Background: an optimization exercise with open tools, aiming at small area and a short achievable clock period. Do not read the settings as production practice. In this exercise RTL edits were held to simulation tests only and were not proved equivalent to the original. Not every run is shown, and edits may drop behaviour that the tests do not exercise. No activity file was given, so power comes from the tool's default toggle rates.

$ cat design/flow/design.v
module mpu #(
  parameter integer NREG = 8
) (
  input  wire                          clk,
  input  wire                          rst_n,
  input  wire [31:0]                   smpuctl_q,  
  input  wire                          prog_en,
  input  wire [$clog2(NREG)-1:0]       prog_idx,
  input  wire                          prog_valid,
  input  wire [31:0]                   prog_base,
  input  wire [31:0]                   prog_limit,     
  input  wire                          prog_allow_r,
  input  wire                          prog_allow_w,
  input  wire                          prog_allow_x,
  input  wire                          prog_user_ok,   
  input  wire                          prog_is_ispace,
  input  wire [1:0]                    acc_type,    
  input  wire [1:0]                    cur_priv,    
  input  wire [31:0]                   phys_addr,
  output reg                           allow,
  output reg                           is_ispace_region
);
  localparam [1:0] ACC_FETCH = 2'b00, ACC_LOAD = 2'b01, ACC_STORE = 2'b10;
  localparam [1:0] PRIV_U = 2'b00;
  integer i;
  reg regs_valid[NREG];
  reg [31:0] regs_base[NREG];
  reg [31:0] regs_limit[NREG];
  reg regs_allow_r[NREG];
  reg regs_allow_w[NREG];
  reg regs_allow_x[NREG];
  reg regs_user_ok[NREG];
  reg regs_is_ispace[NREG];
  reg lock_q;
  always @(posedge clk or negedge rst_n) begin
    if (!rst_n) lock_q <= 1'b0; else lock_q <= lock_q | smpuctl_q[0];
  end
  always @(posedge clk or negedge rst_n) begin
    if (!rst_n) begin
      for (i = 0; i < NREG; i++) begin
        regs_valid[i] <= '0; regs_base[i] <= '0; regs_limit[i] <= '0; regs_allow_r[i] <= '0; regs_allow_w[i] <= '0; regs_allow_x[i] <= '0; regs_user_ok[i] <= '0; regs_is_ispace[i] <= '0;
      end
    end else begin
      if (prog_en && !lock_q) begin
        regs_valid[prog_idx] <= prog_valid; regs_base[prog_idx] <= prog_base; regs_limit[prog_idx] <= prog_limit; regs_allow_r[prog_idx] <= prog_allow_r; regs_allow_w[prog_idx] <= prog_allow_w; regs_allow_x[prog_idx] <= prog_allow_x; regs_user_ok[prog_idx] <= prog_user_ok; regs_is_ispace[prog_idx] <= prog_is_ispace;
      end
    end
  end
  reg hit;
  reg allow_r, allow_w, allow_x, user_ok;
  reg region_is_ispace;
  always @* begin
    hit = 1'b0;
    allow_r = 1'b0; allow_w = 1'b0; allow_x = 1'b0; user_ok = 1'b0;
    region_is_ispace = 1'b0;
    for (i = 0; i < NREG; i++) begin
      if (regs_valid[i] && phys_addr >= regs_base[i] && phys_addr <= regs_limit[i]) begin
        hit = 1'b1;
        allow_r = regs_allow_r[i];
        allow_w = regs_allow_w[i];
        allow_x = regs_allow_x[i];
        user_ok = regs_user_ok[i];
        region_is_ispace = regs_is_ispace[i];
      end
    end
    allow = 1'b0;
    is_ispace_region = region_is_ispace;
    if (hit) begin
      case (acc_type)
        ACC_FETCH: allow = allow_x;
        ACC_LOAD:  allow = allow_r;
        ACC_STORE: allow = allow_w;
        default:   allow = 1'b0;
      endcase
      if (cur_priv == PRIV_U && !user_ok) allow = 1'b0;
    end
  end
endmodule
module harvos_mpu_pair (
  input  wire        clk,
  input  wire        rst_n,
  input  wire        smpuctl_lock,
  input  wire        mpu_prog_en,
  input  wire [2:0]  mpu_prog_idx,
  input  wire [31:0] mpu_prog_base,
  input  wire [31:0] mpu_prog_limit,
  input  wire [2:0]  mpu_prog_perm,       
  input  wire        mpu_prog_user_ok,
  input  wire        mpu_prog_is_ispace,
  input  wire [1:0]  cur_priv,
  input  wire [31:0] if_paddr,
  output wire        if_allow,
  output wire        if_is_ispace,
  input  wire [31:0] d_paddr,
  input  wire        d_is_store,
  output wire        d_allow,
  output wire        d_is_ispace
);
  localparam [1:0] ACC_FETCH = 2'b00, ACC_LOAD = 2'b01, ACC_STORE = 2'b10;
  wire [31:0] smpuctl_q = {31'h0, smpuctl_lock};
  mpu #(.NREG(8)) u_mpu_if (
    .clk(clk), .rst_n(rst_n),
    .smpuctl_q      (smpuctl_q),
    .prog_en        (mpu_prog_en),
    .prog_idx       (mpu_prog_idx),
    .prog_valid     (mpu_prog_en),
    .prog_base      (mpu_prog_base),
    .prog_limit     (mpu_prog_limit),
    .prog_allow_r   (mpu_prog_perm[0]),
    .prog_allow_w   (mpu_prog_perm[1]),
    .prog_allow_x   (mpu_prog_perm[2]),
    .prog_user_ok   (mpu_prog_user_ok),
    .prog_is_ispace (mpu_prog_is_ispace),
    .acc_type       (ACC_FETCH),
    .cur_priv       (cur_priv),
    .phys_addr      (if_paddr),
    .allow          (if_allow),
    .is_ispace_region(if_is_ispace)
  );
  mpu #(.NREG(8)) u_mpu_d (
    .clk(clk), .rst_n(rst_n),
    .smpuctl_q      (smpuctl_q),
    .prog_en        (mpu_prog_en),
    .prog_idx       (mpu_prog_idx),
    .prog_valid     (mpu_prog_en),
    .prog_base      (mpu_prog_base),
    .prog_limit     (mpu_prog_limit),
    .prog_allow_r   (mpu_prog_perm[0]),
    .prog_allow_w   (mpu_prog_perm[1]),
    .prog_allow_x   (mpu_prog_perm[2]),
    .prog_user_ok   (mpu_prog_user_ok),
    .prog_is_ispace (mpu_prog_is_ispace),
    .acc_type       (d_is_store ? ACC_STORE : ACC_LOAD),
    .cur_priv       (cur_priv),
    .phys_addr      (d_paddr),
    .allow          (d_allow),
    .is_ispace_region(d_is_ispace)
  );
endmodule
$ cat design/flow/run.sh
#!/bin/bash
# synth_recipe.tcl (not shown) runs the flow's synth.tcl, then flattens the netlist and writes it again
# the make line also repeats each setting of config.mk as NAME=value (left out here)
make -C /OpenROAD-flow-scripts/flow DESIGN_CONFIG=/design/flow/config.mk WORK_HOME=/design/flow/orfs CLKGATE_MAP_FILE= SYNTH_SCRIPT=/design/flow/synth_recipe.tcl finish
$ cat design/flow/config.mk
export PLATFORM = sky130hd
export DESIGN_NAME = harvos_mpu_pair
export DESIGN_NICKNAME = harvos_mpu_pair
export VERILOG_FILES = /design/flow/design.v
export SDC_FILE = /design/flow/constraint.sdc
export NUM_CORES = 4
export LEC_CHECK = 0
export CAP_MARGIN = 20
export CORE_MARGIN = 2
export CORE_UTILIZATION = 40
export PLACE_DENSITY = 0.6
export SETUP_SLACK_MARGIN = 0.25
export SLEW_MARGIN = 20
$ cat design/flow/constraint.sdc
create_clock -name core_clock -period 7.0 [get_ports {clk}]
set_input_delay 1.4000 -clock core_clock [delete_from_list [all_inputs] [get_ports {clk}]]
set_output_delay 1.4000 -clock core_clock [all_outputs]
set_load 0.01 [all_outputs]
**Run 1: IR drop over the die**

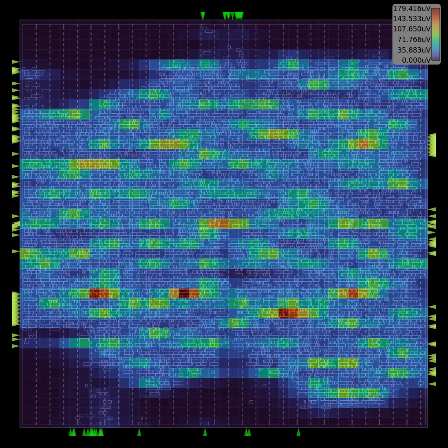
Pint: 11200 uW
Tot Pwr: 15400 uW
PD cells: 202 mW/mm^2

**Run 1: PDN straps and rails**

Pins as bars on the die edge. Tap cells in gray.
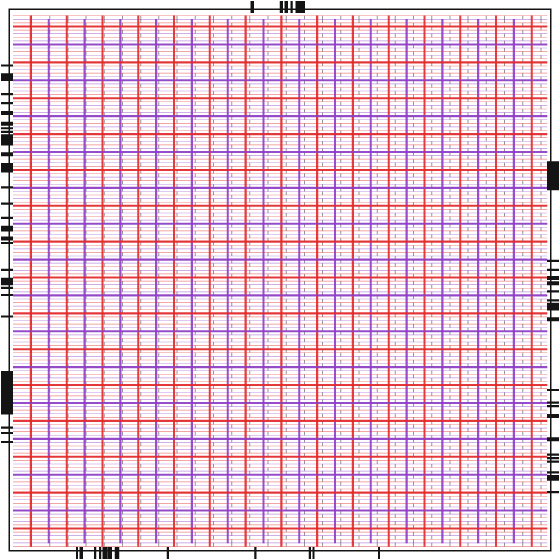
VSS: shown in red. VDD: shown in purple.
29 straps on met5. 147 signal pins sit on the boundary. The core has 148 rows.

==> flow_metrics.tcl, run 1 <==
set metrics [dict create \
    crit_arrival_ns 5.39 \
    worstSetupStartpointType "primary input" \
    cts_tree "done" \
    placed_cells 8967 \
    io_pins 147 \
    r2r_cells 4 \
    synthArstFlopShare 1.00 \
    row_count 148 \
    crit_start "if_paddr[7]" \
    fin_ws_ns 0.205 \
    final_area_sq_mm 0.0762 \
    ys_types 72 \
    status "finished clean" \
    synth_top_cell_by_area "dfrtp_1" \
    hpwl_um 138000 \
    antenna_found_initial 30 \
    syn-num-nets 7795 \
    yosysWarnings 9 \
    grt_pass1_vias 50200 \
    finalNetCount 8091 \
    grt_pass1_wl_um 306000 \
    cp.depth 16 \
    drt_wl_total_um 200000 \
    placed_area_sq_mm 0.0718 \
    drt_first_pass_iters 5 \
    grt_max_degree 149 \
    peakVddDrop_uv 219 \
    dp_slack_ns -0.582 \
    path_buf_inv 6 \
    slew_headroom 0.251 \
    worstHoldStart "u_mpu_if.regs_valid[4]" \
    path_cells "clkdlybuf4s50_1, buf_12, buf_6, ha_1, o21ai_0, a2111oi_2, o21ai_0, o211ai_1, a211oi_2, o22ai_2, a21boi_2, inv_1, o211a_1, o31ai_2, buf_4, clkdlybuf4s50_1" \
    fin_cells 9199 \
    ctsHtreeMaxLevel 3 \
    initialDrtViolationCount 3775 \
    wl_met2_um 91300 \
    cts.clk_slew.worst_paths_ns 0.06 \
    ctsResizeCount 81 \
    whs_path_depth 1 \
    regToRegSetupSlack_ns 4.42 \
    cts_setup_buffers 8 \
    ctsHoldBuffers 0 \
    finClkSkew_ns 0.0160 \
    syn_area_sq_mm 0.0658 \
    wl_met3_um 11400 \
    p_leak_uw 0.0377 \
    die_area_sq_mm 0.168 \
    met2_usage 0.385 \
    cts.sinks 1098 \
    setup-tns-final_ns 0 \
    fmax_ghz 0.147 \
    maxCapViolCount 0 \
    cpPeakStageDelay_ns 0.55 \
    synth_top_area_frac 0.417 \
    worstReg2RegStart "u_mpu_if.lock_q" \
    rr_endpoint "u_mpu_if.regs_limit[6][0]" \
    rsz0062_at_grt "yes" \
    top_layer "met5" \
    crit_family "compound AO/OA/AOI/OAI gates" \
    finalCriticalPeriod_ns 6.79 \
    met3_usage 0.0336 \
    maxSlewViolCount 0 \
    area_growth_pct 15.7 \
    die_y_um 410 \
    synth_common_cells "dfrtp_1, inv_1, ha_1" \
    synth.area.top_cells "dfrtp_1, ha_1, mux2_2" \
    worstSetupEndpoint "if_is_ispace" \
    busiest_layer "met2" \
    synth_cells 6628 \
    cts-buffers-inserted 120 \
    min_to "u_mpu_if.regs_valid[4]" \
    final_layout_size_suffix_gt1_frac 0.162 \
    num_vias 49800 \
    ys_seq_area_frac 0.417 \
    critPathRequiredTime_ns 5.60 \
    ant_nets 0 \
    synth.most_common_cell "dfrtp_1" \
    cp_max_fo 12 \
    hp-class "register to register" \
    die_x_um 410 \
    final-setup-viol-count 0 \
    initial_core_util 0.403 \
    clockBufferDepth 3 \
    core-area_sq_mm 0.163 \
]
**Run 1: placement by cell class**

Fill, decap, tap and diode cells in gray.
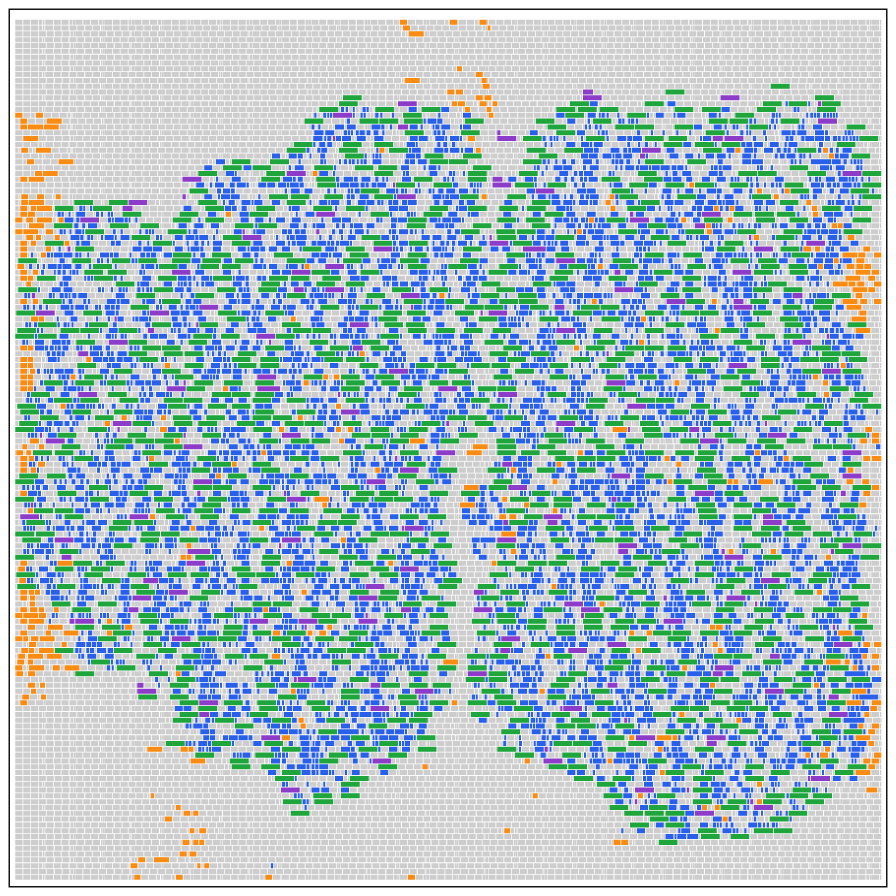
flops: shown in green, cells 1098. combinational and other logic: shown in blue, cells 5292. other buffers and delay cells: shown in orange, cells 412. clock drivers and dummy loads: shown in purple, cells 215.

## run 1: kinds of logic (layout without fill, tap and decap cells)
family / count (synthesis) / count (layout) / synth area share
flops: 1098 / 1098 / 0.417
mux: 587 / 587 / 0.100
simple gates: 1242 / 1242 / 0.0891
other cells: 0 / 7 / 0
buf+inv: 1271 / 1660 / 0.0725
compound gates: 1406 / 1406 / 0.126
fa+ha+maj: 1024 / 1024 / 0.195
## run 1: placed cells by master (no fill, tap or decap), drive strengths merged, types with 135 or more instances in the layout
master and n:
o21ai 679, inv 1035, buf 270, nand2 635, ha 1024, clkbuf 186
clkdlybuf4s50 135, a21oi 292, nand4 165, dfrtp 1098, a21o 141, mux2 585
## run 1: final cells by class
class | instances | area, sq um
Antenna cell | 7 | 17.5
Clock buffer | 186 | 3600
Clock inverter | 29 | 259
Fill cell | 15200 | 87000
Inverter | 1033 | 3880
Multi-Input combinational cell | 4259 | 34100
Sequential cell | 1098 | 27500
Tap cell | 2175 | 2720
Timing Repair Buffer | 412 | 4170
## run 1: power breakdown
part	switching, uW	internal [uW]	leakage [uW]	total [uW]
registers	111	6640	0.0129	6750
logic	1410	916	0.0229	2320
clock network	2730	3620	0.00190	6350
==> inputs of run 2 (changes only) <==
==> design/flow/design.v (replaced) <==
module mpu #(
  parameter integer NREG = 8
) (
  input  wire                    clk,
  input  wire                    rst_n,
  input  wire                    lock_in,
  input  wire                    prog_en,
  input  wire [$clog2(NREG)-1:0] prog_idx,
  input  wire [31:0]             prog_base,
  input  wire [31:0]             prog_limit,     
  input  wire [2:0]              prog_perm,      
  input  wire                    prog_user_ok,
  input  wire                    prog_is_ispace,
  input  wire [1:0]              cur_priv,       
  input  wire [31:0]             if_addr,
  output wire                    if_allow,
  output wire                    if_is_ispace,
  input  wire [31:0]             d_addr,
  input  wire                    d_is_store,
  output wire                    d_allow,
  output wire                    d_is_ispace
);
  function automatic ge32(input [31:0] a, input [31:0] b);
    reg c;
    integer k;
    begin
      c = 1'b1;
      for (k = 0; k < 32; k = k + 1)
        c = (a[k] & ~b[k]) | (a[k] & c) | (~b[k] & c);
      ge32 = c;
    end
  endfunction
  reg            lock_q;
  reg [NREG-1:0] valid;
  reg [31:0]     base  [NREG];
  reg [31:0]     limit [NREG];
  reg [NREG-1:0] perm_r, perm_w, perm_x, user_ok, is_ispace;
  wire wr = prog_en && !lock_q;
  always @(posedge clk or negedge rst_n) begin
    if (!rst_n) lock_q <= 1'b0; else lock_q <= lock_q | lock_in;
  end
  always @(posedge clk or negedge rst_n) begin
    if (!rst_n) valid <= '0;
    else if (wr) valid[prog_idx] <= 1'b1;
  end
  always @(posedge clk) begin
    if (wr) begin
      base[prog_idx]      <= prog_base;
      limit[prog_idx]     <= prog_limit;
      perm_r[prog_idx]    <= prog_perm[0];
      perm_w[prog_idx]    <= prog_perm[1];
      perm_x[prog_idx]    <= prog_perm[2];
      user_ok[prog_idx]   <= prog_user_ok;
      is_ispace[prog_idx] <= prog_is_ispace;
    end
  end
  wire sup = |cur_priv;
  reg [NREG-1:0] if_hit, d_hit;
  reg [NREG-1:0] if_ok, d_ok;
  integer i;
  always @* begin
    for (i = 0; i < NREG; i = i + 1) begin
      if_hit[i] = valid[i] && ge32(if_addr, base[i]) && ge32(limit[i], if_addr);
      d_hit[i]  = valid[i] && ge32(d_addr, base[i]) && ge32(limit[i], d_addr);
      if_ok[i]  = perm_x[i] && (sup || user_ok[i]);
      d_ok[i]   = (d_is_store ? perm_w[i] : perm_r[i]) && (sup || user_ok[i]);
    end
  end
  reg if_a, if_s, d_a, d_s;
  always @* begin
    if_a = 1'b0; if_s = 1'b0; d_a = 1'b0; d_s = 1'b0;
    for (i = 0; i < NREG; i = i + 1) begin
      if (if_hit[i]) begin if_a = if_ok[i]; if_s = is_ispace[i]; end
      if (d_hit[i])  begin d_a = d_ok[i];   d_s = is_ispace[i]; end
    end
  end
  assign if_allow     = if_a;
  assign if_is_ispace = if_s;
  assign d_allow      = d_a;
  assign d_is_ispace  = d_s;
endmodule
module harvos_mpu_pair (
  input  wire        clk,
  input  wire        rst_n,
  input  wire        smpuctl_lock,
  input  wire        mpu_prog_en,
  input  wire [2:0]  mpu_prog_idx,
  input  wire [31:0] mpu_prog_base,
  input  wire [31:0] mpu_prog_limit,
  input  wire [2:0]  mpu_prog_perm,       
  input  wire        mpu_prog_user_ok,
  input  wire        mpu_prog_is_ispace,
  input  wire [1:0]  cur_priv,
  input  wire [31:0] if_paddr,
  output wire        if_allow,
  output wire        if_is_ispace,
  input  wire [31:0] d_paddr,
  input  wire        d_is_store,
  output wire        d_allow,
  output wire        d_is_ispace
);
  mpu #(.NREG(8)) u_mpu (
    .clk            (clk),
    .rst_n          (rst_n),
    .lock_in        (smpuctl_lock),
    .prog_en        (mpu_prog_en),
    .prog_idx       (mpu_prog_idx),
    .prog_base      (mpu_prog_base),
    .prog_limit     (mpu_prog_limit),
    .prog_perm      (mpu_prog_perm),
    .prog_user_ok   (mpu_prog_user_ok),
    .prog_is_ispace (mpu_prog_is_ispace),
    .cur_priv       (cur_priv),
    .if_addr        (if_paddr),
    .if_allow       (if_allow),
    .if_is_ispace   (if_is_ispace),
    .d_addr         (d_paddr),
    .d_is_store     (d_is_store),
    .d_allow        (d_allow),
    .d_is_ispace    (d_is_ispace)
  );
endmodule
--- a/design/flow/config.mk
+++ b/design/flow/config.mk
@@ -6,4 +6,5 @@
 export NUM_CORES = 4
 export LEC_CHECK = 0
+export ABC_AREA = 1
 export CAP_MARGIN = 20
 export CORE_MARGIN = 2
**Run 2: routing congestion**

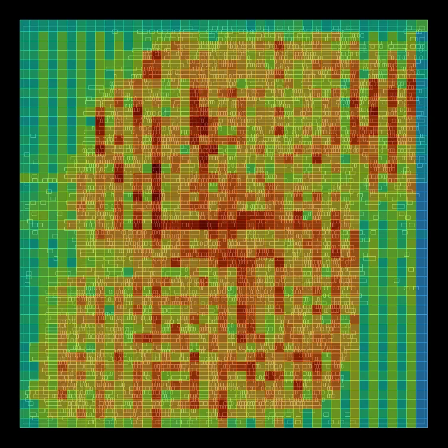
wire length per cell: 19.2 um
GR met1 Demand/Resource: 0.373

**Run 2: sequential cells grouped by signal name**

Other sequential cells in the stronger gray, the rest of the logic in the fainter gray.
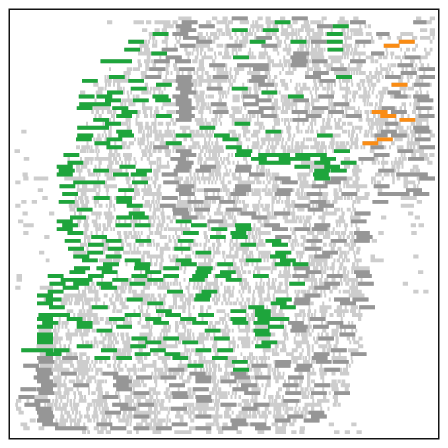
u_mpu.limit: shown in green, placed flops 256. u_mpu.is_ispace: shown in orange, placed flops 8, where north-east.

==> run 2 against run 1 <==
Effect of this change:
- still clean on timing, DRC and antenna
- non-clock buffer count is 80 lower
- area after synthesis is 47% lower
- fmax is 4.8% higher
- die area is 47% lower
- clock power is 44% lower
- sequential share of layout area is 5.1 points higher
- register-to-register slack worse by 0.87 ns
- via count is 37% lower
- clock skew is 0.0073 ns higher
- wire length is 43% lower
- count of clock-buffer cells in the layout is 108 lower
- largest power group unchanged
==> flow_metrics.tcl, run 2 <==
set metrics [dict create \
    rr_endpoint "u_mpu.limit[5][21]" \
    multiInputGateArea_sq_mm 0.0119 \
    placed_area_sq_mm 0.0381 \
    dominant_cells "registers" \
    syn_area_sq_mm 0.0346 \
    synth_top_area_frac 0.479 \
    ctsHtreeMaxLevel 3 \
    syn-num-nets 4692 \
    p_per_area_mw_per_mm2 202 \
    fin_ws_ns 0.516 \
    synth.area.top_cells "edfxtp_1, o22ai_1, inv_1" \
    die_x_um 298 \
    synth_cells 4546 \
    crit_family "simple AND/OR/NAND/NOR gates" \
    rsz0062_at_grt "no" \
    slew_headroom 0.349 \
    grt_pass1_vias 28900 \
    whs_path_depth 1 \
    ys_seq_area_frac 0.485 \
    cpPeakStageDelay_ns 0.64 \
    dp_slack_ns -0.288 \
    min_to "u_mpu.lock_q" \
    met3_usage 0.0553 \
    antenna_found_initial 7 \
    antenna_cells 1 \
    worstSetupStartpointType "primary input" \
    critPathRequiredTime_ns 5.60 \
    path_buf_inv 5 \
    synth-simple-area-share 0.140 \
    cts.clk_slew.worst_paths_ns 0.06 \
    status "finished clean" \
    finClkSkew_ns 0.0233 \
    p_leak_uw 0.0200 \
    yosysWarnings 1 \
    synth_compound_area_frac 0.188 \
    wl_met3_um 11200 \
    num_vias 31200 \
    buffer_area_frac 0.0717 \
    die_y_um 298 \
    multi_input_area_share 0.291 \
    wl_met2_um 47600 \
]
**Run 2: placement by cell class**

Fill, decap, tap and diode cells in gray.
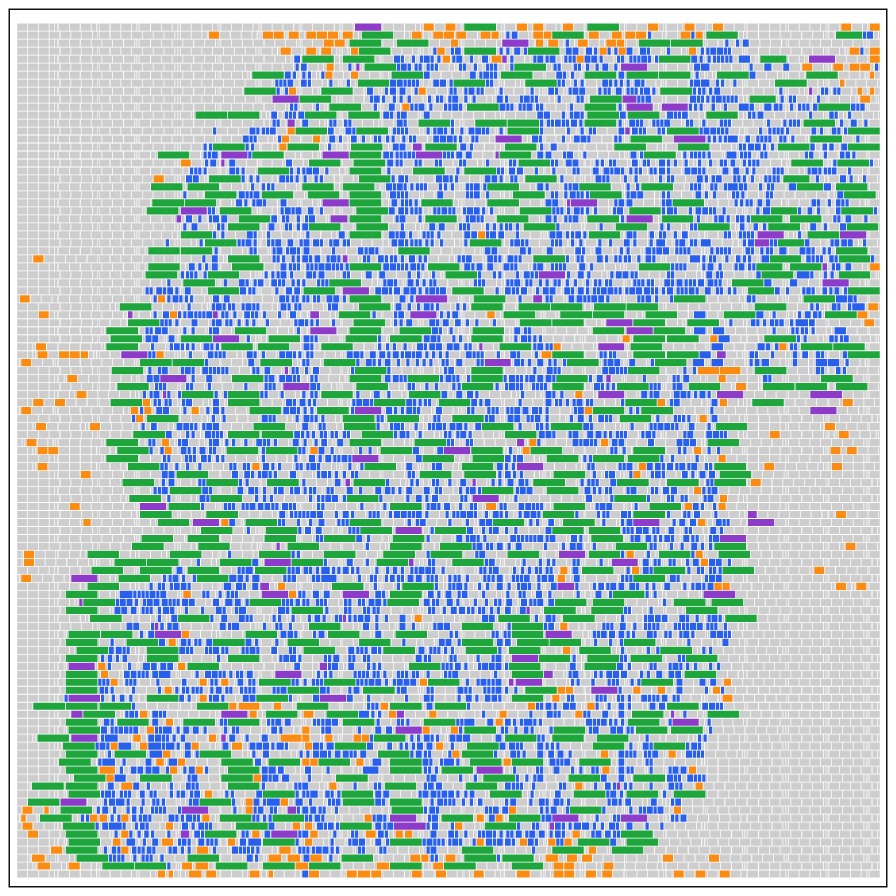
flops: shown in green, cells 561. clock drivers and dummy loads: shown in purple, cells 122. combinational and other logic: shown in blue, cells 3795. other buffers and delay cells: shown in orange, cells 332.

==> run 2: changes by cell type after synthesis, sizes merged, moves of 282 or more <==
cell	before	now
inv	1033	1468
mux2	585	4
edfxtp	0	552
a21oi	292	10
nand2	635	1105
ha	1024	3
o22ai	11	941
o21ai	679	55
dfrtp	1098	9
==> run 2: power breakdown <==
part	switching, uW	internal, uW	total, uW	leakage, uW
combinational	614	347	961	0.0138
clock	1520	2060	3580	0.00108
sequential	2.33	3690	3690	0.00508
total	2130	6100	8230	0.0200
==> run 2: through the flow <==
stage / total power [uW] / TNS [ns] / std cells
after floorplan: 4280 / 0 / 4546
after global placement: 4670 / -0.978 / 5825
after detailed placement: 4680 / -1.05 / 5825
after CTS: 8240 / 0 / 5951
after global routing: 8490 / 0 / 5955
final: 8230 / 0 / 5955
==> run 2: how the worst max path moves through the flow <==
stage,slack [ns],endpoint,cells past startpoint,startpoint
floorplan,1.12,u_mpu.base[0][0],4,mpu_prog_en
global placement,-0.27,if_allow,41,if_paddr[1]
detailed placement,-0.29,d_allow,38,d_paddr[2]
CTS,0.25,d_is_ispace,44,d_paddr[1]
global route,0.20,if_allow,41,if_paddr[1]
finish,0.52,d_allow,38,d_paddr[10]
==> inputs of run 3 (changes only) <==
--- a/design/flow/design.v
+++ b/design/flow/design.v
@@ -22,11 +22,15 @@
 );
   function automatic ge32(input [31:0] a, input [31:0] b);
-    reg c;
-    integer k;
+    reg [31:0] gt, ge;
+    integer w, k;
     begin
-      c = 1'b1;
-      for (k = 0; k < 32; k = k + 1)
-        c = (a[k] & ~b[k]) | (a[k] & c) | (~b[k] & c);
-      ge32 = c;
+      gt = a & ~b;
+      ge = a | ~b;
+      for (w = 1; w < 32; w = w * 2)
+        for (k = 0; k < 32; k = k + 2 * w) begin
+          ge[k] = gt[k + w] | (ge[k + w] & ge[k]);
+          gt[k] = gt[k + w] | (ge[k + w] & gt[k]);
+        end
+      ge32 = ge[0];
     end
   endfunction
--- a/design/flow/config.mk
+++ b/design/flow/config.mk
@@ -11,4 +11,4 @@
 export CORE_UTILIZATION = 40
 export PLACE_DENSITY = 0.6
-export SETUP_SLACK_MARGIN = 0.25
+export SETUP_SLACK_MARGIN = 2.0
 export SLEW_MARGIN = 20
**Run 3: placement by cell class**

Fill, decap, tap and diode cells in gray.
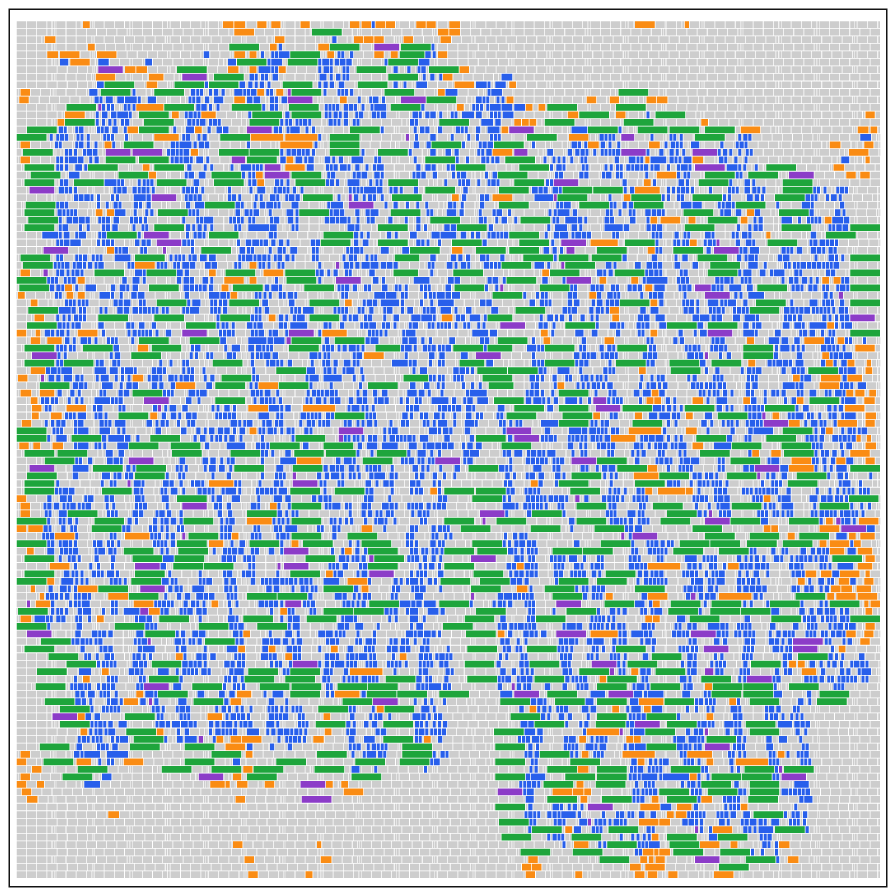
combinational and other logic: shown in blue, cells 4800. other buffers and delay cells: shown in orange, cells 451. clock drivers and dummy loads: shown in purple, cells 132. flops: shown in green, cells 561.

**Run 3: placement density heat map**

Scale bar: 100 um. The die is cut into 32 by 32 equal tiles; dark purple is low, yellow is high, 0 to 100% covered.
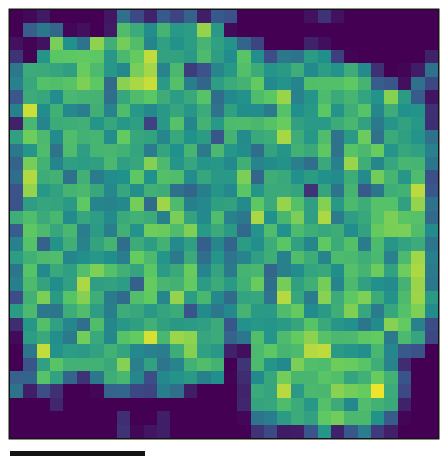
9.7% of the tiles are over 75% full. The fullest tile reaches 98%. The mean over all tiles is 48%.

==> run 3 against run 2 <==
Effect of this change:
- still clean
- fmax grew 28%
- synthesized cell count grew 22%
- clock power grew 5%
- wire length grew 37%
- critical endpoint is now if_is_ispace
- largest power group is now the clock network
==> flow_metrics.tcl, run 3 <==
set metrics [dict create \
    initialDrtViolationCount 4468 \
    power_frac_comb 0.177 \
    synth_xor_area_frac 0 \
    synth_common_cells "nand2_1, inv_1, nor2_1" \
    synth.area.top_cells "edfxtp_1, nand2_1, o21ai_0" \
    min_to "u_mpu.lock_q" \
    cts_tree "done" \
    rr_endpoint "u_mpu.limit[7][20]" \
    busiest_layer "met2" \
    multiInputGateArea_sq_mm 0.0205 \
    maxCapViolCount 0 \
    multi_input_area_share 0.416 \
    wl_met3_um 12800 \
    worstSetupStartpointType "primary input" \
    synth-edff-count 552 \
    cts.sinks 561 \
    whs_path_depth 1 \
    syn_area_sq_mm 0.0391 \
    fin_crit_sh 0.724 \
    crit_start "if_paddr[10]" \
    synth_top_area_frac 0.424 \
    hold_violations 0 \
    avgRoutedWirePerCell_um 21.7 \
    yosysWarnings 1 \
    ys_seq_area_frac 0.430 \
    clock_power_share 0.414 \
    ctsHtreeMaxLevel 3 \
    area_growth_pct 26.3 \
    seq-cell-share 0.340 \
    drt_wl_total_um 157000 \
    synth_cells 5540 \
    syn-num-nets 5687 \
    grt_pass1_wl_um 223000 \
    critPathRequiredTime_ns 5.60 \
    n_all_buffers 451 \
    synth_compound_area_frac 0.191 \
    top_layer "met4" \
    worstSetupEndpoint "if_is_ispace" \
    dominant_cells "multi-input gates" \
    num_vias 41000 \
    synth.avg_cell_area_sq_um 7.06 \
    met2_usage 0.495 \
    swShare 0.284 \
    regToRegSetupSlack_ns 3.43 \
    reg.largest.list "u_mpu.base: 256 flops, u_mpu.limit: 256 flops" \
    grt_pass1_vias 37000 \
    setup-tns-final_ns 0 \
    p_leak_uw 0.0215 \
    grt_max_degree 65 \
    ctsResizeCount 829 \
    worstReg2RegStart "u_mpu.lock_q" \
    wl_met2_um 72800 \
    status "finished clean" \
    antenna_found_initial 3 \
    setup.worst_path.class "primary input to output port" \
    slew_headroom 0.376 \
    drt_first_pass_iters 7 \
    ant_nets 0 \
    insertion_delay_ns 0.66 \
    fillCellCount 9175 \
    finClkSkew_ns 0.0255 \
    synth-simple-area-share 0.283 \
    synthArstFlopShare 0.0160 \
    final-setup-viol-count 0 \
    internal-power_uw 6470 \
    synth_top_family_by_area "simple AND/OR/NAND/NOR gates" \
    buffer_area_frac 0.106 \
    die_y_um 317 \
    rsz0062_at_grt "yes" \
    die_x_um 317 \
    crit_arrival_ns 3.67 \
    tap_cells 1276 \
    antenna_cells 3 \
    portBuffers 146 \
    cts.clk_slew.worst_paths_ns 0.05 \
    r2r_cells 7 \
    gr-usage-met1 0.378 \
    nNonClkInverters 666 \
    tightest_slew_ns 0.934 \
    met3_usage 0.0357 \
    p_seq_frac 0.408 \
]
**Run 3: IR drop over the die**

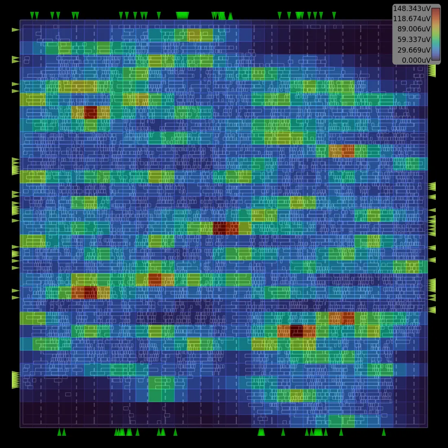
Tot Pwr: 9040 uW
Sw Pwr: 2570 uW
PD cells: 183 mW/mm^2

[run 3: per-stage QoR]
stage / instances / utilization / setup WS (ns) / power (uW) / instance area [sq um]
after detailed placement: 6864 / 0.432 / 0.667 / 4960 / 41800
final: 7223 / 0.510 / 1.93 / 9040 / 49400
after global placement: 6864 / 0.432 / 0.677 / 4950 / 41800
after CTS: 7175 / 0.489 / 1.99 / 8920 / 47300
after global routing: 7223 / 0.510 / 1.85 / 9300 / 49400
after floorplan: 5540 / - / 1.13 / 4470 / 39100
[run 3: power groups by stage]
stage	logic, uW	clock network [uW]	registers [uW]
floorplan	706	0	3760
global placement	1190	0	3760
detailed placement	1200	0	3760
CTS	1430	3800	3690
global route	1700	3910	3690
finish	1600	3750	3690
[run 3: critical path, cell delays in order]
cell	delay, ns
buf_6	0.09
clkinvlp_4	0.19
buf_6	0.18
o22ai_2	0.10
nand2_1	0.10
nand2_1	0.06
nand3_1	0.08
nand2_1	0.07
nand3_1	0.07
nand2_1	0.07
nand4_1	0.32
a21oi_2	0.31
nor2_4	0.09
buf_4	0.14
a21oi_2	0.16
a21oi_4	0.09
buf_6	0.12
==> inputs of run 4 (changes only) <==
--- a/design/flow/config.mk
+++ b/design/flow/config.mk
@@ -11,4 +11,4 @@
 export CORE_UTILIZATION = 40
 export PLACE_DENSITY = 0.6
-export SETUP_SLACK_MARGIN = 2.0
+export SETUP_SLACK_MARGIN = 0.25
 export SLEW_MARGIN = 20
**Run 4: sequential cells grouped by signal name**

Other sequential cells in the stronger gray, the rest of the logic in the fainter gray.
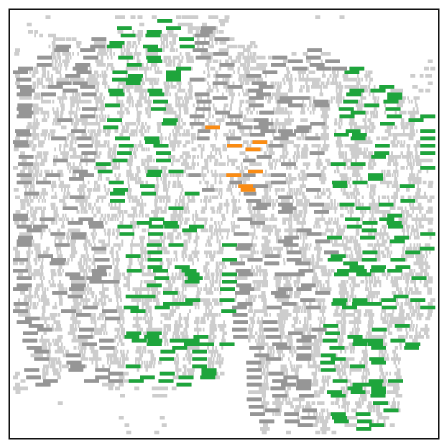
u_mpu.limit: shown in green, placed flops 256, where all over the die. u_mpu.is_ispace: shown in orange, placed flops 8.
Another 297 sequential cells are not colored.

**Run 4: placement density heat map**

Scale bar: 100 um. The die is cut into 32 by 32 equal tiles; dark purple is low, yellow is high, 0 to 100% covered.
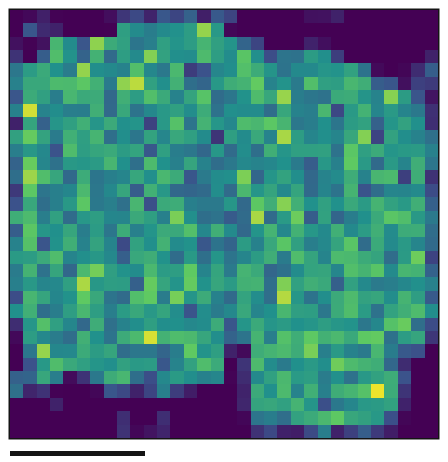
The mean over all tiles is 43%. 3.7% of the tiles are over 75% full. The fullest tile reaches 98%. 13% of the tiles are nearly empty.

==> run 4 against run 3 <==
Effect of this change:
- sequential power is essentially flat
- synthesized cell count is the same
- utilization shrank 5.4 points
- fmax shrank 21%
- largest power group unchanged
- non-clock buffer count shrank 203
- wire length shrank 8.4%
- combinational power shrank 24%
==> flow_metrics.tcl, run 4 <==
set metrics [dict create \
    status "finished clean" \
    final-setup-viol-count 0 \
    die_y_um 317 \
    synth_cells 5540 \
    internal-power_uw 6250 \
    wl_met2_um 67700 \
    tightest_slew_ns 0.922 \
    insertion_delay_ns 0.65 \
    wl_met3_um 9830 \
    antenna_found_initial 3 \
    multiInputGateArea_sq_mm 0.0187 \
    met3_usage 0.0346 \
    clock_power_share 0.432 \
    regToRegSetupSlack_ns 3.43 \
    critPathRequiredTime_ns 5.60 \
    cts.clk_slew.worst_paths_ns 0.05 \
    num_vias 38900 \
    maxPowerGroup "the clock network" \
    syn_area_sq_mm 0.0391 \
    ys_seq_area_frac 0.430 \
    rr_endpoint "u_mpu.limit[7][20]" \
    synthArstFlopShare 0.0160 \
    cts.sinks 561 \
    cp_common_cell "nand2_1" \
    final_common_cell "nand2_1" \
    slew_headroom 0.384 \
    cpPeakStageDelay_ns 0.89 \
    drt_first_pass_iters 6 \
    fillCellCount 9596 \
    n_all_buffers 248 \
    pg_comb_uw 1220 \
    buffer_area_frac 0.0517 \
    swShare 0.276 \
    rsz0062_at_grt "no" \
    placed_area_sq_mm 0.0418 \
    final_area_sq_mm 0.0442 \
    ctsHoldBuffers 0 \
    initial_core_util 0.404 \
    min_to "u_mpu.lock_q" \
    path_cells "clkdlybuf4s50_1, inv_2, o22ai_1, o21ai_1, nand2_1, nand2_1, nand2_1, nand3_1, nand2_1, nand4_1, a21oi_1, nor2_2, a21oi_1, nand2_1, a21oi_2, clkdlybuf4s50_1" \
    die_area_sq_mm 0.100 \
    grt_pass1_wl_um 209000 \
    tap_cells 1276 \
    ant_nets 0 \
    maxCapViolCount 0 \
    met2_usage 0.470 \
    antenna_cells 3 \
    fin_crit_sh 0.912 \
    ctsHtreeMaxLevel 3 \
    worstSetupEndpoint "if_is_ispace" \
    nNonClkInverters 647 \
    reg.largest.list "u_mpu.base: 256 flops, u_mpu.limit: 256 flops" \
    power_frac_comb 0.141 \
    drt_wl_total_um 144000 \
    whs_path_depth 1 \
    p_seq_frac 0.427 \
    clock_power_uw 3730 \
    synth_common_cells "nand2_1, inv_1, nor2_1" \
    switching_power_uw 2390 \
    synth-simple-area-share 0.283 \
    synth-edff-count 552 \
    synth_compound_area_frac 0.191 \
    p_per_area_mw_per_mm2 196 \
    multi_input_area_share 0.424 \
    clockBufferDepth 3 \
    hold_violations 0 \
    setup-tns-final_ns 0 \
    grt_max_degree 65 \
    dominant_cells "multi-input gates" \
    die_x_um 317 \
    crit_start "if_paddr[12]" \
    yosysWarnings 1 \
    finClkSkew_ns 0.0259 \
    worstReg2RegStart "u_mpu.lock_q" \
    cts_tree "done" \
    synth_xor_area_frac 0 \
    area_growth_pct 13.0 \
    top_layer "met4" \
    setup.worst_path.class "primary input to output port" \
    avgRoutedWirePerCell_um 20.5 \
    busiest_layer "met2" \
    crit_arrival_ns 4.98 \
    initialDrtViolationCount 3858 \
    worstSetupStartpointType "primary input" \
    syn-num-nets 5687 \
    synth.avg_cell_area_sq_um 7.06 \
    row_count 114 \
    synth_top_family_by_area "simple AND/OR/NAND/NOR gates" \
    portBuffers 146 \
    gr-usage-met1 0.348 \
    sequentialPower_uw 3690 \
    grt_pass1_vias 35100 \
    seq-cell-share 0.380 \
    gr-total-overflow 0 \
    ctsResizeCount 0 \
    synth.area.top_cells "edfxtp_1, nand2_1, o21ai_0" \
    synth_top_area_frac 0.424 \
]
**Run 4: PDN straps and rails**

Pins as bars on the die edge. Tap cells in gray.
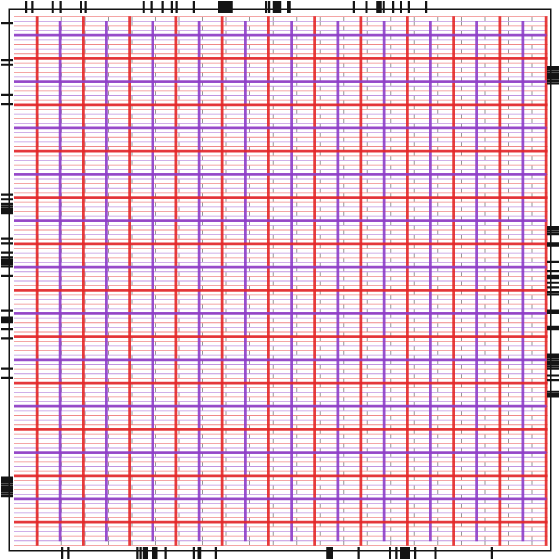
VDD: shown in purple. VSS: shown in red.
The core has 114 rows. 147 signal pins sit on the boundary. 23 straps on met4. 1276 tap cells. 22 straps on met5.

## run 4: changes by cell type in the layout (fill, tap and decap cells not counted), moves of 52 or more
cell             previous run  this run
buf_12                     57         3
buf_4                     176        98
buf_6                      62         0
clkdlybuf4s50_1            78       146
nand2_1                  1719      1909
nand2_2                   176         1
o21ai_0                   397       476
o21ai_1                   111        59
## run 4: metrics by stage
| step | total power [uW] | utilization | setup WS, ns | hold WS [ns] | std cells |
|---|---|---|---|---|---|
| 3_5_place_dp | 4960 | 0.432 | 0.667 | 0.454 | 6864 |
| 6_report | 8640 | 0.456 | 0.619 | 0.468 | 7001 |
| 5_1_grt | 8920 | 0.456 | 0.305 | 0.486 | 7001 |
| 4_1_cts | 8690 | 0.456 | 0.651 | 0.466 | 6996 |
| 3_3_place_gp | 4950 | 0.432 | 0.677 | 0.451 | 6864 |
| 2_1_floorplan | 4470 | - | 1.13 | 0.440 | 5540 |
## run 4: critical path: cells and delay by family
family / cells / cell delay, ns
buf+inv: 3 / 1.78
compound gates: 5 / 0.91
simple gates: 8 / 0.84
==> inputs of run 5 (changes only) <==
--- a/design/flow/design.v
+++ b/design/flow/design.v
@@ -22,15 +22,16 @@
 );
   function automatic ge32(input [31:0] a, input [31:0] b);
-    reg [31:0] gt, ge;
+    reg [31:0] gt, pp;
     integer w, k;
     begin
       gt = a & ~b;
-      ge = a | ~b;
+      pp = a | ~b;
+      gt[0] = pp[0];
       for (w = 1; w < 32; w = w * 2)
         for (k = 0; k < 32; k = k + 2 * w) begin
-          ge[k] = gt[k + w] | (ge[k + w] & ge[k]);
-          gt[k] = gt[k + w] | (ge[k + w] & gt[k]);
+          gt[k] = gt[k + w] | (pp[k + w] & gt[k]);
+          pp[k] = pp[k + w] & pp[k];
         end
-      ge32 = ge[0];
+      ge32 = gt[0];
     end
   endfunction
@@ -71,16 +72,26 @@
     end
   end
-  reg if_a, if_s, d_a, d_s;
-  always @* begin
-    if_a = 1'b0; if_s = 1'b0; d_a = 1'b0; d_s = 1'b0;
-    for (i = 0; i < NREG; i = i + 1) begin
-      if (if_hit[i]) begin if_a = if_ok[i]; if_s = is_ispace[i]; end
-      if (d_hit[i])  begin d_a = d_ok[i];   d_s = is_ispace[i]; end
+  function automatic [1:0] pick8(input [7:0] hit, input [7:0] v);
+    reg [7:0] h, x;
+    integer w, k;
+    begin
+      h = hit;
+      x = hit & v;
+      for (w = 1; w < 8; w = w * 2)
+        for (k = 0; k < 8; k = k + 2 * w) begin
+          x[k] = x[k + w] | (~h[k + w] & x[k]);
+          h[k] = h[k + w] | h[k];
+        end
+      pick8 = {h[0], x[0]};
     end
-  end
-  assign if_allow     = if_a;
-  assign if_is_ispace = if_s;
-  assign d_allow      = d_a;
-  assign d_is_ispace  = d_s;
+  endfunction
+  wire [1:0] if_a = pick8(if_hit, if_ok);
+  wire [1:0] if_s = pick8(if_hit, is_ispace);
+  wire [1:0] d_a  = pick8(d_hit, d_ok);
+  wire [1:0] d_s  = pick8(d_hit, is_ispace);
+  assign if_allow     = if_a[0];
+  assign if_is_ispace = if_s[0];
+  assign d_allow      = d_a[0];
+  assign d_is_ispace  = d_s[0];
 endmodule
 module harvos_mpu_pair (
--- a/design/flow/config.mk
+++ b/design/flow/config.mk
@@ -11,4 +11,4 @@
 export CORE_UTILIZATION = 40
 export PLACE_DENSITY = 0.6
-export SETUP_SLACK_MARGIN = 0.25
+export SETUP_SLACK_MARGIN = 2.5
 export SLEW_MARGIN = 20
**Run 5: placement density heat map**

Scale bar: 100 um. The die is cut into 30 by 30 equal tiles; dark purple is low, yellow is high, 0 to 100% covered.
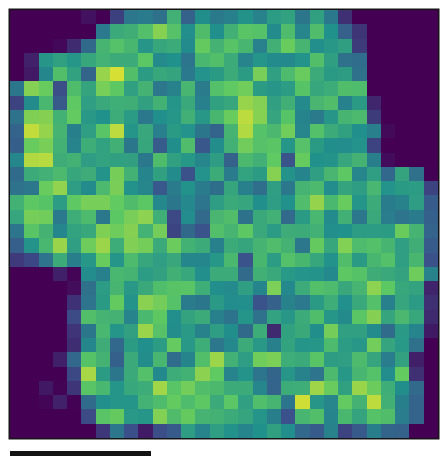
14% of the tiles are nearly empty. The fullest tile reaches 94%. The mean over all tiles is 48%. 10% of the tiles are over 75% full.

**Run 5: sequential cells grouped by signal name**

Other sequential cells in the stronger gray, the rest of the logic in the fainter gray.
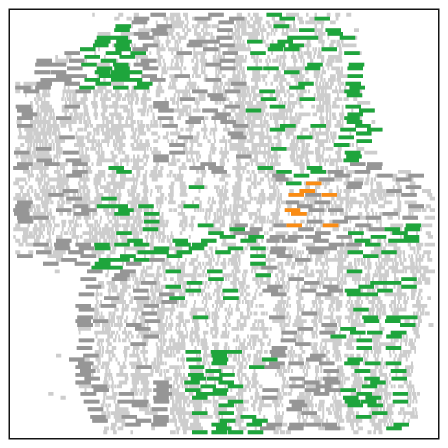
u_mpu.is_ispace: shown in orange, placed flops 8. u_mpu.limit: shown in green, placed flops 256, where all over the die.
Another 297 sequential cells are not colored.

==> run 5 against run 4 <==
Effect of this change:
- still clean on timing, DRC and antenna
- worst setup slack improved by 1.5 ns
- die area fell by 7.9%
- area after synthesis down 8.0%
- cell count shrank 6.9%
- worst hold slack improved by 0.038 ns
- count of clock-buffer cells in the layout down 11
- first-iteration DRC count increased by 12%
- wire length grew 1.5%
- sequential share of layout area is 1.1 points lower
- global-route usage grew 2.6 points
- power fell by 1.9%
==> flow_metrics.tcl, run 5 <==
set metrics [dict create \
    p_leak_uw 0.0192 \
    sequentialPower_uw 3690 \
    setup.worst_path.class "primary input to output port" \
    syn_area_sq_mm 0.0360 \
    slew_headroom 0.217 \
    cp_slowest_cell "buf_4" \
    avgRoutedWirePerCell_um 22.4 \
    drt_first_pass_iters 6 \
    critPathRequiredTime_ns 5.60 \
    synth_cells 4932 \
    ctsHoldBuffers 0 \
    synth.avg_cell_area_sq_um 7.30 \
    switching_power_uw 2320 \
    hpwl_um 99600 \
    synth_top_cell_by_area "edfxtp_1" \
    final-setup-viol-count 0 \
    fmax_ghz 0.206 \
    crit_start "if_paddr[5]" \
    die_y_um 304 \
    path_cells "buf_8, clkinvlp_4, buf_4, nand2_1, nand3_1, a21oi_2, nand2_1, nand2_1, nand2_1, nand2_2, nand2_1, nand2_2, nand3_2, nand2_4, inv_2, nand3_1, nand2_1, inv_2, nand2_4, buf_6" \
    synth_common_cells "nand2_1, nor2_1, inv_1" \
    timing.hold.ws_ns 0.506 \
    synth.area.top_cells "edfxtp_1, nand2_1, nor2_1" \
    syn-num-nets 5079 \
    whs_path_depth 1 \
    power_frac_comb 0.153 \
    row_count 110 \
    grt_pass1_vias 33900 \
    die_x_um 304 \
    via_per_inst 5.68 \
    synth_top_area_frac 0.461 \
    insertion_delay_ns 0.62 \
    hold_violations 0 \
    cts.clk_slew.worst_paths_ns 0.05 \
    cp.depth 20 \
    final_common_cell "nand2_1" \
    final_area_sq_mm 0.0455 \
    rsz0062_at_grt "yes" \
    ys.flop_type "edfxtp_1" \
    maxPowerGroup "sequential cells" \
    setup-tns-final_ns 0 \
    wl_met1_um 58000 \
    min_to "u_mpu.lock_q" \
    initial_core_util 0.402 \
    placed_area_sq_mm 0.0386 \
    clock_power_uw 3490 \
    rr_endpoint "u_mpu.limit[0][22]" \
    cpPeakStageDelay_ns 0.20 \
    ctsHtreeMaxLevel 3 \
    clockRootBuffer "clkbuf_16" \
    portBuffers 146 \
    synthArstFlopShare 0.0160 \
    synth-edff-count 552 \
    regToRegSetupSlack_ns 3.94 \
    reg.largest.list "u_mpu.base: 256 flops, u_mpu.limit: 256 flops" \
    clockBufferDepth 3 \
    gr-total-overflow 0 \
    ys_seq_area_frac 0.467 \
    gp_congestion 1.00 \
    ys_seq_elements 561 \
    finClkSkew_ns 0.0281 \
    synth_top_family_by_area "simple AND/OR/NAND/NOR gates" \
    final_layout_size_suffix_gt1_frac 0.197 \
    cp_common_cell "nand2_1" \
    clock_power_share 0.411 \
    worstReg2RegStart "u_mpu.lock_q" \
    status "finished clean" \
    crit_family "simple AND/OR/NAND/NOR gates" \
    antenna_found_initial 5 \
    ant_nets 0 \
    pg_comb_uw 1300 \
    cp_max_fo 5 \
    route.detailed.drc 0 \
    worstSetupStartpointType "primary input" \
    synth_xor_area_frac 0 \
    layout_common_cells "nand2_1, nor2_1, edfxtp_1, inv_1, o21ai_0" \
    worstSetupEndpoint "if_is_ispace" \
    finalCriticalPeriod_ns 4.86 \
    internal-power_uw 6160 \
    p_per_area_mw_per_mm2 186 \
    area_growth_pct 26.4 \
    drt_wl_total_um 146000 \
    yosysWarnings 1 \
    num_vias 37000 \
    cts_tree "done" \
    maxCapViolCount 0 \
    grt_max_degree 57 \
    p_seq_frac 0.436 \
    die_area_sq_mm 0.0924 \
    cts.sinks 561 \
    peakVddDrop_uv 189 \
    wl_met3_um 15000 \
    tightest_slew_ns 1.17 \
    wl_met2_um 65900 \
    top_layer "met5" \
    grt_pass1_wl_um 213000 \
    path_buf_inv 6 \
    swShare 0.274 \
    fin_crit_sh 0.694 \
    busiest_layer "met2" \
    met3_usage 0.0572 \
    synth-simple-area-share 0.292 \
    initialDrtViolationCount 4312 \
    met2_usage 0.488 \
    synth_compound_area_frac 0.145 \
    crit_arrival_ns 3.46 \
]
**Run 5: routing congestion**

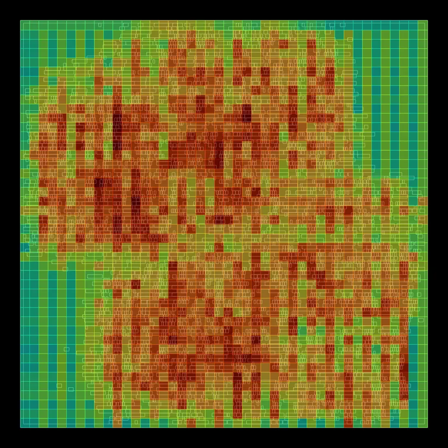
GR met1 Demand/Resource: 0.410
fin util: 0.508

[run 5: cell count changes in the layout (fill, tap and decap cells not counted), sizes merged, moves of 62 or more]
cell           delta
a31oi            -90
buf             +243
clkdlybuf4s50    -69
nand2           -379
nand3           +122
nor2             +67
nor3             -62
o21ai            -65
[run 5: what timing repair did]
item                                    4_1_cts  5_1_grt
buffers inserted                            163       24
endpoints found under the setup margin        4       26
pin swaps                                   234      112
cloned                                       30        1
hold endpoints to repair                      0        0
gates resized for setup                    1057      153
[run 5: metrics by stage]
| stage | power, uW | setup WS, ns | cells | utilization |
|---|---|---|---|---|
| after detailed placement | 4730 | 0.662 | 6171 | 0.431 |
| after global placement | 4720 | 0.627 | 6171 | 0.431 |
| after floorplan | 4300 | 2.10 | 4932 | - |
| after global routing | 8710 | 2.06 | 6513 | 0.508 |
| after CTS | 8440 | 2.21 | 6488 | 0.500 |
| final | 8480 | 2.14 | 6515 | 0.508 |
[run 5: cell type report]
type,instances,area (sq um)
fill,8525,44100
multi-input combinational,3570,17800
sequential,561,16800
timing repair buffer,444,4500
inverter,621,2610
clock buffer,87,1840
tap,1176,1470
clock inverter,37,304
timing repair inverter,17,125
antenna,2,5.00
==> inputs of run 6 (changes only) <==
--- a/design/flow/config.mk
+++ b/design/flow/config.mk
@@ -11,4 +11,4 @@
 export CORE_UTILIZATION = 40
 export PLACE_DENSITY = 0.6
-export SETUP_SLACK_MARGIN = 2.5
+export SETUP_SLACK_MARGIN = 1.5
 export SLEW_MARGIN = 20
**Run 6: IR drop over the die**

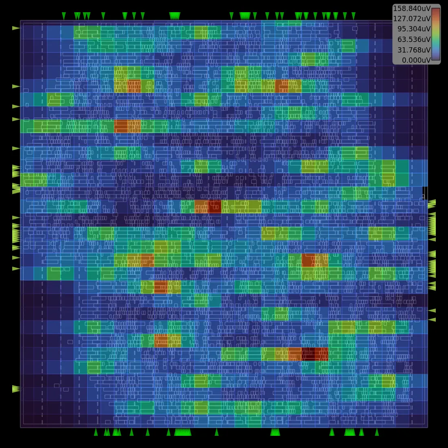
PD cells: 198 mW/mm^2
Sw Pwr: 2240 uW
Tot Pwr: 8340 uW
Pint: 6100 uW

**Run 6: sequential cells grouped by signal name**

Other sequential cells in the stronger gray, the rest of the logic in the fainter gray.
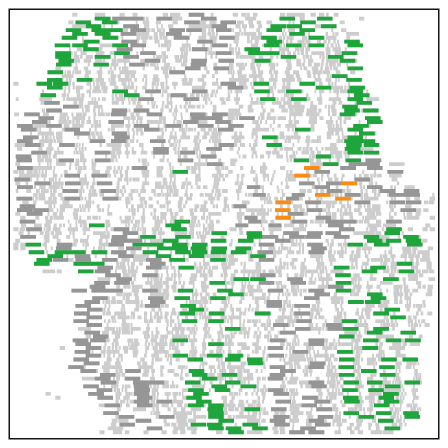
u_mpu.limit: shown in green, placed flops 256, where all over the die. u_mpu.is_ispace: shown in orange, placed flops 8.

==> run 6 against run 5 <==
Effect of this change:
- still clean
- power is 1.7% lower
- critical path depth is 5 lower
- clock skew is 0.015 ns lower
- die area stayed put
- critical path type unchanged
- final area is 7.5% lower
- worst hold slack worse by 0.032 ns
- worst setup slack worse by 0.57 ns
- via count is 3.7% lower
- critical endpoint is now d_is_ispace
- highest routed layer unchanged
- flip-flop and latch count stayed put
- count of clock-buffer cells in the layout is 1 lower
==> flow_metrics.tcl, run 6 <==
set metrics [dict create \
    status "finished clean" \
    ys.flop_type "edfxtp_1" \
    cts.sinks 561 \
    final_layout_size_suffix_gt1_frac 0.0933 \
    path_cells "clkdlybuf4s50_1, inv_4, buf_4, o211ai_1, nor2_1, nor2_2, nand2_1, a21oi_1, nand2_1, nand3_1, nand2_1, nor2_1, nand2_1, nand2_2, dlygate4sd2_1" \
    setup.worst_path.class "primary input to output port" \
    yosysWarnings 1 \
    synth_compound_area_frac 0.145 \
    maxCapViolCount 0 \
    cp_common_cell "nand2_1" \
    rsz0062_at_grt "yes" \
    drt_first_pass_iters 6 \
    ys_seq_area_frac 0.467 \
    cpPeakStageDelay_ns 0.55 \
    whs_path_depth 1 \
    avgRoutedWirePerCell_um 22.0 \
    final-setup-viol-count 0 \
    clock_buffers 86 \
    nNonClkInverters 627 \
    initial_core_util 0.402 \
    ctsHoldBuffers 0 \
    antenna_cells 2 \
    fillCellCount 8763 \
    fin_crit_sh 0.775 \
    synth-simple-area-share 0.292 \
    synth.avg_cell_area_sq_um 7.30 \
    gr-total-overflow 0 \
    multi_input_cells 3570 \
    slew_headroom 0.368 \
    num_vias 35600 \
    tap_cells 1176 \
    crit_arrival_ns 4.03 \
    crit_family "buffers and inverters" \
    syn-num-nets 5079 \
    fmax_ghz 0.184 \
    initialDrtViolationCount 4403 \
    gp_congestion 0.972 \
    crit_start "d_paddr[22]" \
    synth_top_family_by_area "simple AND/OR/NAND/NOR gates" \
    synth_top_cell_by_area "edfxtp_1" \
    worstReg2RegStart "u_mpu.lock_q" \
    seq-cell-share 0.399 \
    layout_common_cells "nand2_1, nor2_1, inv_1, edfxtp_1, o21ai_0" \
    synth_common_cells "nand2_1, nor2_1, inv_1" \
    die_x_um 304 \
    cts_tree "done" \
    drt_wl_total_um 140000 \
    dp_slack_ns 0.650 \
    hold_violations 0 \
    synthArstFlopShare 0.0160 \
    antenna_found_initial 3 \
    gr-usage-met1 0.402 \
    synth_cells 4932 \
    ctsHtreeMaxLevel 3 \
    cp_max_fo 14 \
    design.seq.count 561 \
    clockRootBuffer "clkbuf_16" \
]
**Run 6: PDN straps and rails**

Pins as bars on the die edge. Tap cells in gray.
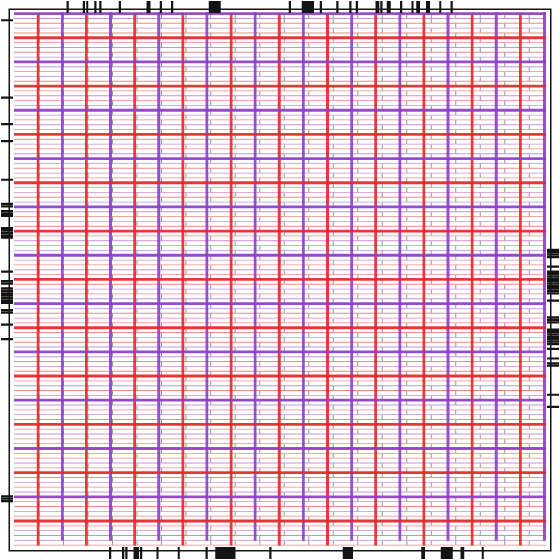
VDD: shown in purple. VSS: shown in red.
22 straps on met5. 22 straps on met4. 1176 tap cells. 111 met1 rails follow the rows.

-- run 6: cell counts after synthesis --
No cell type changed its count.
-- run 6: through the flow --
stage | area, sq um | std cells | utilization | hold WS, ns | power [uW]
after floorplan | 36000 | 4932 | - | 0.440 | 4300
after global placement | 38700 | 6167 | 0.432 | 0.455 | 4730
after detailed placement | 38700 | 6167 | 0.432 | 0.462 | 4730
after CTS | 41500 | 6328 | 0.463 | 0.476 | 8320
after global routing | 42100 | 6343 | 0.469 | 0.481 | 8580
final | 42100 | 6345 | 0.469 | 0.474 | 8340
-- run 6: layer usage --
layer	routed length (um)	up-vias
li1	-	16800
met1	56900	16700
met2	62400	1825
met3	14000	300
met4	6320	4
met5	20	-
-- run 6: timing repair --
item | CTS | global route
buffers inserted | 37 | 14
cloned | 6 | 1
gates resized for setup | 124 | 198
pin swaps | 9 | 26
setup endpoints to repair | 4 | 4
-- run 6: power by group through the flow --
stage	logic (uW)	registers (uW)	clock network, uW
2_1_floorplan	542	3760	0
3_3_place_gp	967	3760	0
3_5_place_dp	972	3760	0
4_1_cts	1010	3690	3620
5_1_grt	1150	3690	3740
6_report	1070	3690	3570
==> inputs of run 7 (changes only) <==
--- a/design/flow/config.mk
+++ b/design/flow/config.mk
@@ -10,5 +10,8 @@
 export CORE_MARGIN = 2
 export CORE_UTILIZATION = 40
+export CTS_BUF_LIST = sky130_fd_sc_hd__clkbuf_2 sky130_fd_sc_hd__clkbuf_4 sky130_fd_sc_hd__clkbuf_8
+export CTS_CLUSTER_DIAMETER = 60
+export CTS_CLUSTER_SIZE = 30
 export PLACE_DENSITY = 0.6
-export SETUP_SLACK_MARGIN = 1.5
+export SETUP_SLACK_MARGIN = 2.5
 export SLEW_MARGIN = 20
**Run 7: IR drop over the die**

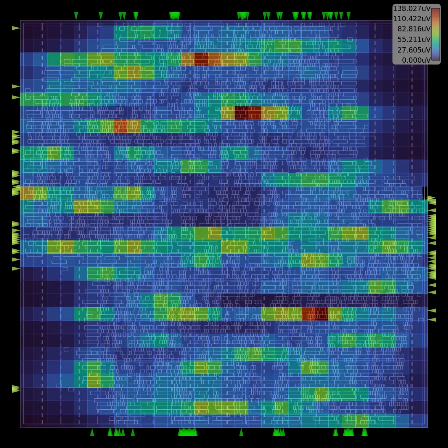
PD cells: 170 mW/mm^2
Tot Pwr: 7690 uW
Sw Pwr: 2450 uW

**Run 7: placement by cell class**

Fill, decap, tap and diode cells in gray.
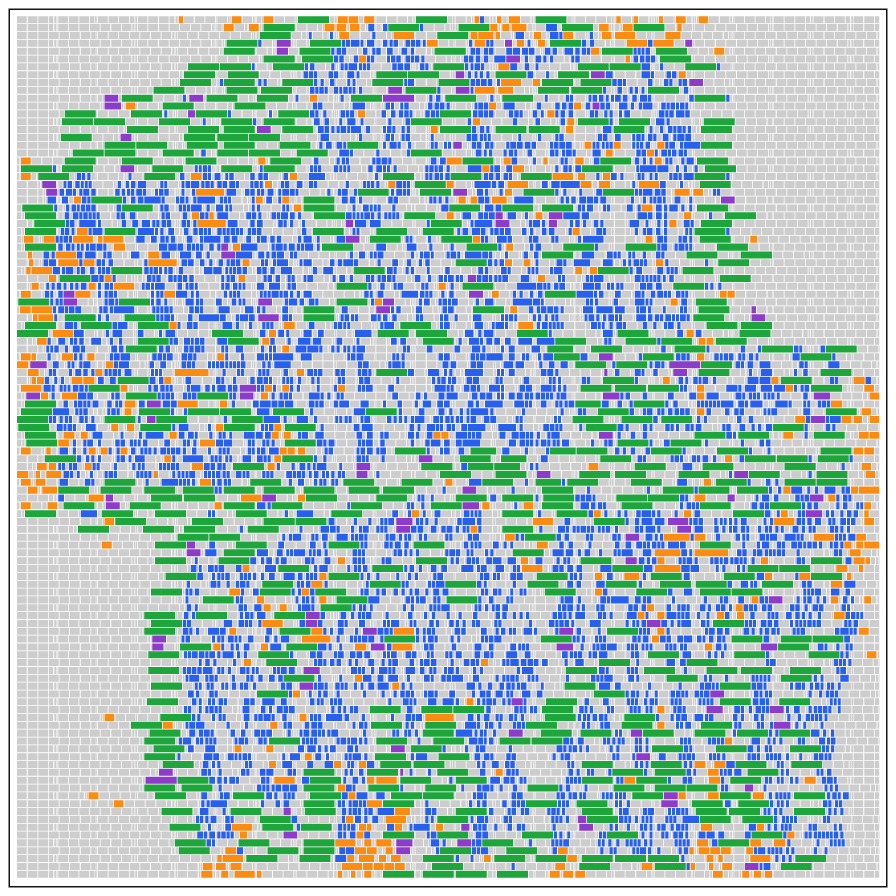
flops: shown in green, cells 561. combinational and other logic: shown in blue, cells 4209. clock drivers and dummy loads: shown in purple, cells 114. other buffers and delay cells: shown in orange, cells 451.

==> run 7 against run 6 <==
Effect of this change:
- sequential share of layout area fell by 2.8 points
- global-route usage rose by 1.0 points
- highest routed layer unchanged
- synthesized cell count did not move
- utilization rose by 3.6 points
- power fell by 7.7%
- worst setup slack improved by 0.57 ns
- worst hold slack improved by 0.038 ns
- area after synthesis did not move
- die area did not move
- via count rose by 3.9%
- first-iteration DRC count fell by 1.6%
- non-clock buffer count rose by 160
==> flow_metrics.tcl, run 7 <==
set metrics [dict create \
    status "finished clean" \
    maxCapViolCount 0 \
    placed_cells 6171 \
    synth-simple-area-share 0.292 \
    cp_max_fo 5 \
    setup.worst_path.class "primary input to output port" \
    placed_area_sq_mm 0.0386 \
    crit_start "d_paddr[7]" \
    ctsResizeCount 1063 \
    clockBufferDepth 3 \
    die_area_sq_mm 0.0924 \
    ctsHtreeMaxLevel 2 \
    internal-power_uw 5240 \
    synth_cells 4932 \
    fin_cells 6514 \
    synth_compound_area_frac 0.145 \
    layout_common_cells "nand2_1, edfxtp_1, inv_1, nor2_1, o21ai_0" \
    synth_common_cells "nand2_1, nor2_1, inv_1" \
    gp_congestion 1.00 \
    clock_power_uw 2690 \
    rr_endpoint "u_mpu.base[6][22]" \
    ctsHoldBuffers 0 \
    sequentialPower_uw 3690 \
    slew_headroom 0.222 \
    fillCellCount 8524 \
    multiInputGateArea_sq_mm 0.0182 \
    fin_util 0.505 \
    syn-num-nets 5079 \
    rsz0062_at_grt "yes" \
    pg_comb_uw 1320 \
    final-setup-viol-count 0 \
    final_common_cell "nand2_1" \
    synth_top_cell_by_area "edfxtp_1" \
    cts_tree "done" \
    gr-total-overflow 0 \
    cts.sinks 561 \
    num_vias 37000 \
    antenna_found_initial 5 \
    whs_path_depth 1 \
    worstReg2RegStart "u_mpu.lock_q" \
    clockRootBuffer "clkbuf_8" \
    initialDrtViolationCount 4334 \
    synthArstFlopShare 0.0160 \
    synth_top_family_by_area "simple AND/OR/NAND/NOR gates" \
    final_area_sq_mm 0.0453 \
    timing.hold.ws_ns 0.513 \
    synth.avg_cell_area_sq_um 7.30 \
    fmax_ghz 0.206 \
    cts_setup_buffers 165 \
    drt_first_pass_iters 6 \
    final_layout_size_suffix_gt1_frac 0.217 \
    ys.flop_type "edfxtp_1" \
    avgRoutedWirePerCell_um 22.5 \
    ys_seq_area_frac 0.467 \
    yosysWarnings 1 \
    reg.largest.list "u_mpu.base: 256 flops, u_mpu.limit: 256 flops" \
    fin_crit_sh 0.693 \
    maxPowerGroup "sequential cells" \
    initial_core_util 0.402 \
    dp_slack_ns 0.662 \
    die_x_um 304 \
    crit_arrival_ns 3.45 \
    cts-buffers-inserted 60 \
    hold_violations 0 \
    drt_wl_total_um 146000 \
]
**Run 7: placement density heat map**

Scale bar: 100 um. The die is cut into 30 by 30 equal tiles; dark purple is low, yellow is high, 0 to 100% covered.
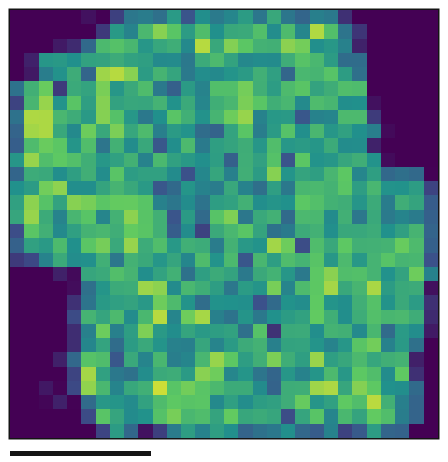
14% of the tiles are nearly empty. The mean over all tiles is 47%. The fullest tile reaches 93%. 8.4% of the tiles are over 75% full.

## run 7: final cells by class
type / instances / area share
Clock inverter: 50 / 0.0142
Clock buffer: 64 / 0.0190
Timing Repair Buffer: 451 / 0.100
Sequential cell: 561 / 0.371
Timing Repair inverter: 18 / 0.00285
Tap cell: 1176 / 0.0325
Antenna cell: 3 / 0.000166
Multi-Input combinational cell: 3570 / 0.401
Inverter: 621 / 0.0582
## run 7: critical path: stages
cell and delay [ns]:
buf_4 0.11, clkinvlp_4 0.18, buf_12 0.20, nand2_2 0.08, nand3_2 0.08, nor2_1 0.15, nor2_2 0.07, nand2_4 0.10
nand2_1 0.07, nand2_2 0.12, nand2_2 0.09, nand2_4 0.10, nand3_4 0.11, inv_2 0.08, nor2_1 0.04, nor2_1 0.10
nand2_1 0.06, inv_1 0.06, nand2_2 0.11, buf_6 0.14
## run 7: layer usage
layer | up-vias | share of wire | track usage
li1 | 17100 | - | -
met1 | 17600 | 0.40 | 0.407
met2 | 1964 | 0.45 | 0.485
met3 | 377 | 0.099 | 0.0570
met4 | 6 | 0.048 | 0.130
met5 | - | 0.00023 | 0
==> inputs of run 8 (changes only) <==
==> design/flow/config.mk (replaced) <==
export PLATFORM = sky130hd
export DESIGN_NAME = harvos_mpu_pair
export DESIGN_NICKNAME = harvos_mpu_pair
export VERILOG_FILES = /design/flow/design.v
export SDC_FILE = /design/flow/constraint.sdc
export NUM_CORES = 4
export LEC_CHECK = 0
export ABC_AREA = 1
export CAP_MARGIN = 20
export CORE_MARGIN = 2
export CORE_UTILIZATION = 60
export CTS_BUF_LIST = sky130_fd_sc_hd__clkbuf_4 sky130_fd_sc_hd__clkbuf_8
export CTS_CLUSTER_DIAMETER = 50
export CTS_CLUSTER_SIZE = 20
export PLACE_DENSITY = 0.75
export SETUP_SLACK_MARGIN = 2.5
export SLEW_MARGIN = 20
**Run 8: IR drop over the die**

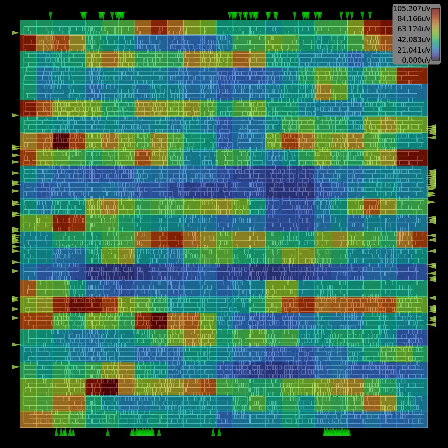
Tot Pwr: 7880 uW
Sw Pwr: 2450 uW
Pint: 5430 uW

**Run 8: routing congestion**

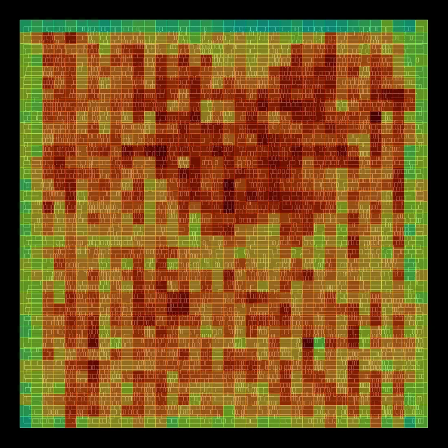
Global Route met2 Usage: 0.636
wire length per cell: 23.0 um

==> run 8 against run 7 <==
Effect of this change:
- still clean
- sequential share of layout area grew 0.19 points
- register-to-register slack gained 0.25 ns
- critical path depth shrank 3
- wire length shrank 4.0%
- clock power grew 7%
- critical path type unchanged
- largest cell class unchanged
- largest power group unchanged
==> flow_metrics.tcl, run 8 <==
set metrics [dict create \
    slew_headroom 0.384 \
    via_per_inst 6.25 \
    synth_compound_area_frac 0.145 \
    final_common_cell "nand2_1" \
    status "finished clean" \
    fin_ws_ns 2.21 \
    synthArstFlopShare 0.0160 \
    clockRootBuffer "clkbuf_8" \
    fin_util 0.762 \
    groute.usage.overall 0.435 \
    worstHoldStart "u_mpu.lock_q" \
    finalCriticalPeriod_ns 4.79 \
    worstReg2RegStart "u_mpu.lock_q" \
    rsz0062_at_grt "yes" \
    die_area_sq_mm 0.0620 \
    busiest_layer "met2" \
    drt_first_pass_iters 13 \
    hold_violations 0 \
    yosysWarnings 1 \
    ant_nets 0 \
    final_layout_size_suffix_gt1_frac 0.219 \
    final_area_sq_mm 0.0450 \
    grt_pass1_vias 33600 \
    fillCellCount 4299 \
    crit_start "d_paddr[18]" \
    reg.largest.list "u_mpu.base: 256 flops, u_mpu.limit: 256 flops" \
    regToRegSetupSlack_ns 4.18 \
    insertion_delay_ns 0.74 \
    row_count 89 \
    cp-end-kind "output port" \
    wl_met1_um 51100 \
    r2r_cells 6 \
    gr-usage-met1 0.602 \
    ctsHoldBuffers 0 \
    ys_seq_area_frac 0.467 \
    synth_xor_area_frac 0 \
    dp_slack_ns 0.741 \
    initialDrtViolationCount 6886 \
    io_pins 147 \
    clockBufferDepth 3 \
    cts.sinks 561 \
    synth.avg_cell_area_sq_um 7.30 \
    num_vias 38100 \
    worstSetupStartpointType "primary input" \
    cts-buffers-inserted 71 \
    route.detailed.drc 0 \
    cp_max_fo 15 \
    tightest_slew_ns 0.922 \
    placed_area_sq_mm 0.0381 \
    synth.area.top_cells "edfxtp_1, nand2_1, nor2_1" \
    grt_max_degree 65 \
    synthMuxAreaShare 0.000626 \
    timing.hold.ws_ns 0.478 \
    synth_top_family_by_area "simple AND/OR/NAND/NOR gates" \
    ys_seq_elements 561 \
    peakVddDrop_uv 201 \
    gp_congestion 1.05 \
    met3_usage 0.128 \
    fin_cells 6103 \
    layout_common_cells "nand2_1, edfxtp_1, inv_1, nor2_1, o21ai_0" \
    ctsHtreeMaxLevel 3 \
    fmax_ghz 0.209 \
    die_x_um 249 \
    gr-total-overflow 0 \
    syn_area_sq_mm 0.0360 \
    setup.worst_path.class "primary input to output port" \
    finalNetCount 5418 \
    initial_core_util 0.609 \
    synth_top_cell_by_area "edfxtp_1" \
    hpwl_um 90900 \
    p_leak_uw 0.0190 \
    synth.most_common_cell "nand2_1" \
    cts.clk_slew.worst_paths_ns 0.09 \
    worstSetupEndpoint "d_is_ispace" \
    die_y_um 249 \
    synth-simple-area-share 0.292 \
    top_layer "met5" \
    syn-num-nets 5079 \
    portBuffers 146 \
    whs_path_depth 1 \
    synth_cells 4932 \
    wl_met2_um 59300 \
    ys_types 42 \
    ys.flop_type "edfxtp_1" \
    synth_common_cells "nand2_1, nor2_1, inv_1" \
    synthAdderAreaFrac 0.00139 \
    rr_endpoint "u_mpu.limit[5][17]" \
    synth_top_area_frac 0.461 \
    placed_cells 5759 \
    fin_crit_sh 0.685 \
    p_per_area_mw_per_mm2 175 \
    grt_pass1_wl_um 203000 \
    final-setup-viol-count 0 \
    core-area_sq_mm 0.0591 \
    cts_tree "done" \
    maxCapViolCount 0 \
    area_growth_pct 25.1 \
    drt_wl_total_um 141000 \
    crit_arrival_ns 3.39 \
    wl_met3_um 22600 \
    hp-class "register to register" \
    setup-tns-final_ns 0 \
    finClkSkew_ns 0.0363 \
    synth-edff-count 552 \
    antenna_found_initial 2 \
]
**Run 8: placement density heat map**

Scale bar: 50 um. The die is cut into 25 by 25 equal tiles; dark purple is low, yellow is high, 0 to 100% covered.
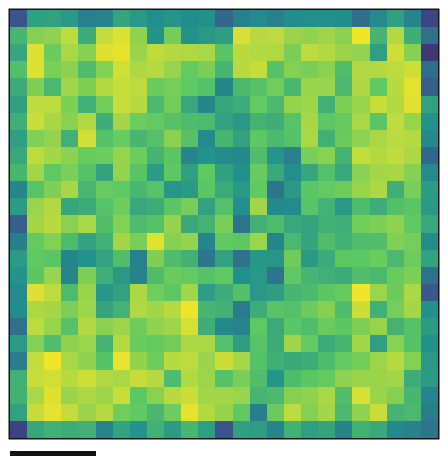
The fullest tile reaches 98%. 47% of the tiles are over 75% full. The mean over all tiles is 71%.

run 8: cell counts after synthesis:
Identical to the previous run, type by type.
run 8: where the power goes:
part           internal, uW  switching, uW
clock network          1280           1590
logic                   459            859
registers              3680           4.38
run 8: worst max-delay path: stages:
cell     delay (ns)
buf_4          0.20
inv_6          0.11
buf_6          0.16
o21ai_1        0.17
inv_1          0.06
nand3_1        0.08
nand2_1        0.05
nand2_1        0.07
nand2_2        0.11
a21oi_4        0.25
nand2_2        0.11
nand3_2        0.11
nand2_2        0.06
nor2_2         0.13
nand2_1        0.08
nand2_2        0.10
buf_6          0.11
run 8: area by class of cell:
class	instances	area, sq um	area share
Antenna cell	3	7.51	0.000167
Clock inverter	56	669	0.0149
Multi-Input combinational cell	3570	18500	0.410
Clock buffer	73	998	0.0222
Tap cell	773	967	0.0215
Timing Repair inverter	27	181	0.00403
Sequential cell	561	16800	0.373
Inverter	621	2620	0.0583
Timing Repair Buffer	419	4320	0.0960
run 8: what timing repair did:
| item | in CTS | in global routing |
|---|---|---|
| cloned | 42 | 3 |
| setup buffers | 143 | 23 |
| endpoints found under the setup margin | 4 | 17 |
| pin swaps | 228 | 171 |
| gates resized for setup | 1130 | 324 |
==> inputs of run 9 (changes only) <==
==> design/flow/flow/run.sh (new file) <==
#!/bin/bash
# Own layout flow: the standard layout, with the port buffers that
# global placement inserts made plain buf_2 cells (the resizer may upsize
# them later) instead of the delay-cell buffers ORFS picks by default.
set -euo pipefail
bash standard.sh synth > synth.log 2>&1
bash standard.sh finish "BUFFER_PORTS_ARGS=-buffer_cell sky130_fd_sc_hd__buf_2" > layout.log 2>&1
==> design/flow/standard.sh (new file) <==
#!/bin/bash
# synth_recipe.tcl (not shown) runs the flow's synth.tcl, then flattens the netlist and writes it again
# the make line also repeats each setting of config.mk as NAME=value (left out here)
make -C /OpenROAD-flow-scripts/flow DESIGN_CONFIG=/design/flow/config.mk WORK_HOME=/design/flow/orfs CLKGATE_MAP_FILE= SYNTH_SCRIPT=/design/flow/synth_recipe.tcl "${@:-finish}"
--- a/design/flow/config.mk
+++ b/design/flow/config.mk
@@ -9,9 +9,9 @@
 export CAP_MARGIN = 20
 export CORE_MARGIN = 2
-export CORE_UTILIZATION = 60
+export CORE_UTILIZATION = 40
 export CTS_BUF_LIST = sky130_fd_sc_hd__clkbuf_4 sky130_fd_sc_hd__clkbuf_8
 export CTS_CLUSTER_DIAMETER = 50
 export CTS_CLUSTER_SIZE = 20
-export PLACE_DENSITY = 0.75
+export PLACE_DENSITY = 0.6
 export SETUP_SLACK_MARGIN = 2.5
 export SLEW_MARGIN = 20
removed: design/flow/run.sh
**Run 9: placement density heat map**

Scale bar: 100 um. The die is cut into 30 by 30 equal tiles; dark purple is low, yellow is high, 0 to 100% covered.
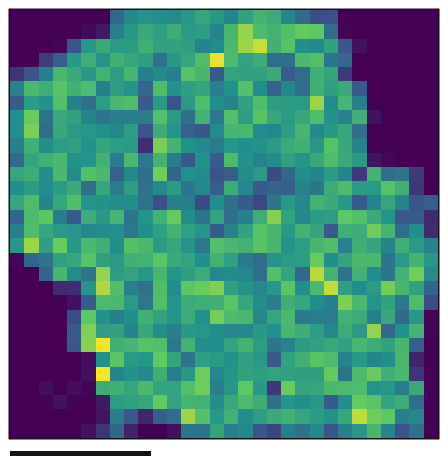
The fullest tile reaches 99%. 4.7% of the tiles are over 75% full. 16% of the tiles are nearly empty. The mean over all tiles is 44%.

**Run 9: sequential cells grouped by signal name**

Other sequential cells in the stronger gray, the rest of the logic in the fainter gray.
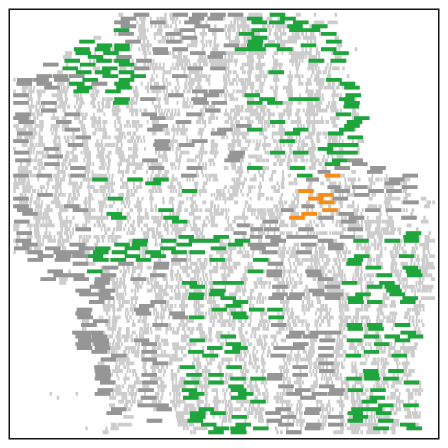
u_mpu.is_ispace: shown in orange, placed flops 8, where east. u_mpu.limit: shown in green, placed flops 256, where all over the die.
Another 297 sequential cells are not colored.

==> run 9 against run 8 <==
Effect of this change:
- non-clock buffer count fell by 156
- cell count rose by 4.0%
- area after synthesis stayed put
- worst setup slack lost 0.091 ns
- combinational power down 16%
- count of clock-buffer cells in the layout is 8 higher
- die area up 49%
- synthesized cell count unchanged
- utilization fell by 29 points
- sequential share of layout area grew 2.6 points
- largest cell class unchanged
==> flow_metrics.tcl, run 9 <==
set metrics [dict create \
    status "finished clean" \
    cts-buffers-inserted 75 \
    regToRegSetupSlack_ns 4.02 \
    synthArstFlopShare 0.0160 \
    worstHoldStart "u_mpu.lock_q" \
    setup-tns-final_ns 0 \
    crit_start "d_paddr[7]" \
    ant_nets 0 \
    syn_area_sq_mm 0.0360 \
    final_common_cell "nand2_1" \
    slew_headroom 0.299 \
    setup.worst_path.class "primary input to output port" \
    wl_met2_um 63100 \
    gr-total-overflow 0 \
    route.detailed.drc 0 \
    met3_usage 0.0619 \
    grt_pass1_vias 32400 \
    crit_family "simple AND/OR/NAND/NOR gates" \
    cts.sinks 561 \
    p_leak_uw 0.0178 \
    cts_setup_buffers 90 \
    avgRoutedWirePerCell_um 22.0 \
    maxCapViolCount 0 \
    finClkSkew_ns 0.0481 \
    synth.most_common_cell "nand2_1" \
    busiest_layer "met2" \
    cp_max_fo 16 \
    hpwl_um 97200 \
    finalCriticalPeriod_ns 4.88 \
    initial_core_util 0.402 \
    insertion_delay_ns 0.74 \
    ctsHoldBuffers 0 \
    wl_met3_um 14300 \
    gr-usage-met1 0.390 \
    worstSetupStartpointType "primary input" \
    ctsResizeCount 543 \
    syn-num-nets 5079 \
    reg.largest.list "u_mpu.base: 256 flops, u_mpu.limit: 256 flops" \
    via_per_inst 5.60 \
    area_growth_pct 17.1 \
    rr_endpoint "u_mpu.base[7][22]" \
    layout_common_cells "nand2_1, nor2_1, inv_1, edfxtp_1, o21ai_0" \
    synth-edff-count 552 \
    drt_first_pass_iters 6 \
    hp-class "register to register" \
    gp_congestion 0.998 \
    die_y_um 304 \
    row_count 110 \
    yosysWarnings 1 \
    num_vias 35600 \
    antenna_found_initial 12 \
    placed_cells 6091 \
    grt_pass1_wl_um 202000 \
    path_cells "buf_12, clkinvlp_4, buf_4, clkbuf_16, o21ai_0, nor2_1, nand2_1, nand2_1, nand2_2, nand2_1, nand2_2, nand4_1, nand2_1, nand3_1, nand2_1, inv_1, nand2_2, buf_6" \
    synth_cells 4932 \
    fin_cells 6348 \
    synth_top_cell_by_area "edfxtp_1" \
    synth.avg_cell_area_sq_um 7.30 \
    finalNetCount 5253 \
    initialDrtViolationCount 4092 \
    met2_usage 0.465 \
    tightest_slew_ns 1.05 \
    ys_types 42 \
    path_buf_inv 6 \
    final-setup-viol-count 0 \
    cp_common_cell "nand2_1" \
    synth_common_cells "nand2_1, nor2_1, inv_1" \
    cpPeakStageDelay_ns 0.19 \
    fin_util 0.470 \
    hold_violations 0 \
    groute.usage.overall 0.293 \
    fillCellCount 8861 \
    crit_arrival_ns 3.48 \
    clockRootBuffer "clkbuf_8" \
    rsz0062_at_grt "yes" \
    peakVddDrop_uv 187 \
    portBuffers 146 \
    ys.flop_type "edfxtp_1" \
    grt_max_degree 45 \
    fmax_ghz 0.205 \
    fin_crit_sh 0.698 \
    io_pins 147 \
    synth_top_area_frac 0.461 \
    die_area_sq_mm 0.0924 \
    cp.depth 18 \
    r2r_cells 6 \
    worstReg2RegStart "u_mpu.lock_q" \
    whs_path_depth 1 \
]
**Run 9: IR drop over the die**

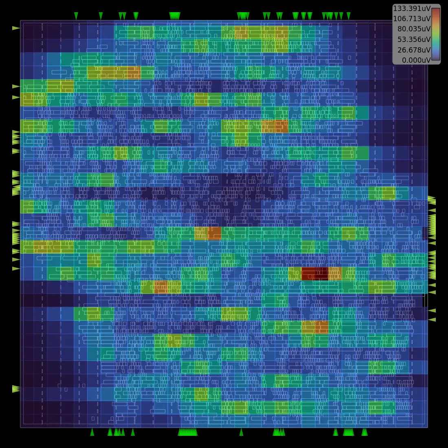
Pint: 5330 uW
Tot Pwr: 7660 uW
PD cells: 182 mW/mm^2
Sw Pwr: 2330 uW

run 9: per-stage QoR:
stage	setup slack [ns]	power, uW	hold WS, ns	instance area [sq um]
floorplan	2.10	4300	0.440	36000
global placement	1.32	4640	0.459	37300
detailed placement	1.31	4650	0.476	37300
CTS	2.20	7650	0.487	41700
global route	2.06	7910	0.516	42100
finish	2.12	7660	0.509	42100
run 9: area by class of cell:
cell class              count  area, sq um  share of cell area
multi-input cells        3570        16900               0.400
flip-flops and latches    561        16800               0.399
inverters                 621         2650              0.0629
repair buffers            263         2550              0.0606
well taps                1176         1470              0.0349
clock buffers              81         1080              0.0257
clock inverters            57          606              0.0144
repair inverters           14         98.8             0.00235
diodes                      5         12.5            0.000297
run 9: cells by family (layout without fill, tap and decap cells):
kind of cell / Yosys count / count (layout) / share of synthesized area
AO/OA/AOI/OAI: 960 / 960 / 0.145
flip-flops: 561 / 561 / 0.467
adder cells (fa/ha/maj): 4 / 4 / 0.00139
other: 0 / 5 / 0
AND/OR/NAND/NOR: 2604 / 2604 / 0.292
multiplexers: 2 / 2 / 0.000626
buffers and inverters: 801 / 1036 / 0.0949
run 9: power breakdown:
part           internal [uW]  switching [uW]
clock                   1300            1570
combinational            346             760
sequential              3680            3.79
==> inputs of run 10 (changes only) <==
--- a/design/flow/config.mk
+++ b/design/flow/config.mk
@@ -14,4 +14,4 @@
 export CTS_CLUSTER_SIZE = 20
 export PLACE_DENSITY = 0.6
-export SETUP_SLACK_MARGIN = 2.5
+export SETUP_SLACK_MARGIN = 2.0
 export SLEW_MARGIN = 20
**Run 10: placement density heat map**

Scale bar: 100 um. The die is cut into 30 by 30 equal tiles; dark purple is low, yellow is high, 0 to 100% covered.
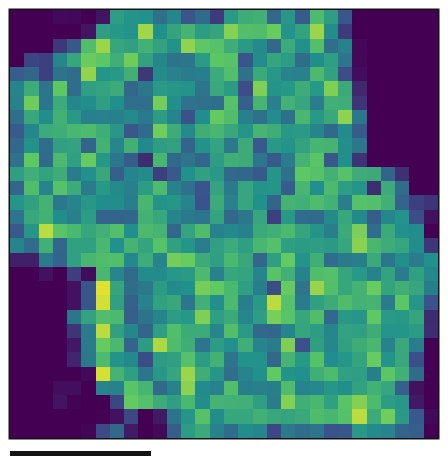
The fullest tile reaches 96%. 15% of the tiles are nearly empty. 5.2% of the tiles are over 75% full. The mean over all tiles is 43%.

**Run 10: routing congestion**

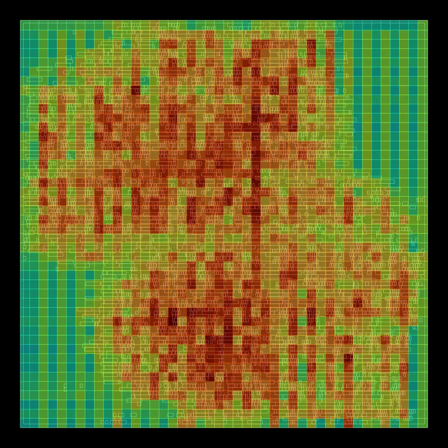
GR met1 Demand/Resource: 0.388
GRT Util Overall: 0.287

==> run 10 against run 9 <==
Effect of this change:
- power rose by 2.1%
- synthesized cell count did not move
- clock power rose by 8.7%
- count of clock-buffer cells in the layout rose by 1
- worst hold slack got worse by 0.032 ns
- critical path type unchanged
- die area did not move
- area after synthesis did not move
- final area fell by 2.5%
- flip-flop and latch count did not move
- combinational power fell by 8%
- still clean on timing, DRC and antenna
==> flow_metrics.tcl, run 10 <==
set metrics [dict create \
    finalCriticalPeriod_ns 4.98 \
    antenna_cells 3 \
    buffer_area_frac 0.0445 \
    status "finished clean" \
    cp_common_cell "nand2_1" \
    n_all_buffers 227 \
    synthMuxAreaShare 0.000626 \
    synth_top_area_frac 0.461 \
    maxCapViolCount 0 \
    area_growth_pct 14.1 \
    gp_congestion 1.01 \
    final-clk-cell-share 0.0460 \
    regToRegSetupSlack_ns 3.69 \
    synth_top_family_by_area "simple AND/OR/NAND/NOR gates" \
    dominant_cells "registers" \
    synth_compound_area_frac 0.145 \
    peakVddDrop_uv 141 \
    rsz0062_at_grt "yes" \
    reg.largest.list "u_mpu.base: 256 flops, u_mpu.limit: 256 flops" \
    slew_headroom 0.233 \
    final-setup-viol-count 0 \
    regArea_sq_mm 0.0168 \
    fin_crit_sh 0.711 \
    synth_cells 4932 \
    setup.worst_path.class "primary input to output port" \
    hpwl_um 96500 \
    grt_max_degree 49 \
    via_per_inst 5.58 \
    fillCellCount 8814 \
    avgRoutedWirePerCell_um 21.7 \
    nNonClkInverters 636 \
    syn_area_sq_mm 0.0360 \
    synth.most_common_cell "nand2_1" \
    path_cells "buf_4, clkinvlp_4, buf_12, o21ai_0, nor3b_4, buf_4, a21oi_2, nand2_1, nand3_2, nand2_1, nor2_2, nand2_1, nand2_4, buf_2" \
    num_vias 35200 \
    crit_arrival_ns 3.58 \
    gr-total-overflow 0 \
    synth_xor_area_frac 0 \
    route.detailed.drc 0 \
    insertion_delay_ns 0.75 \
    placed_cells 6088 \
    layout_common_cells "nand2_1, nor2_1, inv_1, edfxtp_1, o21ai_0" \
    synthArstFlopShare 0.0160 \
    antenna_found_initial 9 \
    synthAdderAreaFrac 0.00139 \
    portBuffers 146 \
    cts-buffers-inserted 79 \
    cpPeakStageDelay_ns 0.30 \
    seq-cell-share 0.409 \
    synth-edff-count 552 \
    placed_area_sq_mm 0.0373 \
    clock_buffers 82 \
    met3_usage 0.0591 \
    wl_met2_um 61400 \
    met2_usage 0.454 \
    busiest_layer "met2" \
    tightest_slew_ns 1.15 \
    initialDrtViolationCount 4024 \
    yosysWarnings 1 \
    final_area_sq_mm 0.0411 \
    synth.avg_cell_area_sq_um 7.30 \
]
**Run 10: IR drop over the die**

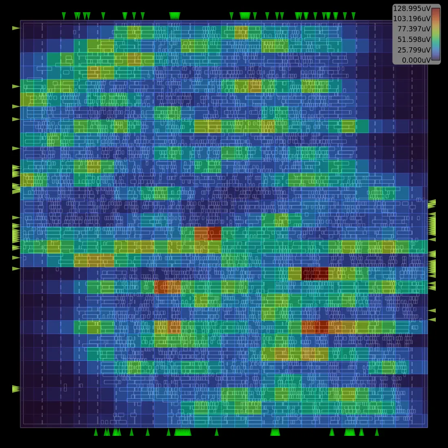
Tot Pwr: 7830 uW
Pint: 5420 uW
Sw Pwr: 2400 uW

-- run 10: cell types whose count changed in the layout (fill, tap and decap cells not counted), sizes merged --
cell / previous run / this run
buf: 259 / 221
inv: 619 / 626
clkbuf: 82 / 88
clkinv: 27 / 23
clkinvlp: 42 / 46
bufbuf: 3 / 0
bufinv: 4 / 6
diode: 5 / 3
-- run 10: path summary, 6_finish.rpt --
| path | start | end | depth (start not counted) |
|---|---|---|---|
| max | if_paddr[24] | if_is_ispace | 14 |
| min | rst_n | u_mpu.valid[4] | 1 |
| max reg2reg | u_mpu.lock_q | u_mpu.base[6][21] | 7 |
| min reg2reg | u_mpu.lock_q | u_mpu.lock_q | 1 |
| max in group asynchronous | rst_n | u_mpu.lock_q | 1 |
| min in group core_clock | u_mpu.lock_q | u_mpu.lock_q | 1 |
-- run 10: power breakdown --
part	total (uW)	internal [uW]	switching, uW	leakage [uW]
clock	3120	1450	1670	0.000939
sequential	3680	3680	3.24	0.00508
combinational	1020	291	730	0.0115
-- run 10: repair_timing --
action,4_1_cts,5_1_grt
cloned,14,2
hold buffers,0,0
setup buffers,53,13
resized for setup,199,204
pin swaps,11,35
setup endpoints to repair,4,4
==> inputs of run 11 (changes only) <==
--- a/design/flow/config.mk
+++ b/design/flow/config.mk
@@ -10,7 +10,7 @@
 export CORE_MARGIN = 2
 export CORE_UTILIZATION = 40
-export CTS_BUF_LIST = sky130_fd_sc_hd__clkbuf_4 sky130_fd_sc_hd__clkbuf_8
+export CTS_BUF_LIST = sky130_fd_sc_hd__clkbuf_8
 export CTS_CLUSTER_DIAMETER = 50
-export CTS_CLUSTER_SIZE = 20
+export CTS_CLUSTER_SIZE = 24
 export PLACE_DENSITY = 0.6
 export SETUP_SLACK_MARGIN = 2.0
**Run 11: routing congestion**

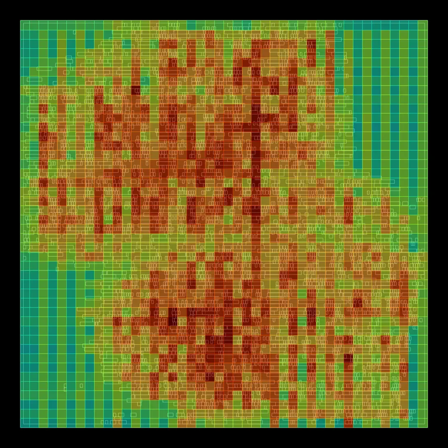
grt met3 use: 0.0591
fin util: 0.458
wire length per cell: 21.7 um
Global Route met2 Usage: 0.454

**Run 11: placement by cell class**

Fill, decap, tap and diode cells in gray.
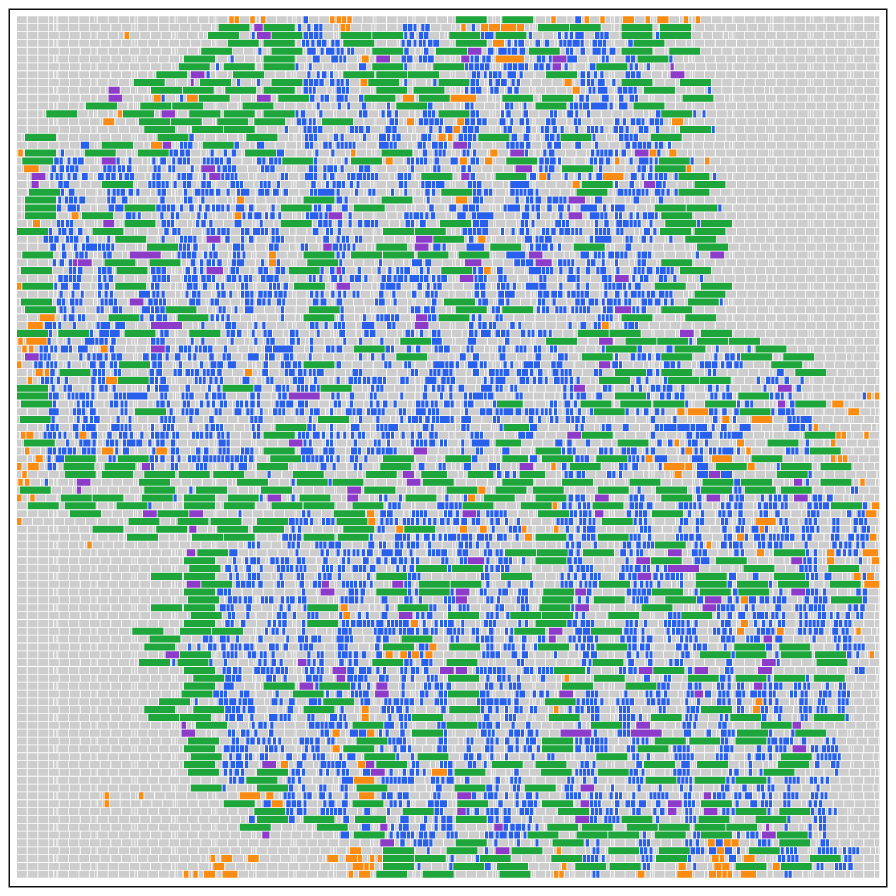
clock drivers and dummy loads: shown in purple, cells 147. other buffers and delay cells: shown in orange, cells 227. combinational and other logic: shown in blue, cells 4206. flops: shown in green, cells 561.

==> run 11 against run 10 <==
Effect of this change:
- non-clock buffer count unchanged
- synthesized cell count is the same
- global-route usage is the same
- worst setup slack hardly changed
- die area unchanged
- final area about the same
- power shrank 0.14%
- utilization barely moved
- critical path type unchanged
- flip-flop and latch count unchanged
==> flow_metrics.tcl, run 11 <==
set metrics [dict create \
    placed_cells 6088 \
    synth_top_area_frac 0.461 \
    setup.worst_path.class "primary input to output port" \
    synth_common_cells "nand2_1, nor2_1, inv_1" \
    clockRootBuffer "clkbuf_8" \
    fin_crit_sh 0.711 \
    rsz0062_at_grt "yes" \
    slew_headroom 0.233 \
    synth.most_common_cell "nand2_1" \
    synth_xor_area_frac 0 \
    final-setup-viol-count 0 \
    num_vias 35300 \
    crit_arrival_ns 3.58 \
    ctsHoldBuffers 0 \
    synth_top_family_by_area "simple AND/OR/NAND/NOR gates" \
    cp_common_cell "nand2_1" \
    row_count 110 \
    ys_seq_area_frac 0.467 \
    regToRegSetupSlack_ns 3.69 \
    nNonClkInverters 636 \
    portBuffers 146 \
    buffer_area_frac 0.0445 \
    crit_start "if_paddr[24]" \
    cts.clk_slew.worst_paths_ns 0.10 \
    die_y_um 304 \
    worstReg2RegStart "u_mpu.lock_q" \
    synthAdderAreaFrac 0.00139 \
    hpwl_um 96500 \
    ys.flop_type "edfxtp_1" \
    layout_common_cells "nand2_1, nor2_1, inv_1, edfxtp_1, o21ai_0" \
    fmax_ghz 0.201 \
    seq-cell-share 0.409 \
    final_layout_size_suffix_gt1_frac 0.123 \
    grt_max_degree 49 \
    final_area_sq_mm 0.0411 \
    rr_endpoint "u_mpu.base[6][21]" \
    synth_cells 4932 \
    antenna_cells 4 \
    cp.depth 14 \
    status "finished clean" \
    cts-buffers-inserted 79 \
    antenna_found_initial 9 \
    via_per_inst 5.58 \
    core-area_sq_mm 0.0896 \
    initialDrtViolationCount 4025 \
    reg.largest.list "u_mpu.base: 256 flops, u_mpu.limit: 256 flops" \
    grt_pass1_vias 31400 \
    ys_seq_elements 561 \
    groute.usage.overall 0.287 \
    worstSetupEndpoint "if_is_ispace" \
    synthMuxAreaShare 0.000626 \
    maxCapViolCount 0 \
    path_cells "buf_4, clkinvlp_4, buf_12, o21ai_0, nor3b_4, buf_4, a21oi_2, nand2_1, nand3_2, nand2_1, nor2_2, nand2_1, nand2_4, buf_2" \
    synth.area.top_cells "edfxtp_1, nand2_1, nor2_1" \
    fin_total_pwr_uw 7810 \
    cpPeakStageDelay_ns 0.30 \
    yosysWarnings 1 \
    fillCellCount 8813 \
    synth.avg_cell_area_sq_um 7.30 \
    insertion_delay_ns 0.74 \
    placed_area_sq_mm 0.0373 \
    finalCriticalPeriod_ns 4.98 \
    drt_wl_total_um 137000 \
    gp_congestion 1.01 \
    synth_compound_area_frac 0.145 \
    tightest_slew_ns 1.15 \
    gr-total-overflow 0 \
    tap_cells 1176 \
    synthArstFlopShare 0.0160 \
    route.detailed.drc 0 \
    final-clk-cell-share 0.0459 \
    finalNetCount 5222 \
    clock_buffers 80 \
    regArea_sq_mm 0.0168 \
    synth-edff-count 552 \
    syn_area_sq_mm 0.0360 \
    dominant_cells "registers" \
    r2r_cells 7 \
    area_growth_pct 14.1 \
    peakVddDrop_uv 141 \
    worstSetupStartpointType "primary input" \
    n_all_buffers 227 \
]
**Run 11: placement density heat map**

Scale bar: 100 um. The die is cut into 30 by 30 equal tiles; dark purple is low, yellow is high, 0 to 100% covered.
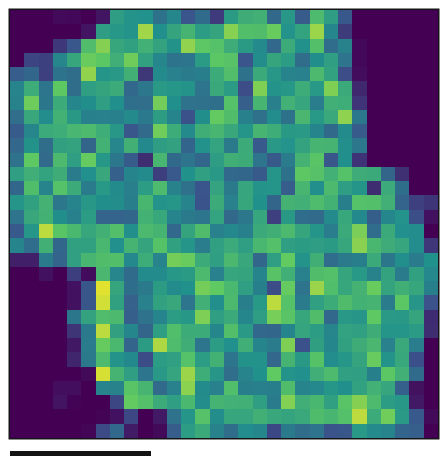
5.2% of the tiles are over 75% full. 15% of the tiles are nearly empty. The mean over all tiles is 43%.

-- run 11: worst register-to-register path: stages, from the launching register on --
cell and delay (ns):
dfrtp_1 0.38, inv_1 0.05, nand2_1 0.19, inv_1 0.47
nand2_1 0.39, nor2_4 0.15, buf_4 0.48, buf_4 0.73
-- run 11: what timing repair did --
action                                  in CTS  in global routing
cloned                                      14                  2
pin swaps                                   11                 35
buffers inserted                            53                 13
gates resized for setup                    199                204
endpoints found under the setup margin       4                  4
-- run 11: where the power goes --
part | switching, uW | internal, uW | total (uW) | leakage (uW)
registers | 3.26 | 3680 | 3680 | 0.00508
logic | 729 | 291 | 1020 | 0.0115
clock network | 1670 | 1440 | 3110 | 0.000941
-- run 11: stage by stage --
step | setup WS (ns) | hold WS [ns] | utilization
finish | 2.02 | 0.474 | 0.458
detailed placement | 1.32 | 0.461 | 0.417
CTS | 1.98 | 0.453 | 0.450
global placement | 1.36 | 0.454 | 0.417
global route | 1.93 | 0.461 | 0.458
floorplan | 1.12 | 0.440 | -
-- run 11: per-layer routing --
metal,vias up,GRT usage,part of all wire
met5,-,0,0.00052
met1,16500,0.388,0.41
li1,16700,-,-
met4,12,0.110,0.042
met2,1796,0.454,0.45
met3,319,0.0591,0.10
==> inputs of run 12 (changes only) <==
--- a/design/flow/design.v
+++ b/design/flow/design.v
@@ -21,17 +21,21 @@
   output wire                    d_is_ispace
 );
+  localparam integer RIP = 10;
   function automatic ge32(input [31:0] a, input [31:0] b);
     reg [31:0] gt, pp;
+    reg c;
     integer w, k;
     begin
       gt = a & ~b;
       pp = a | ~b;
-      gt[0] = pp[0];
-      for (w = 1; w < 32; w = w * 2)
-        for (k = 0; k < 32; k = k + 2 * w) begin
+      c = pp[0];
+      for (k = 1; k < RIP; k = k + 1)
+        c = gt[k] | (pp[k] & c);
+      for (w = 1; w < 32 - RIP; w = w * 2)
+        for (k = RIP; k + w < 32; k = k + 2 * w) begin
           gt[k] = gt[k + w] | (pp[k + w] & gt[k]);
           pp[k] = pp[k + w] & pp[k];
         end
-      ge32 = gt[0];
+      ge32 = gt[RIP] | (pp[RIP] & c);
     end
   endfunction
--- a/design/flow/config.mk
+++ b/design/flow/config.mk
@@ -10,8 +10,8 @@
 export CORE_MARGIN = 2
 export CORE_UTILIZATION = 40
-export CTS_BUF_LIST = sky130_fd_sc_hd__clkbuf_8
+export CTS_BUF_LIST = sky130_fd_sc_hd__clkbuf_4 sky130_fd_sc_hd__clkbuf_8
 export CTS_CLUSTER_DIAMETER = 50
-export CTS_CLUSTER_SIZE = 24
+export CTS_CLUSTER_SIZE = 20
 export PLACE_DENSITY = 0.6
-export SETUP_SLACK_MARGIN = 2.0
+export SETUP_SLACK_MARGIN = 2.5
 export SLEW_MARGIN = 20
**Run 12: PDN straps and rails**

Pins as bars on the die edge. Tap cells in gray.
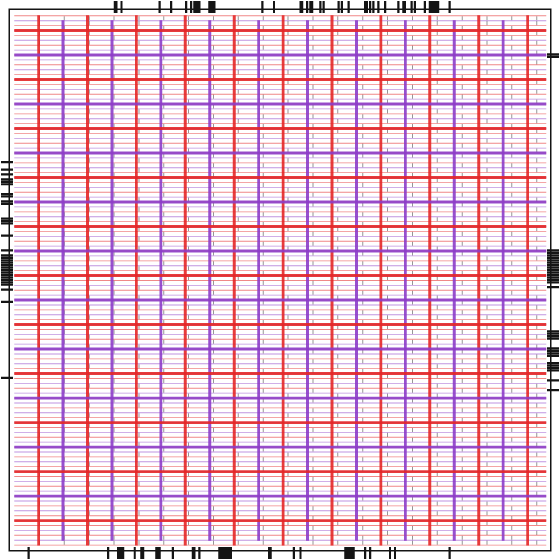
VSS: shown in red. VDD: shown in purple.
21 straps on met5. 1155 tap cells. 21 straps on met4. 109 met1 rails follow the rows.

**Run 12: routing congestion**

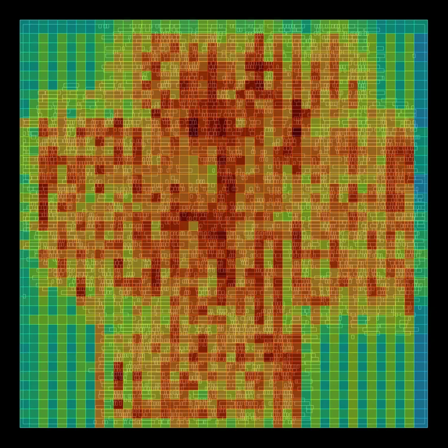
GR met1 Demand/Resource: 0.439
fin util: 0.479
GRT Util Overall: 0.309

==> run 12 against run 11 <==
Effect of this change:
- critical path type unchanged
- utilization up 2.0 points
- register-to-register slack got worse by 0.38 ns
- via count down 1.8%
- largest power group unchanged
- critical endpoint unchanged
- still clean
==> flow_metrics.tcl, run 12 <==
set metrics [dict create \
    regToRegSetupSlack_ns 3.31 \
    buffer_area_frac 0.0663 \
    rr_endpoint "u_mpu.base[7][11]" \
    syn_area_sq_mm 0.0350 \
    final_layout_size_suffix_gt1_frac 0.171 \
    synth.most_common_cell "nand2_1" \
    synthMuxAreaShare 0.000644 \
    synthAdderAreaFrac 0.00143 \
    num_vias 34600 \
    multi_input_cells 3018 \
    maxCapViolCount 0 \
    layout_common_cells "nand2_1, inv_1, edfxtp_1, nand3_1, nor2_1" \
    p_seq_frac 0.472 \
    reg.largest.list "u_mpu.base: 256 flops, u_mpu.limit: 256 flops" \
    wl_met3_um 16900 \
    row_count 108 \
    placed_area_sq_mm 0.0365 \
    ys_seq_elements 561 \
    synth_compound_area_frac 0.165 \
    worstSetupStartpointType "primary input" \
    synth_top_family_by_area "simple AND/OR/NAND/NOR gates" \
    portBuffers 146 \
    crit_start "if_paddr[16]" \
    fillCellCount 8308 \
    final-clk-cell-share 0.0438 \
    r2r_cells 7 \
    clock_power_uw 2990 \
    placed_cells 5575 \
    core-area_sq_mm 0.0868 \
    drt_wl_total_um 143000 \
    worstReg2RegStart "u_mpu.lock_q" \
    ys_seq_area_frac 0.480 \
    wl_met2_um 61700 \
    drt_first_pass_iters 6 \
    nNonClkInverters 674 \
    synth_xor_area_frac 0 \
    switching_power_uw 2350 \
    synth-edff-count 552 \
    clockRootBuffer "clkbuf_8" \
    rsz0062_at_grt "yes" \
    dominant_cells "registers" \
    maxSlewViolCount 0 \
    cts-buffers-inserted 78 \
    cts.clk_slew.worst_paths_ns 0.09 \
    top_layer "met5" \
    antenna_cells 10 \
    seq-cell-share 0.404 \
    busiest_layer "met2" \
    synth.area.top_cells "edfxtp_1, nand2_1, inv_1" \
    wl_met1_um 58300 \
    peakVddDrop_uv 168 \
    antenna_found_initial 15 \
    met3_usage 0.0629 \
    n_all_buffers 320 \
    synthArstFlopShare 0.0160 \
    final-setup-viol-count 0 \
    area_growth_pct 18.8 \
    path_cells "buf_4, inv_4, o21ai_1, nor2_1, o21ai_1, nand3_1, nand2_1, nand2_1, a21oi_1, nand2_1, nand3_2, nand2_2, nor2_1, a21oi_1, nand2_2, buf_6" \
    setup.worst_path.class "primary input to output port" \
    maxPowerGroup "sequential cells" \
    pg_comb_uw 1120 \
    insertion_delay_ns 0.75 \
    sequentialPower_uw 3680 \
    crit_arrival_ns 3.78 \
    avgRoutedWirePerCell_um 24.4 \
    via_per_inst 5.89 \
    setup-tns-final_ns 0 \
    fmax_ghz 0.193 \
    met2_usage 0.460 \
    final_common_cell "nand2_1" \
    final_area_sq_mm 0.0415 \
    power_frac_comb 0.144 \
    cp-end-kind "output port" \
    cp.depth 16 \
    route.detailed.drc 0 \
    gp_congestion 1.01 \
    cp_common_cell "nand2_1" \
    finalCriticalPeriod_ns 5.18 \
    hpwl_um 101000 \
    slew_headroom 0.241 \
    grt_pass1_vias 30800 \
    synth_top_area_frac 0.474 \
    tightest_slew_ns 1.14 \
    ys_types 51 \
    finalNetCount 4800 \
    cpPeakStageDelay_ns 0.46 \
    clock_power_share 0.384 \
    regArea_sq_mm 0.0168 \
    die_y_um 300 \
    yosysWarnings 1 \
    gr-total-overflow 0 \
    grt_max_degree 42 \
    status "finished clean" \
    worstSetupEndpoint "if_is_ispace" \
    cts.sinks 561 \
    tap_cells 1155 \
    ys.flop_type "edfxtp_1" \
    fin_crit_sh 0.740 \
    swShare 0.302 \
    multi_input_area_share 0.381 \
    initialDrtViolationCount 4626 \
    synth.avg_cell_area_sq_um 7.93 \
    clock_buffers 82 \
    synth_cells 4411 \
    synth_common_cells "nand2_1, inv_1, edfxtp_1" \
]
**Run 12: IR drop over the die**

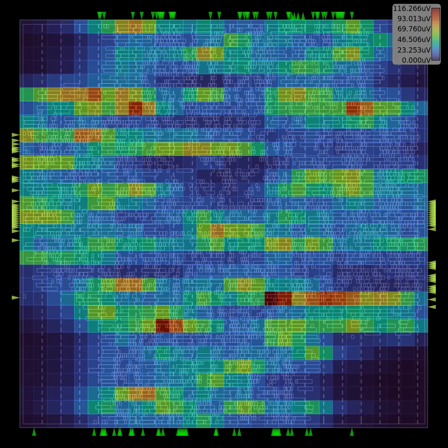
Pint: 5440 uW
Tot Pwr: 7800 uW

run 12: changes by cell type after synthesis, moves of 60 or more:
cell / change
o22ai_1: +107
nand2_1: -381
nand3_1: +60
nor2_1: -337
o21ai_0: -123
a21oi_1: -92
run 12: kinds of logic after synthesis:
| logic type | after synthesis |
|---|---|
| simple gates | 2047 |
| compound gates | 965 |
| buf+inv | 832 |
| flops | 561 |
| fa+ha+maj | 4 |
| mux | 2 |
run 12: per-stage QoR:
stage               setup WS, ns  total power, uW  hold WS, ns
detailed placement         0.641             4650        0.463
global route                1.81             8030        0.485
global placement           0.571             4640        0.454
finish                      1.82             7800        0.494
CTS                         1.91             7760        0.468
floorplan                   2.11             4290        0.438
run 12: worst register-to-register path, stage by stage (launching register included):
cell and delay (ns):
dfrtp_1 0.39, inv_1 0.05, nand2_1 0.24, inv_1 0.77, nand2_1 0.44, nor2_4 0.17
buf_4 0.59, buf_4 0.65
run 12: timing repair:
action                                  in CTS  in global routing
gates cloned                                11                  4
endpoints found under the setup margin       4                  4
setup buffers                              108                 30
gates resized for setup                    417                129
hold buffers                                 0                  0
hold endpoints to repair                     0                  0
pin swaps                                   94                 66
==> inputs of run 13 (changes only) <==
--- a/design/flow/design.v
+++ b/design/flow/design.v
@@ -21,21 +21,17 @@
   output wire                    d_is_ispace
 );
-  localparam integer RIP = 10;
   function automatic ge32(input [31:0] a, input [31:0] b);
     reg [31:0] gt, pp;
-    reg c;
     integer w, k;
     begin
       gt = a & ~b;
       pp = a | ~b;
-      c = pp[0];
-      for (k = 1; k < RIP; k = k + 1)
-        c = gt[k] | (pp[k] & c);
-      for (w = 1; w < 32 - RIP; w = w * 2)
-        for (k = RIP; k + w < 32; k = k + 2 * w) begin
+      gt[0] = pp[0];
+      for (w = 1; w < 32; w = w * 2)
+        for (k = 0; k < 32; k = k + 2 * w) begin
           gt[k] = gt[k + w] | (pp[k + w] & gt[k]);
           pp[k] = pp[k + w] & pp[k];
         end
-      ge32 = gt[RIP] | (pp[RIP] & c);
+      ge32 = gt[0];
     end
   endfunction
@@ -77,15 +73,13 @@
   end
   function automatic [1:0] pick8(input [7:0] hit, input [7:0] v);
-    reg [7:0] h, x;
-    integer w, k;
+    reg x;
+    reg [7:0] above;
+    integer k;
     begin
-      h = hit;
-      x = hit & v;
-      for (w = 1; w < 8; w = w * 2)
-        for (k = 0; k < 8; k = k + 2 * w) begin
-          x[k] = x[k + w] | (~h[k + w] & x[k]);
-          h[k] = h[k + w] | h[k];
-        end
-      pick8 = {h[0], x[0]};
+      above[7] = 1'b0;
+      for (k = 6; k >= 0; k = k - 1) above[k] = above[k+1] | hit[k+1];
+      x = 1'b0;
+      for (k = 0; k < 8; k = k + 1) x = x | (hit[k] & v[k] & ~above[k]);
+      pick8 = {|hit, x};
     end
   endfunction
--- a/design/flow/config.mk
+++ b/design/flow/config.mk
@@ -14,4 +14,4 @@
 export CTS_CLUSTER_SIZE = 20
 export PLACE_DENSITY = 0.6
-export SETUP_SLACK_MARGIN = 2.5
+export SETUP_SLACK_MARGIN = 2.0
 export SLEW_MARGIN = 20
**Run 13: placement density heat map**

Scale bar: 100 um. The die is cut into 30 by 30 equal tiles; dark purple is low, yellow is high, 0 to 100% covered.
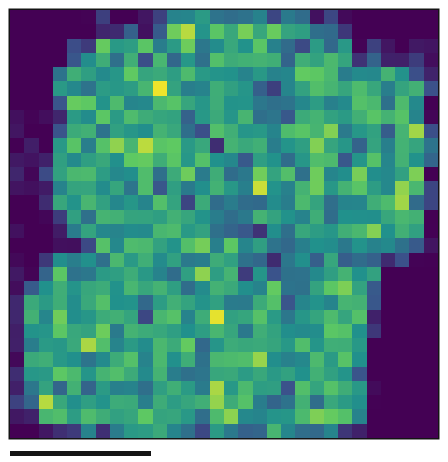
The mean over all tiles is 43%. 4.7% of the tiles are over 75% full. The fullest tile reaches 98%. 14% of the tiles are nearly empty.

**Run 13: sequential cells grouped by signal name**

Other sequential cells in the stronger gray, the rest of the logic in the fainter gray.
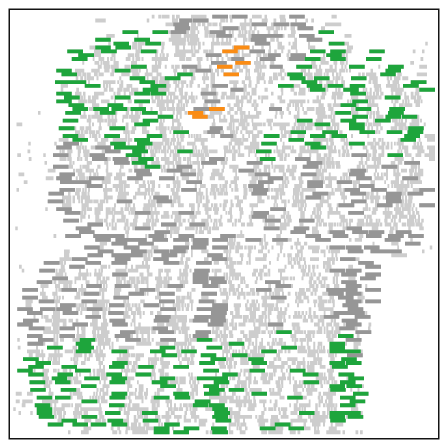
u_mpu.is_ispace: shown in orange, placed flops 8, where north. u_mpu.limit: shown in green, placed flops 256, where all over the die.
Another 297 sequential cells are not colored.

==> run 13 against run 12 <==
Effect of this change:
- area after synthesis rose by 1.9%
- critical path depth fell by 3
- still clean
- cell count grew 3.1%
- final area down 1.4%
- utilization is 1.5 points lower
- sequential share of layout area rose by 0.56 points
- die area is 1.9% higher
- count of clock-buffer cells in the layout rose by 3
- highest routed layer unchanged
==> flow_metrics.tcl, run 13 <==
set metrics [dict create \
    num_vias 34600 \
    final-setup-viol-count 0 \
    grt_max_degree 42 \
    power_frac_comb 0.132 \
    synth.most_common_cell "nand2_1" \
    groute.usage.overall 0.279 \
    regArea_sq_mm 0.0168 \
    layout_common_cells "nand2_1, edfxtp_1, inv_1, nor2_1, o21ai_0" \
    setup.worst_path.class "primary input to output port" \
    gr-usage-met1 0.414 \
    syn_area_sq_mm 0.0357 \
    finalCriticalPeriod_ns 4.94 \
    status "finished clean" \
    route.detailed.drc 0 \
    gp_congestion 0.960 \
    setup-tns-final_ns 0 \
    finalNetCount 4983 \
    drt_first_pass_iters 6 \
    rsz0062_at_grt "yes" \
    row_count 109 \
    ys_seq_elements 561 \
    synth_top_area_frac 0.465 \
    clock_power_share 0.391 \
    buffer_area_frac 0.0465 \
    nNonClkInverters 630 \
    rr_endpoint "u_mpu.base[3][12]" \
    insertion_delay_ns 0.72 \
    crit_arrival_ns 3.54 \
    cpPeakStageDelay_ns 0.35 \
    gr-total-overflow 0 \
    seq-cell-share 0.410 \
    busiest_layer "met1" \
    internal-power_uw 5430 \
    yosysWarnings 1 \
    ys.flop_type "edfxtp_1" \
    swShare 0.299 \
    drt_wl_total_um 132000 \
    pg_comb_uw 1030 \
    fin_util 0.464 \
    met2_usage 0.410 \
    cp-end-kind "output port" \
    area_growth_pct 14.9 \
    dominant_cells "registers" \
    multi_input_cells 3353 \
    cts.sinks 561 \
    switching_power_uw 2310 \
    multi_input_area_share 0.394 \
    final_layout_size_suffix_gt1_frac 0.130 \
    final_common_cell "nand2_1" \
    clock_buffers 85 \
    core-area_sq_mm 0.0884 \
    die_y_um 303 \
    slew_headroom 0.321 \
    n_all_buffers 212 \
    regToRegSetupSlack_ns 3.32 \
    maxCapViolCount 0 \
    tightest_slew_ns 1.02 \
    r2r_cells 7 \
    clock_power_uw 3030 \
    ctsResizeCount 200 \
    portBuffers 146 \
    sequentialPower_uw 3680 \
    fmax_ghz 0.202 \
    path_cells "buf_6, inv_8, nor2_1, a211oi_1, nand2_1, nor4_2, nand2_1, nand2_1, nand3_1, nor2_1, nand3_1, nand3_1, buf_2" \
    reg.largest.list "u_mpu.base: 256 flops, u_mpu.limit: 256 flops" \
]
**Run 13: placement by cell class**

Fill, decap, tap and diode cells in gray.
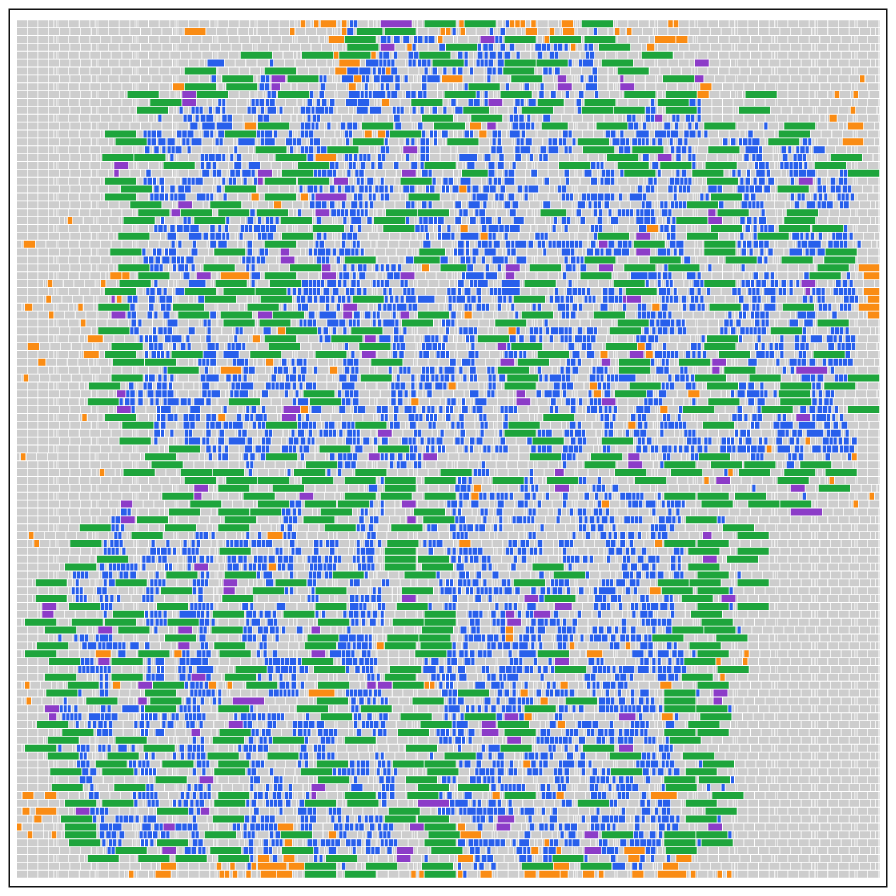
flops: shown in green, cells 561. other buffers and delay cells: shown in orange, cells 212. combinational and other logic: shown in blue, cells 3983. clock drivers and dummy loads: shown in purple, cells 142.

## run 13: cell count changes after synthesis, sizes merged, moves of 26 or more
cell   previous run  this run
a21oi           128       204
a31oi            31        70
buf             136       162
inv             657       620
nand2          1151      1270
nor2            314       556
o21ai           366       465
o22ai           263       185
## run 13: through the flow
stage / setup WS, ns / std cells / power [uW] / instance area (sq um)
after floorplan: 1.12 / 4710 / 4300 / 35700
after global placement: 1.50 / 5865 / 4630 / 37000
after detailed placement: 1.49 / 5866 / 4630 / 37000
after CTS: 1.99 / 6040 / 7690 / 39700
after global routing: 1.95 / 6065 / 8000 / 41000
final: 2.06 / 6065 / 7740 / 41000
## run 13: metal layers
layer | wire [um] | vias to the layer above | part of all wire
met4 | 4590 | 2 | 0.035
met2 | 55800 | 1936 | 0.42
met5 | 13 | - | 0.000098
met3 | 14800 | 233 | 0.11
li1 | - | 16300 | -
met1 | 57000 | 16200 | 0.43
## run 13: logic make-up (layout without fill, tap and decap cells)
logic type,Yosys count,count (layout),share of synthesized area
other cells,0,2,0
flops,561,561,0.471
compound gates,1043,1043,0.165
mux,2,2,0.000597
simple gates,2304,2304,0.266
fa+ha+maj,4,4,0.00140
buf+inv,796,984,0.0953

## Gallery

Routing congestion.
Plate I
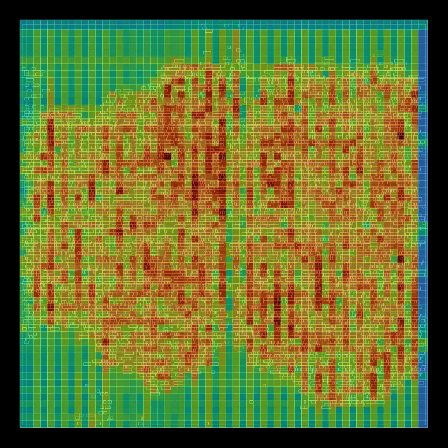
Plate II
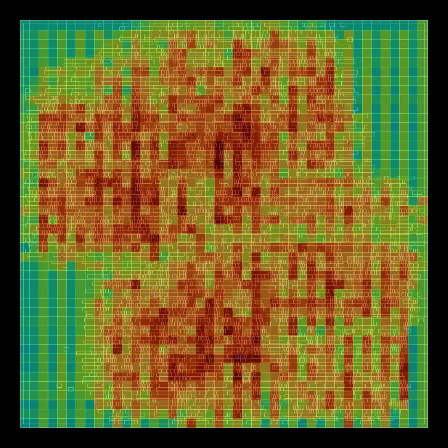
Plate III
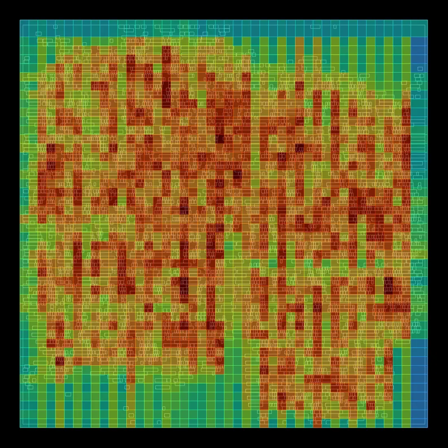
Plate IV
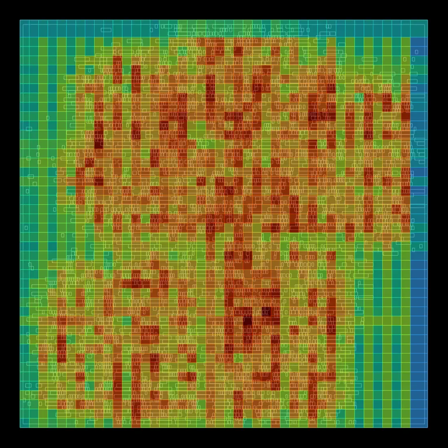
- run 7 = Plate II
- run 13 = Plate IV
- run 3 = Plate III
- run 1 = Plate I


==> notes/layouts.md <==
Pictures saved along the way, in no particular order.

Placement density heat map.
(a)
Scale bar: 100 um. The die is cut into 20 by 20 equal tiles; dark purple is low, yellow is high, 0 to 100% covered.
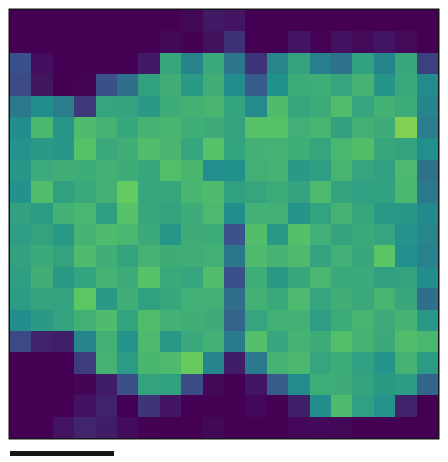
(b)
Scale bar: 100 um. The die is cut into 30 by 30 equal tiles; dark purple is low, yellow is high, 0 to 100% covered.
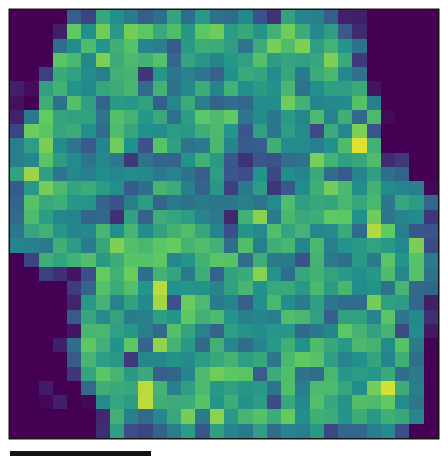
(c)
Scale bar: 100 um. The die is cut into 30 by 30 equal tiles; dark purple is low, yellow is high, 0 to 100% covered.
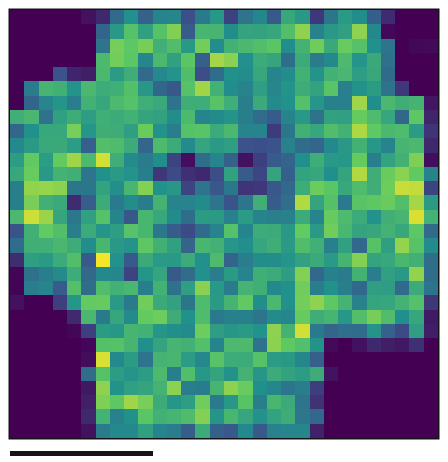
(d)
Scale bar: 100 um. The die is cut into 30 by 30 equal tiles; dark purple is low, yellow is high, 0 to 100% covered.
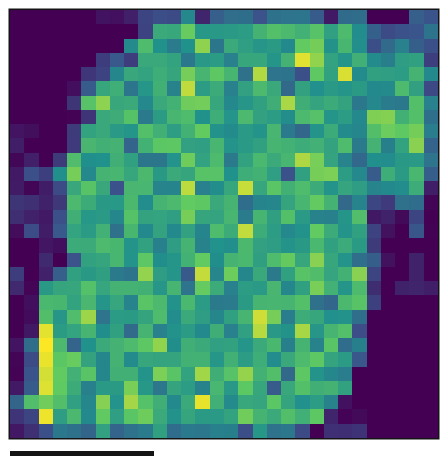
(c): run 12
(b): run 6
(d): run 2
(a): run 1
The one with the largest die is (a).

Key to (c):
The emptiest ninth of the die: south-east. The mean over all tiles is 45%. 16% of the tiles are nearly empty. The fullest tile reaches 99%.

-- static timing again, ports no longer ideal --
Ports are ideal in the flow. The routed layouts listed here were re-timed in OpenROAD.
Step 1 assumes that a clkbuf_16 drives the clock port and a buf_2 every other input.
Step 2 also shifts input and output timing later by t, the mid clock arrival at the registers, as if the neighbouring blocks saw the same clock.
Slacks: no drivers / after step 1 / after step 2; pairs: no drivers / after step 1.
run	t, ns	setup WS [ns]	slew at the worst register clock pin (ns)	worst slew at a driven data input, ns
run 1	0.813	0.205 / 0.176 / 0.176	0.07 / 0.07	0.18
run 2	0.668	0.516 / 0.487 / 0.487	0.07 / 0.07	0.18
run 3	0.716	1.934 / 1.885 / 1.668	0.06 / 0.06	0.12
run 4	0.712	0.619 / 0.586 / 0.586	0.06 / 0.06	0.12
run 5	0.684	2.141 / 2.089 / 2.089	0.06 / 0.06	0.13
run 6	0.708	1.573 / 1.552 / 1.552	0.06 / 0.06	0.15
run 7	0.837	2.148 / 2.117 / 2.117	0.12 / 0.12	0.15
run 8	0.782	2.208 / 2.172 / 1.922	0.11 / 0.11	0.09
run 9	0.793	2.117 / 2.036 / 2.036	0.11 / 0.11	0.14
run 10	0.801	2.024 / 1.947 / 1.947	0.10 / 0.10	0.16
run 11	0.801	2.023 / 1.946 / 1.946	0.10 / 0.10	0.16
run 12	0.793	1.817 / 1.789 / 1.789	0.10 / 0.10	0.14
run 13	0.760	2.060 / 1.938 / 1.938	0.10 / 0.10	0.18
After both steps every run listed still meets setup and hold. For run 8, which loses most, drivers alone change the setup slack by -0.036 ns; drivers and shift together by -0.286 ns.
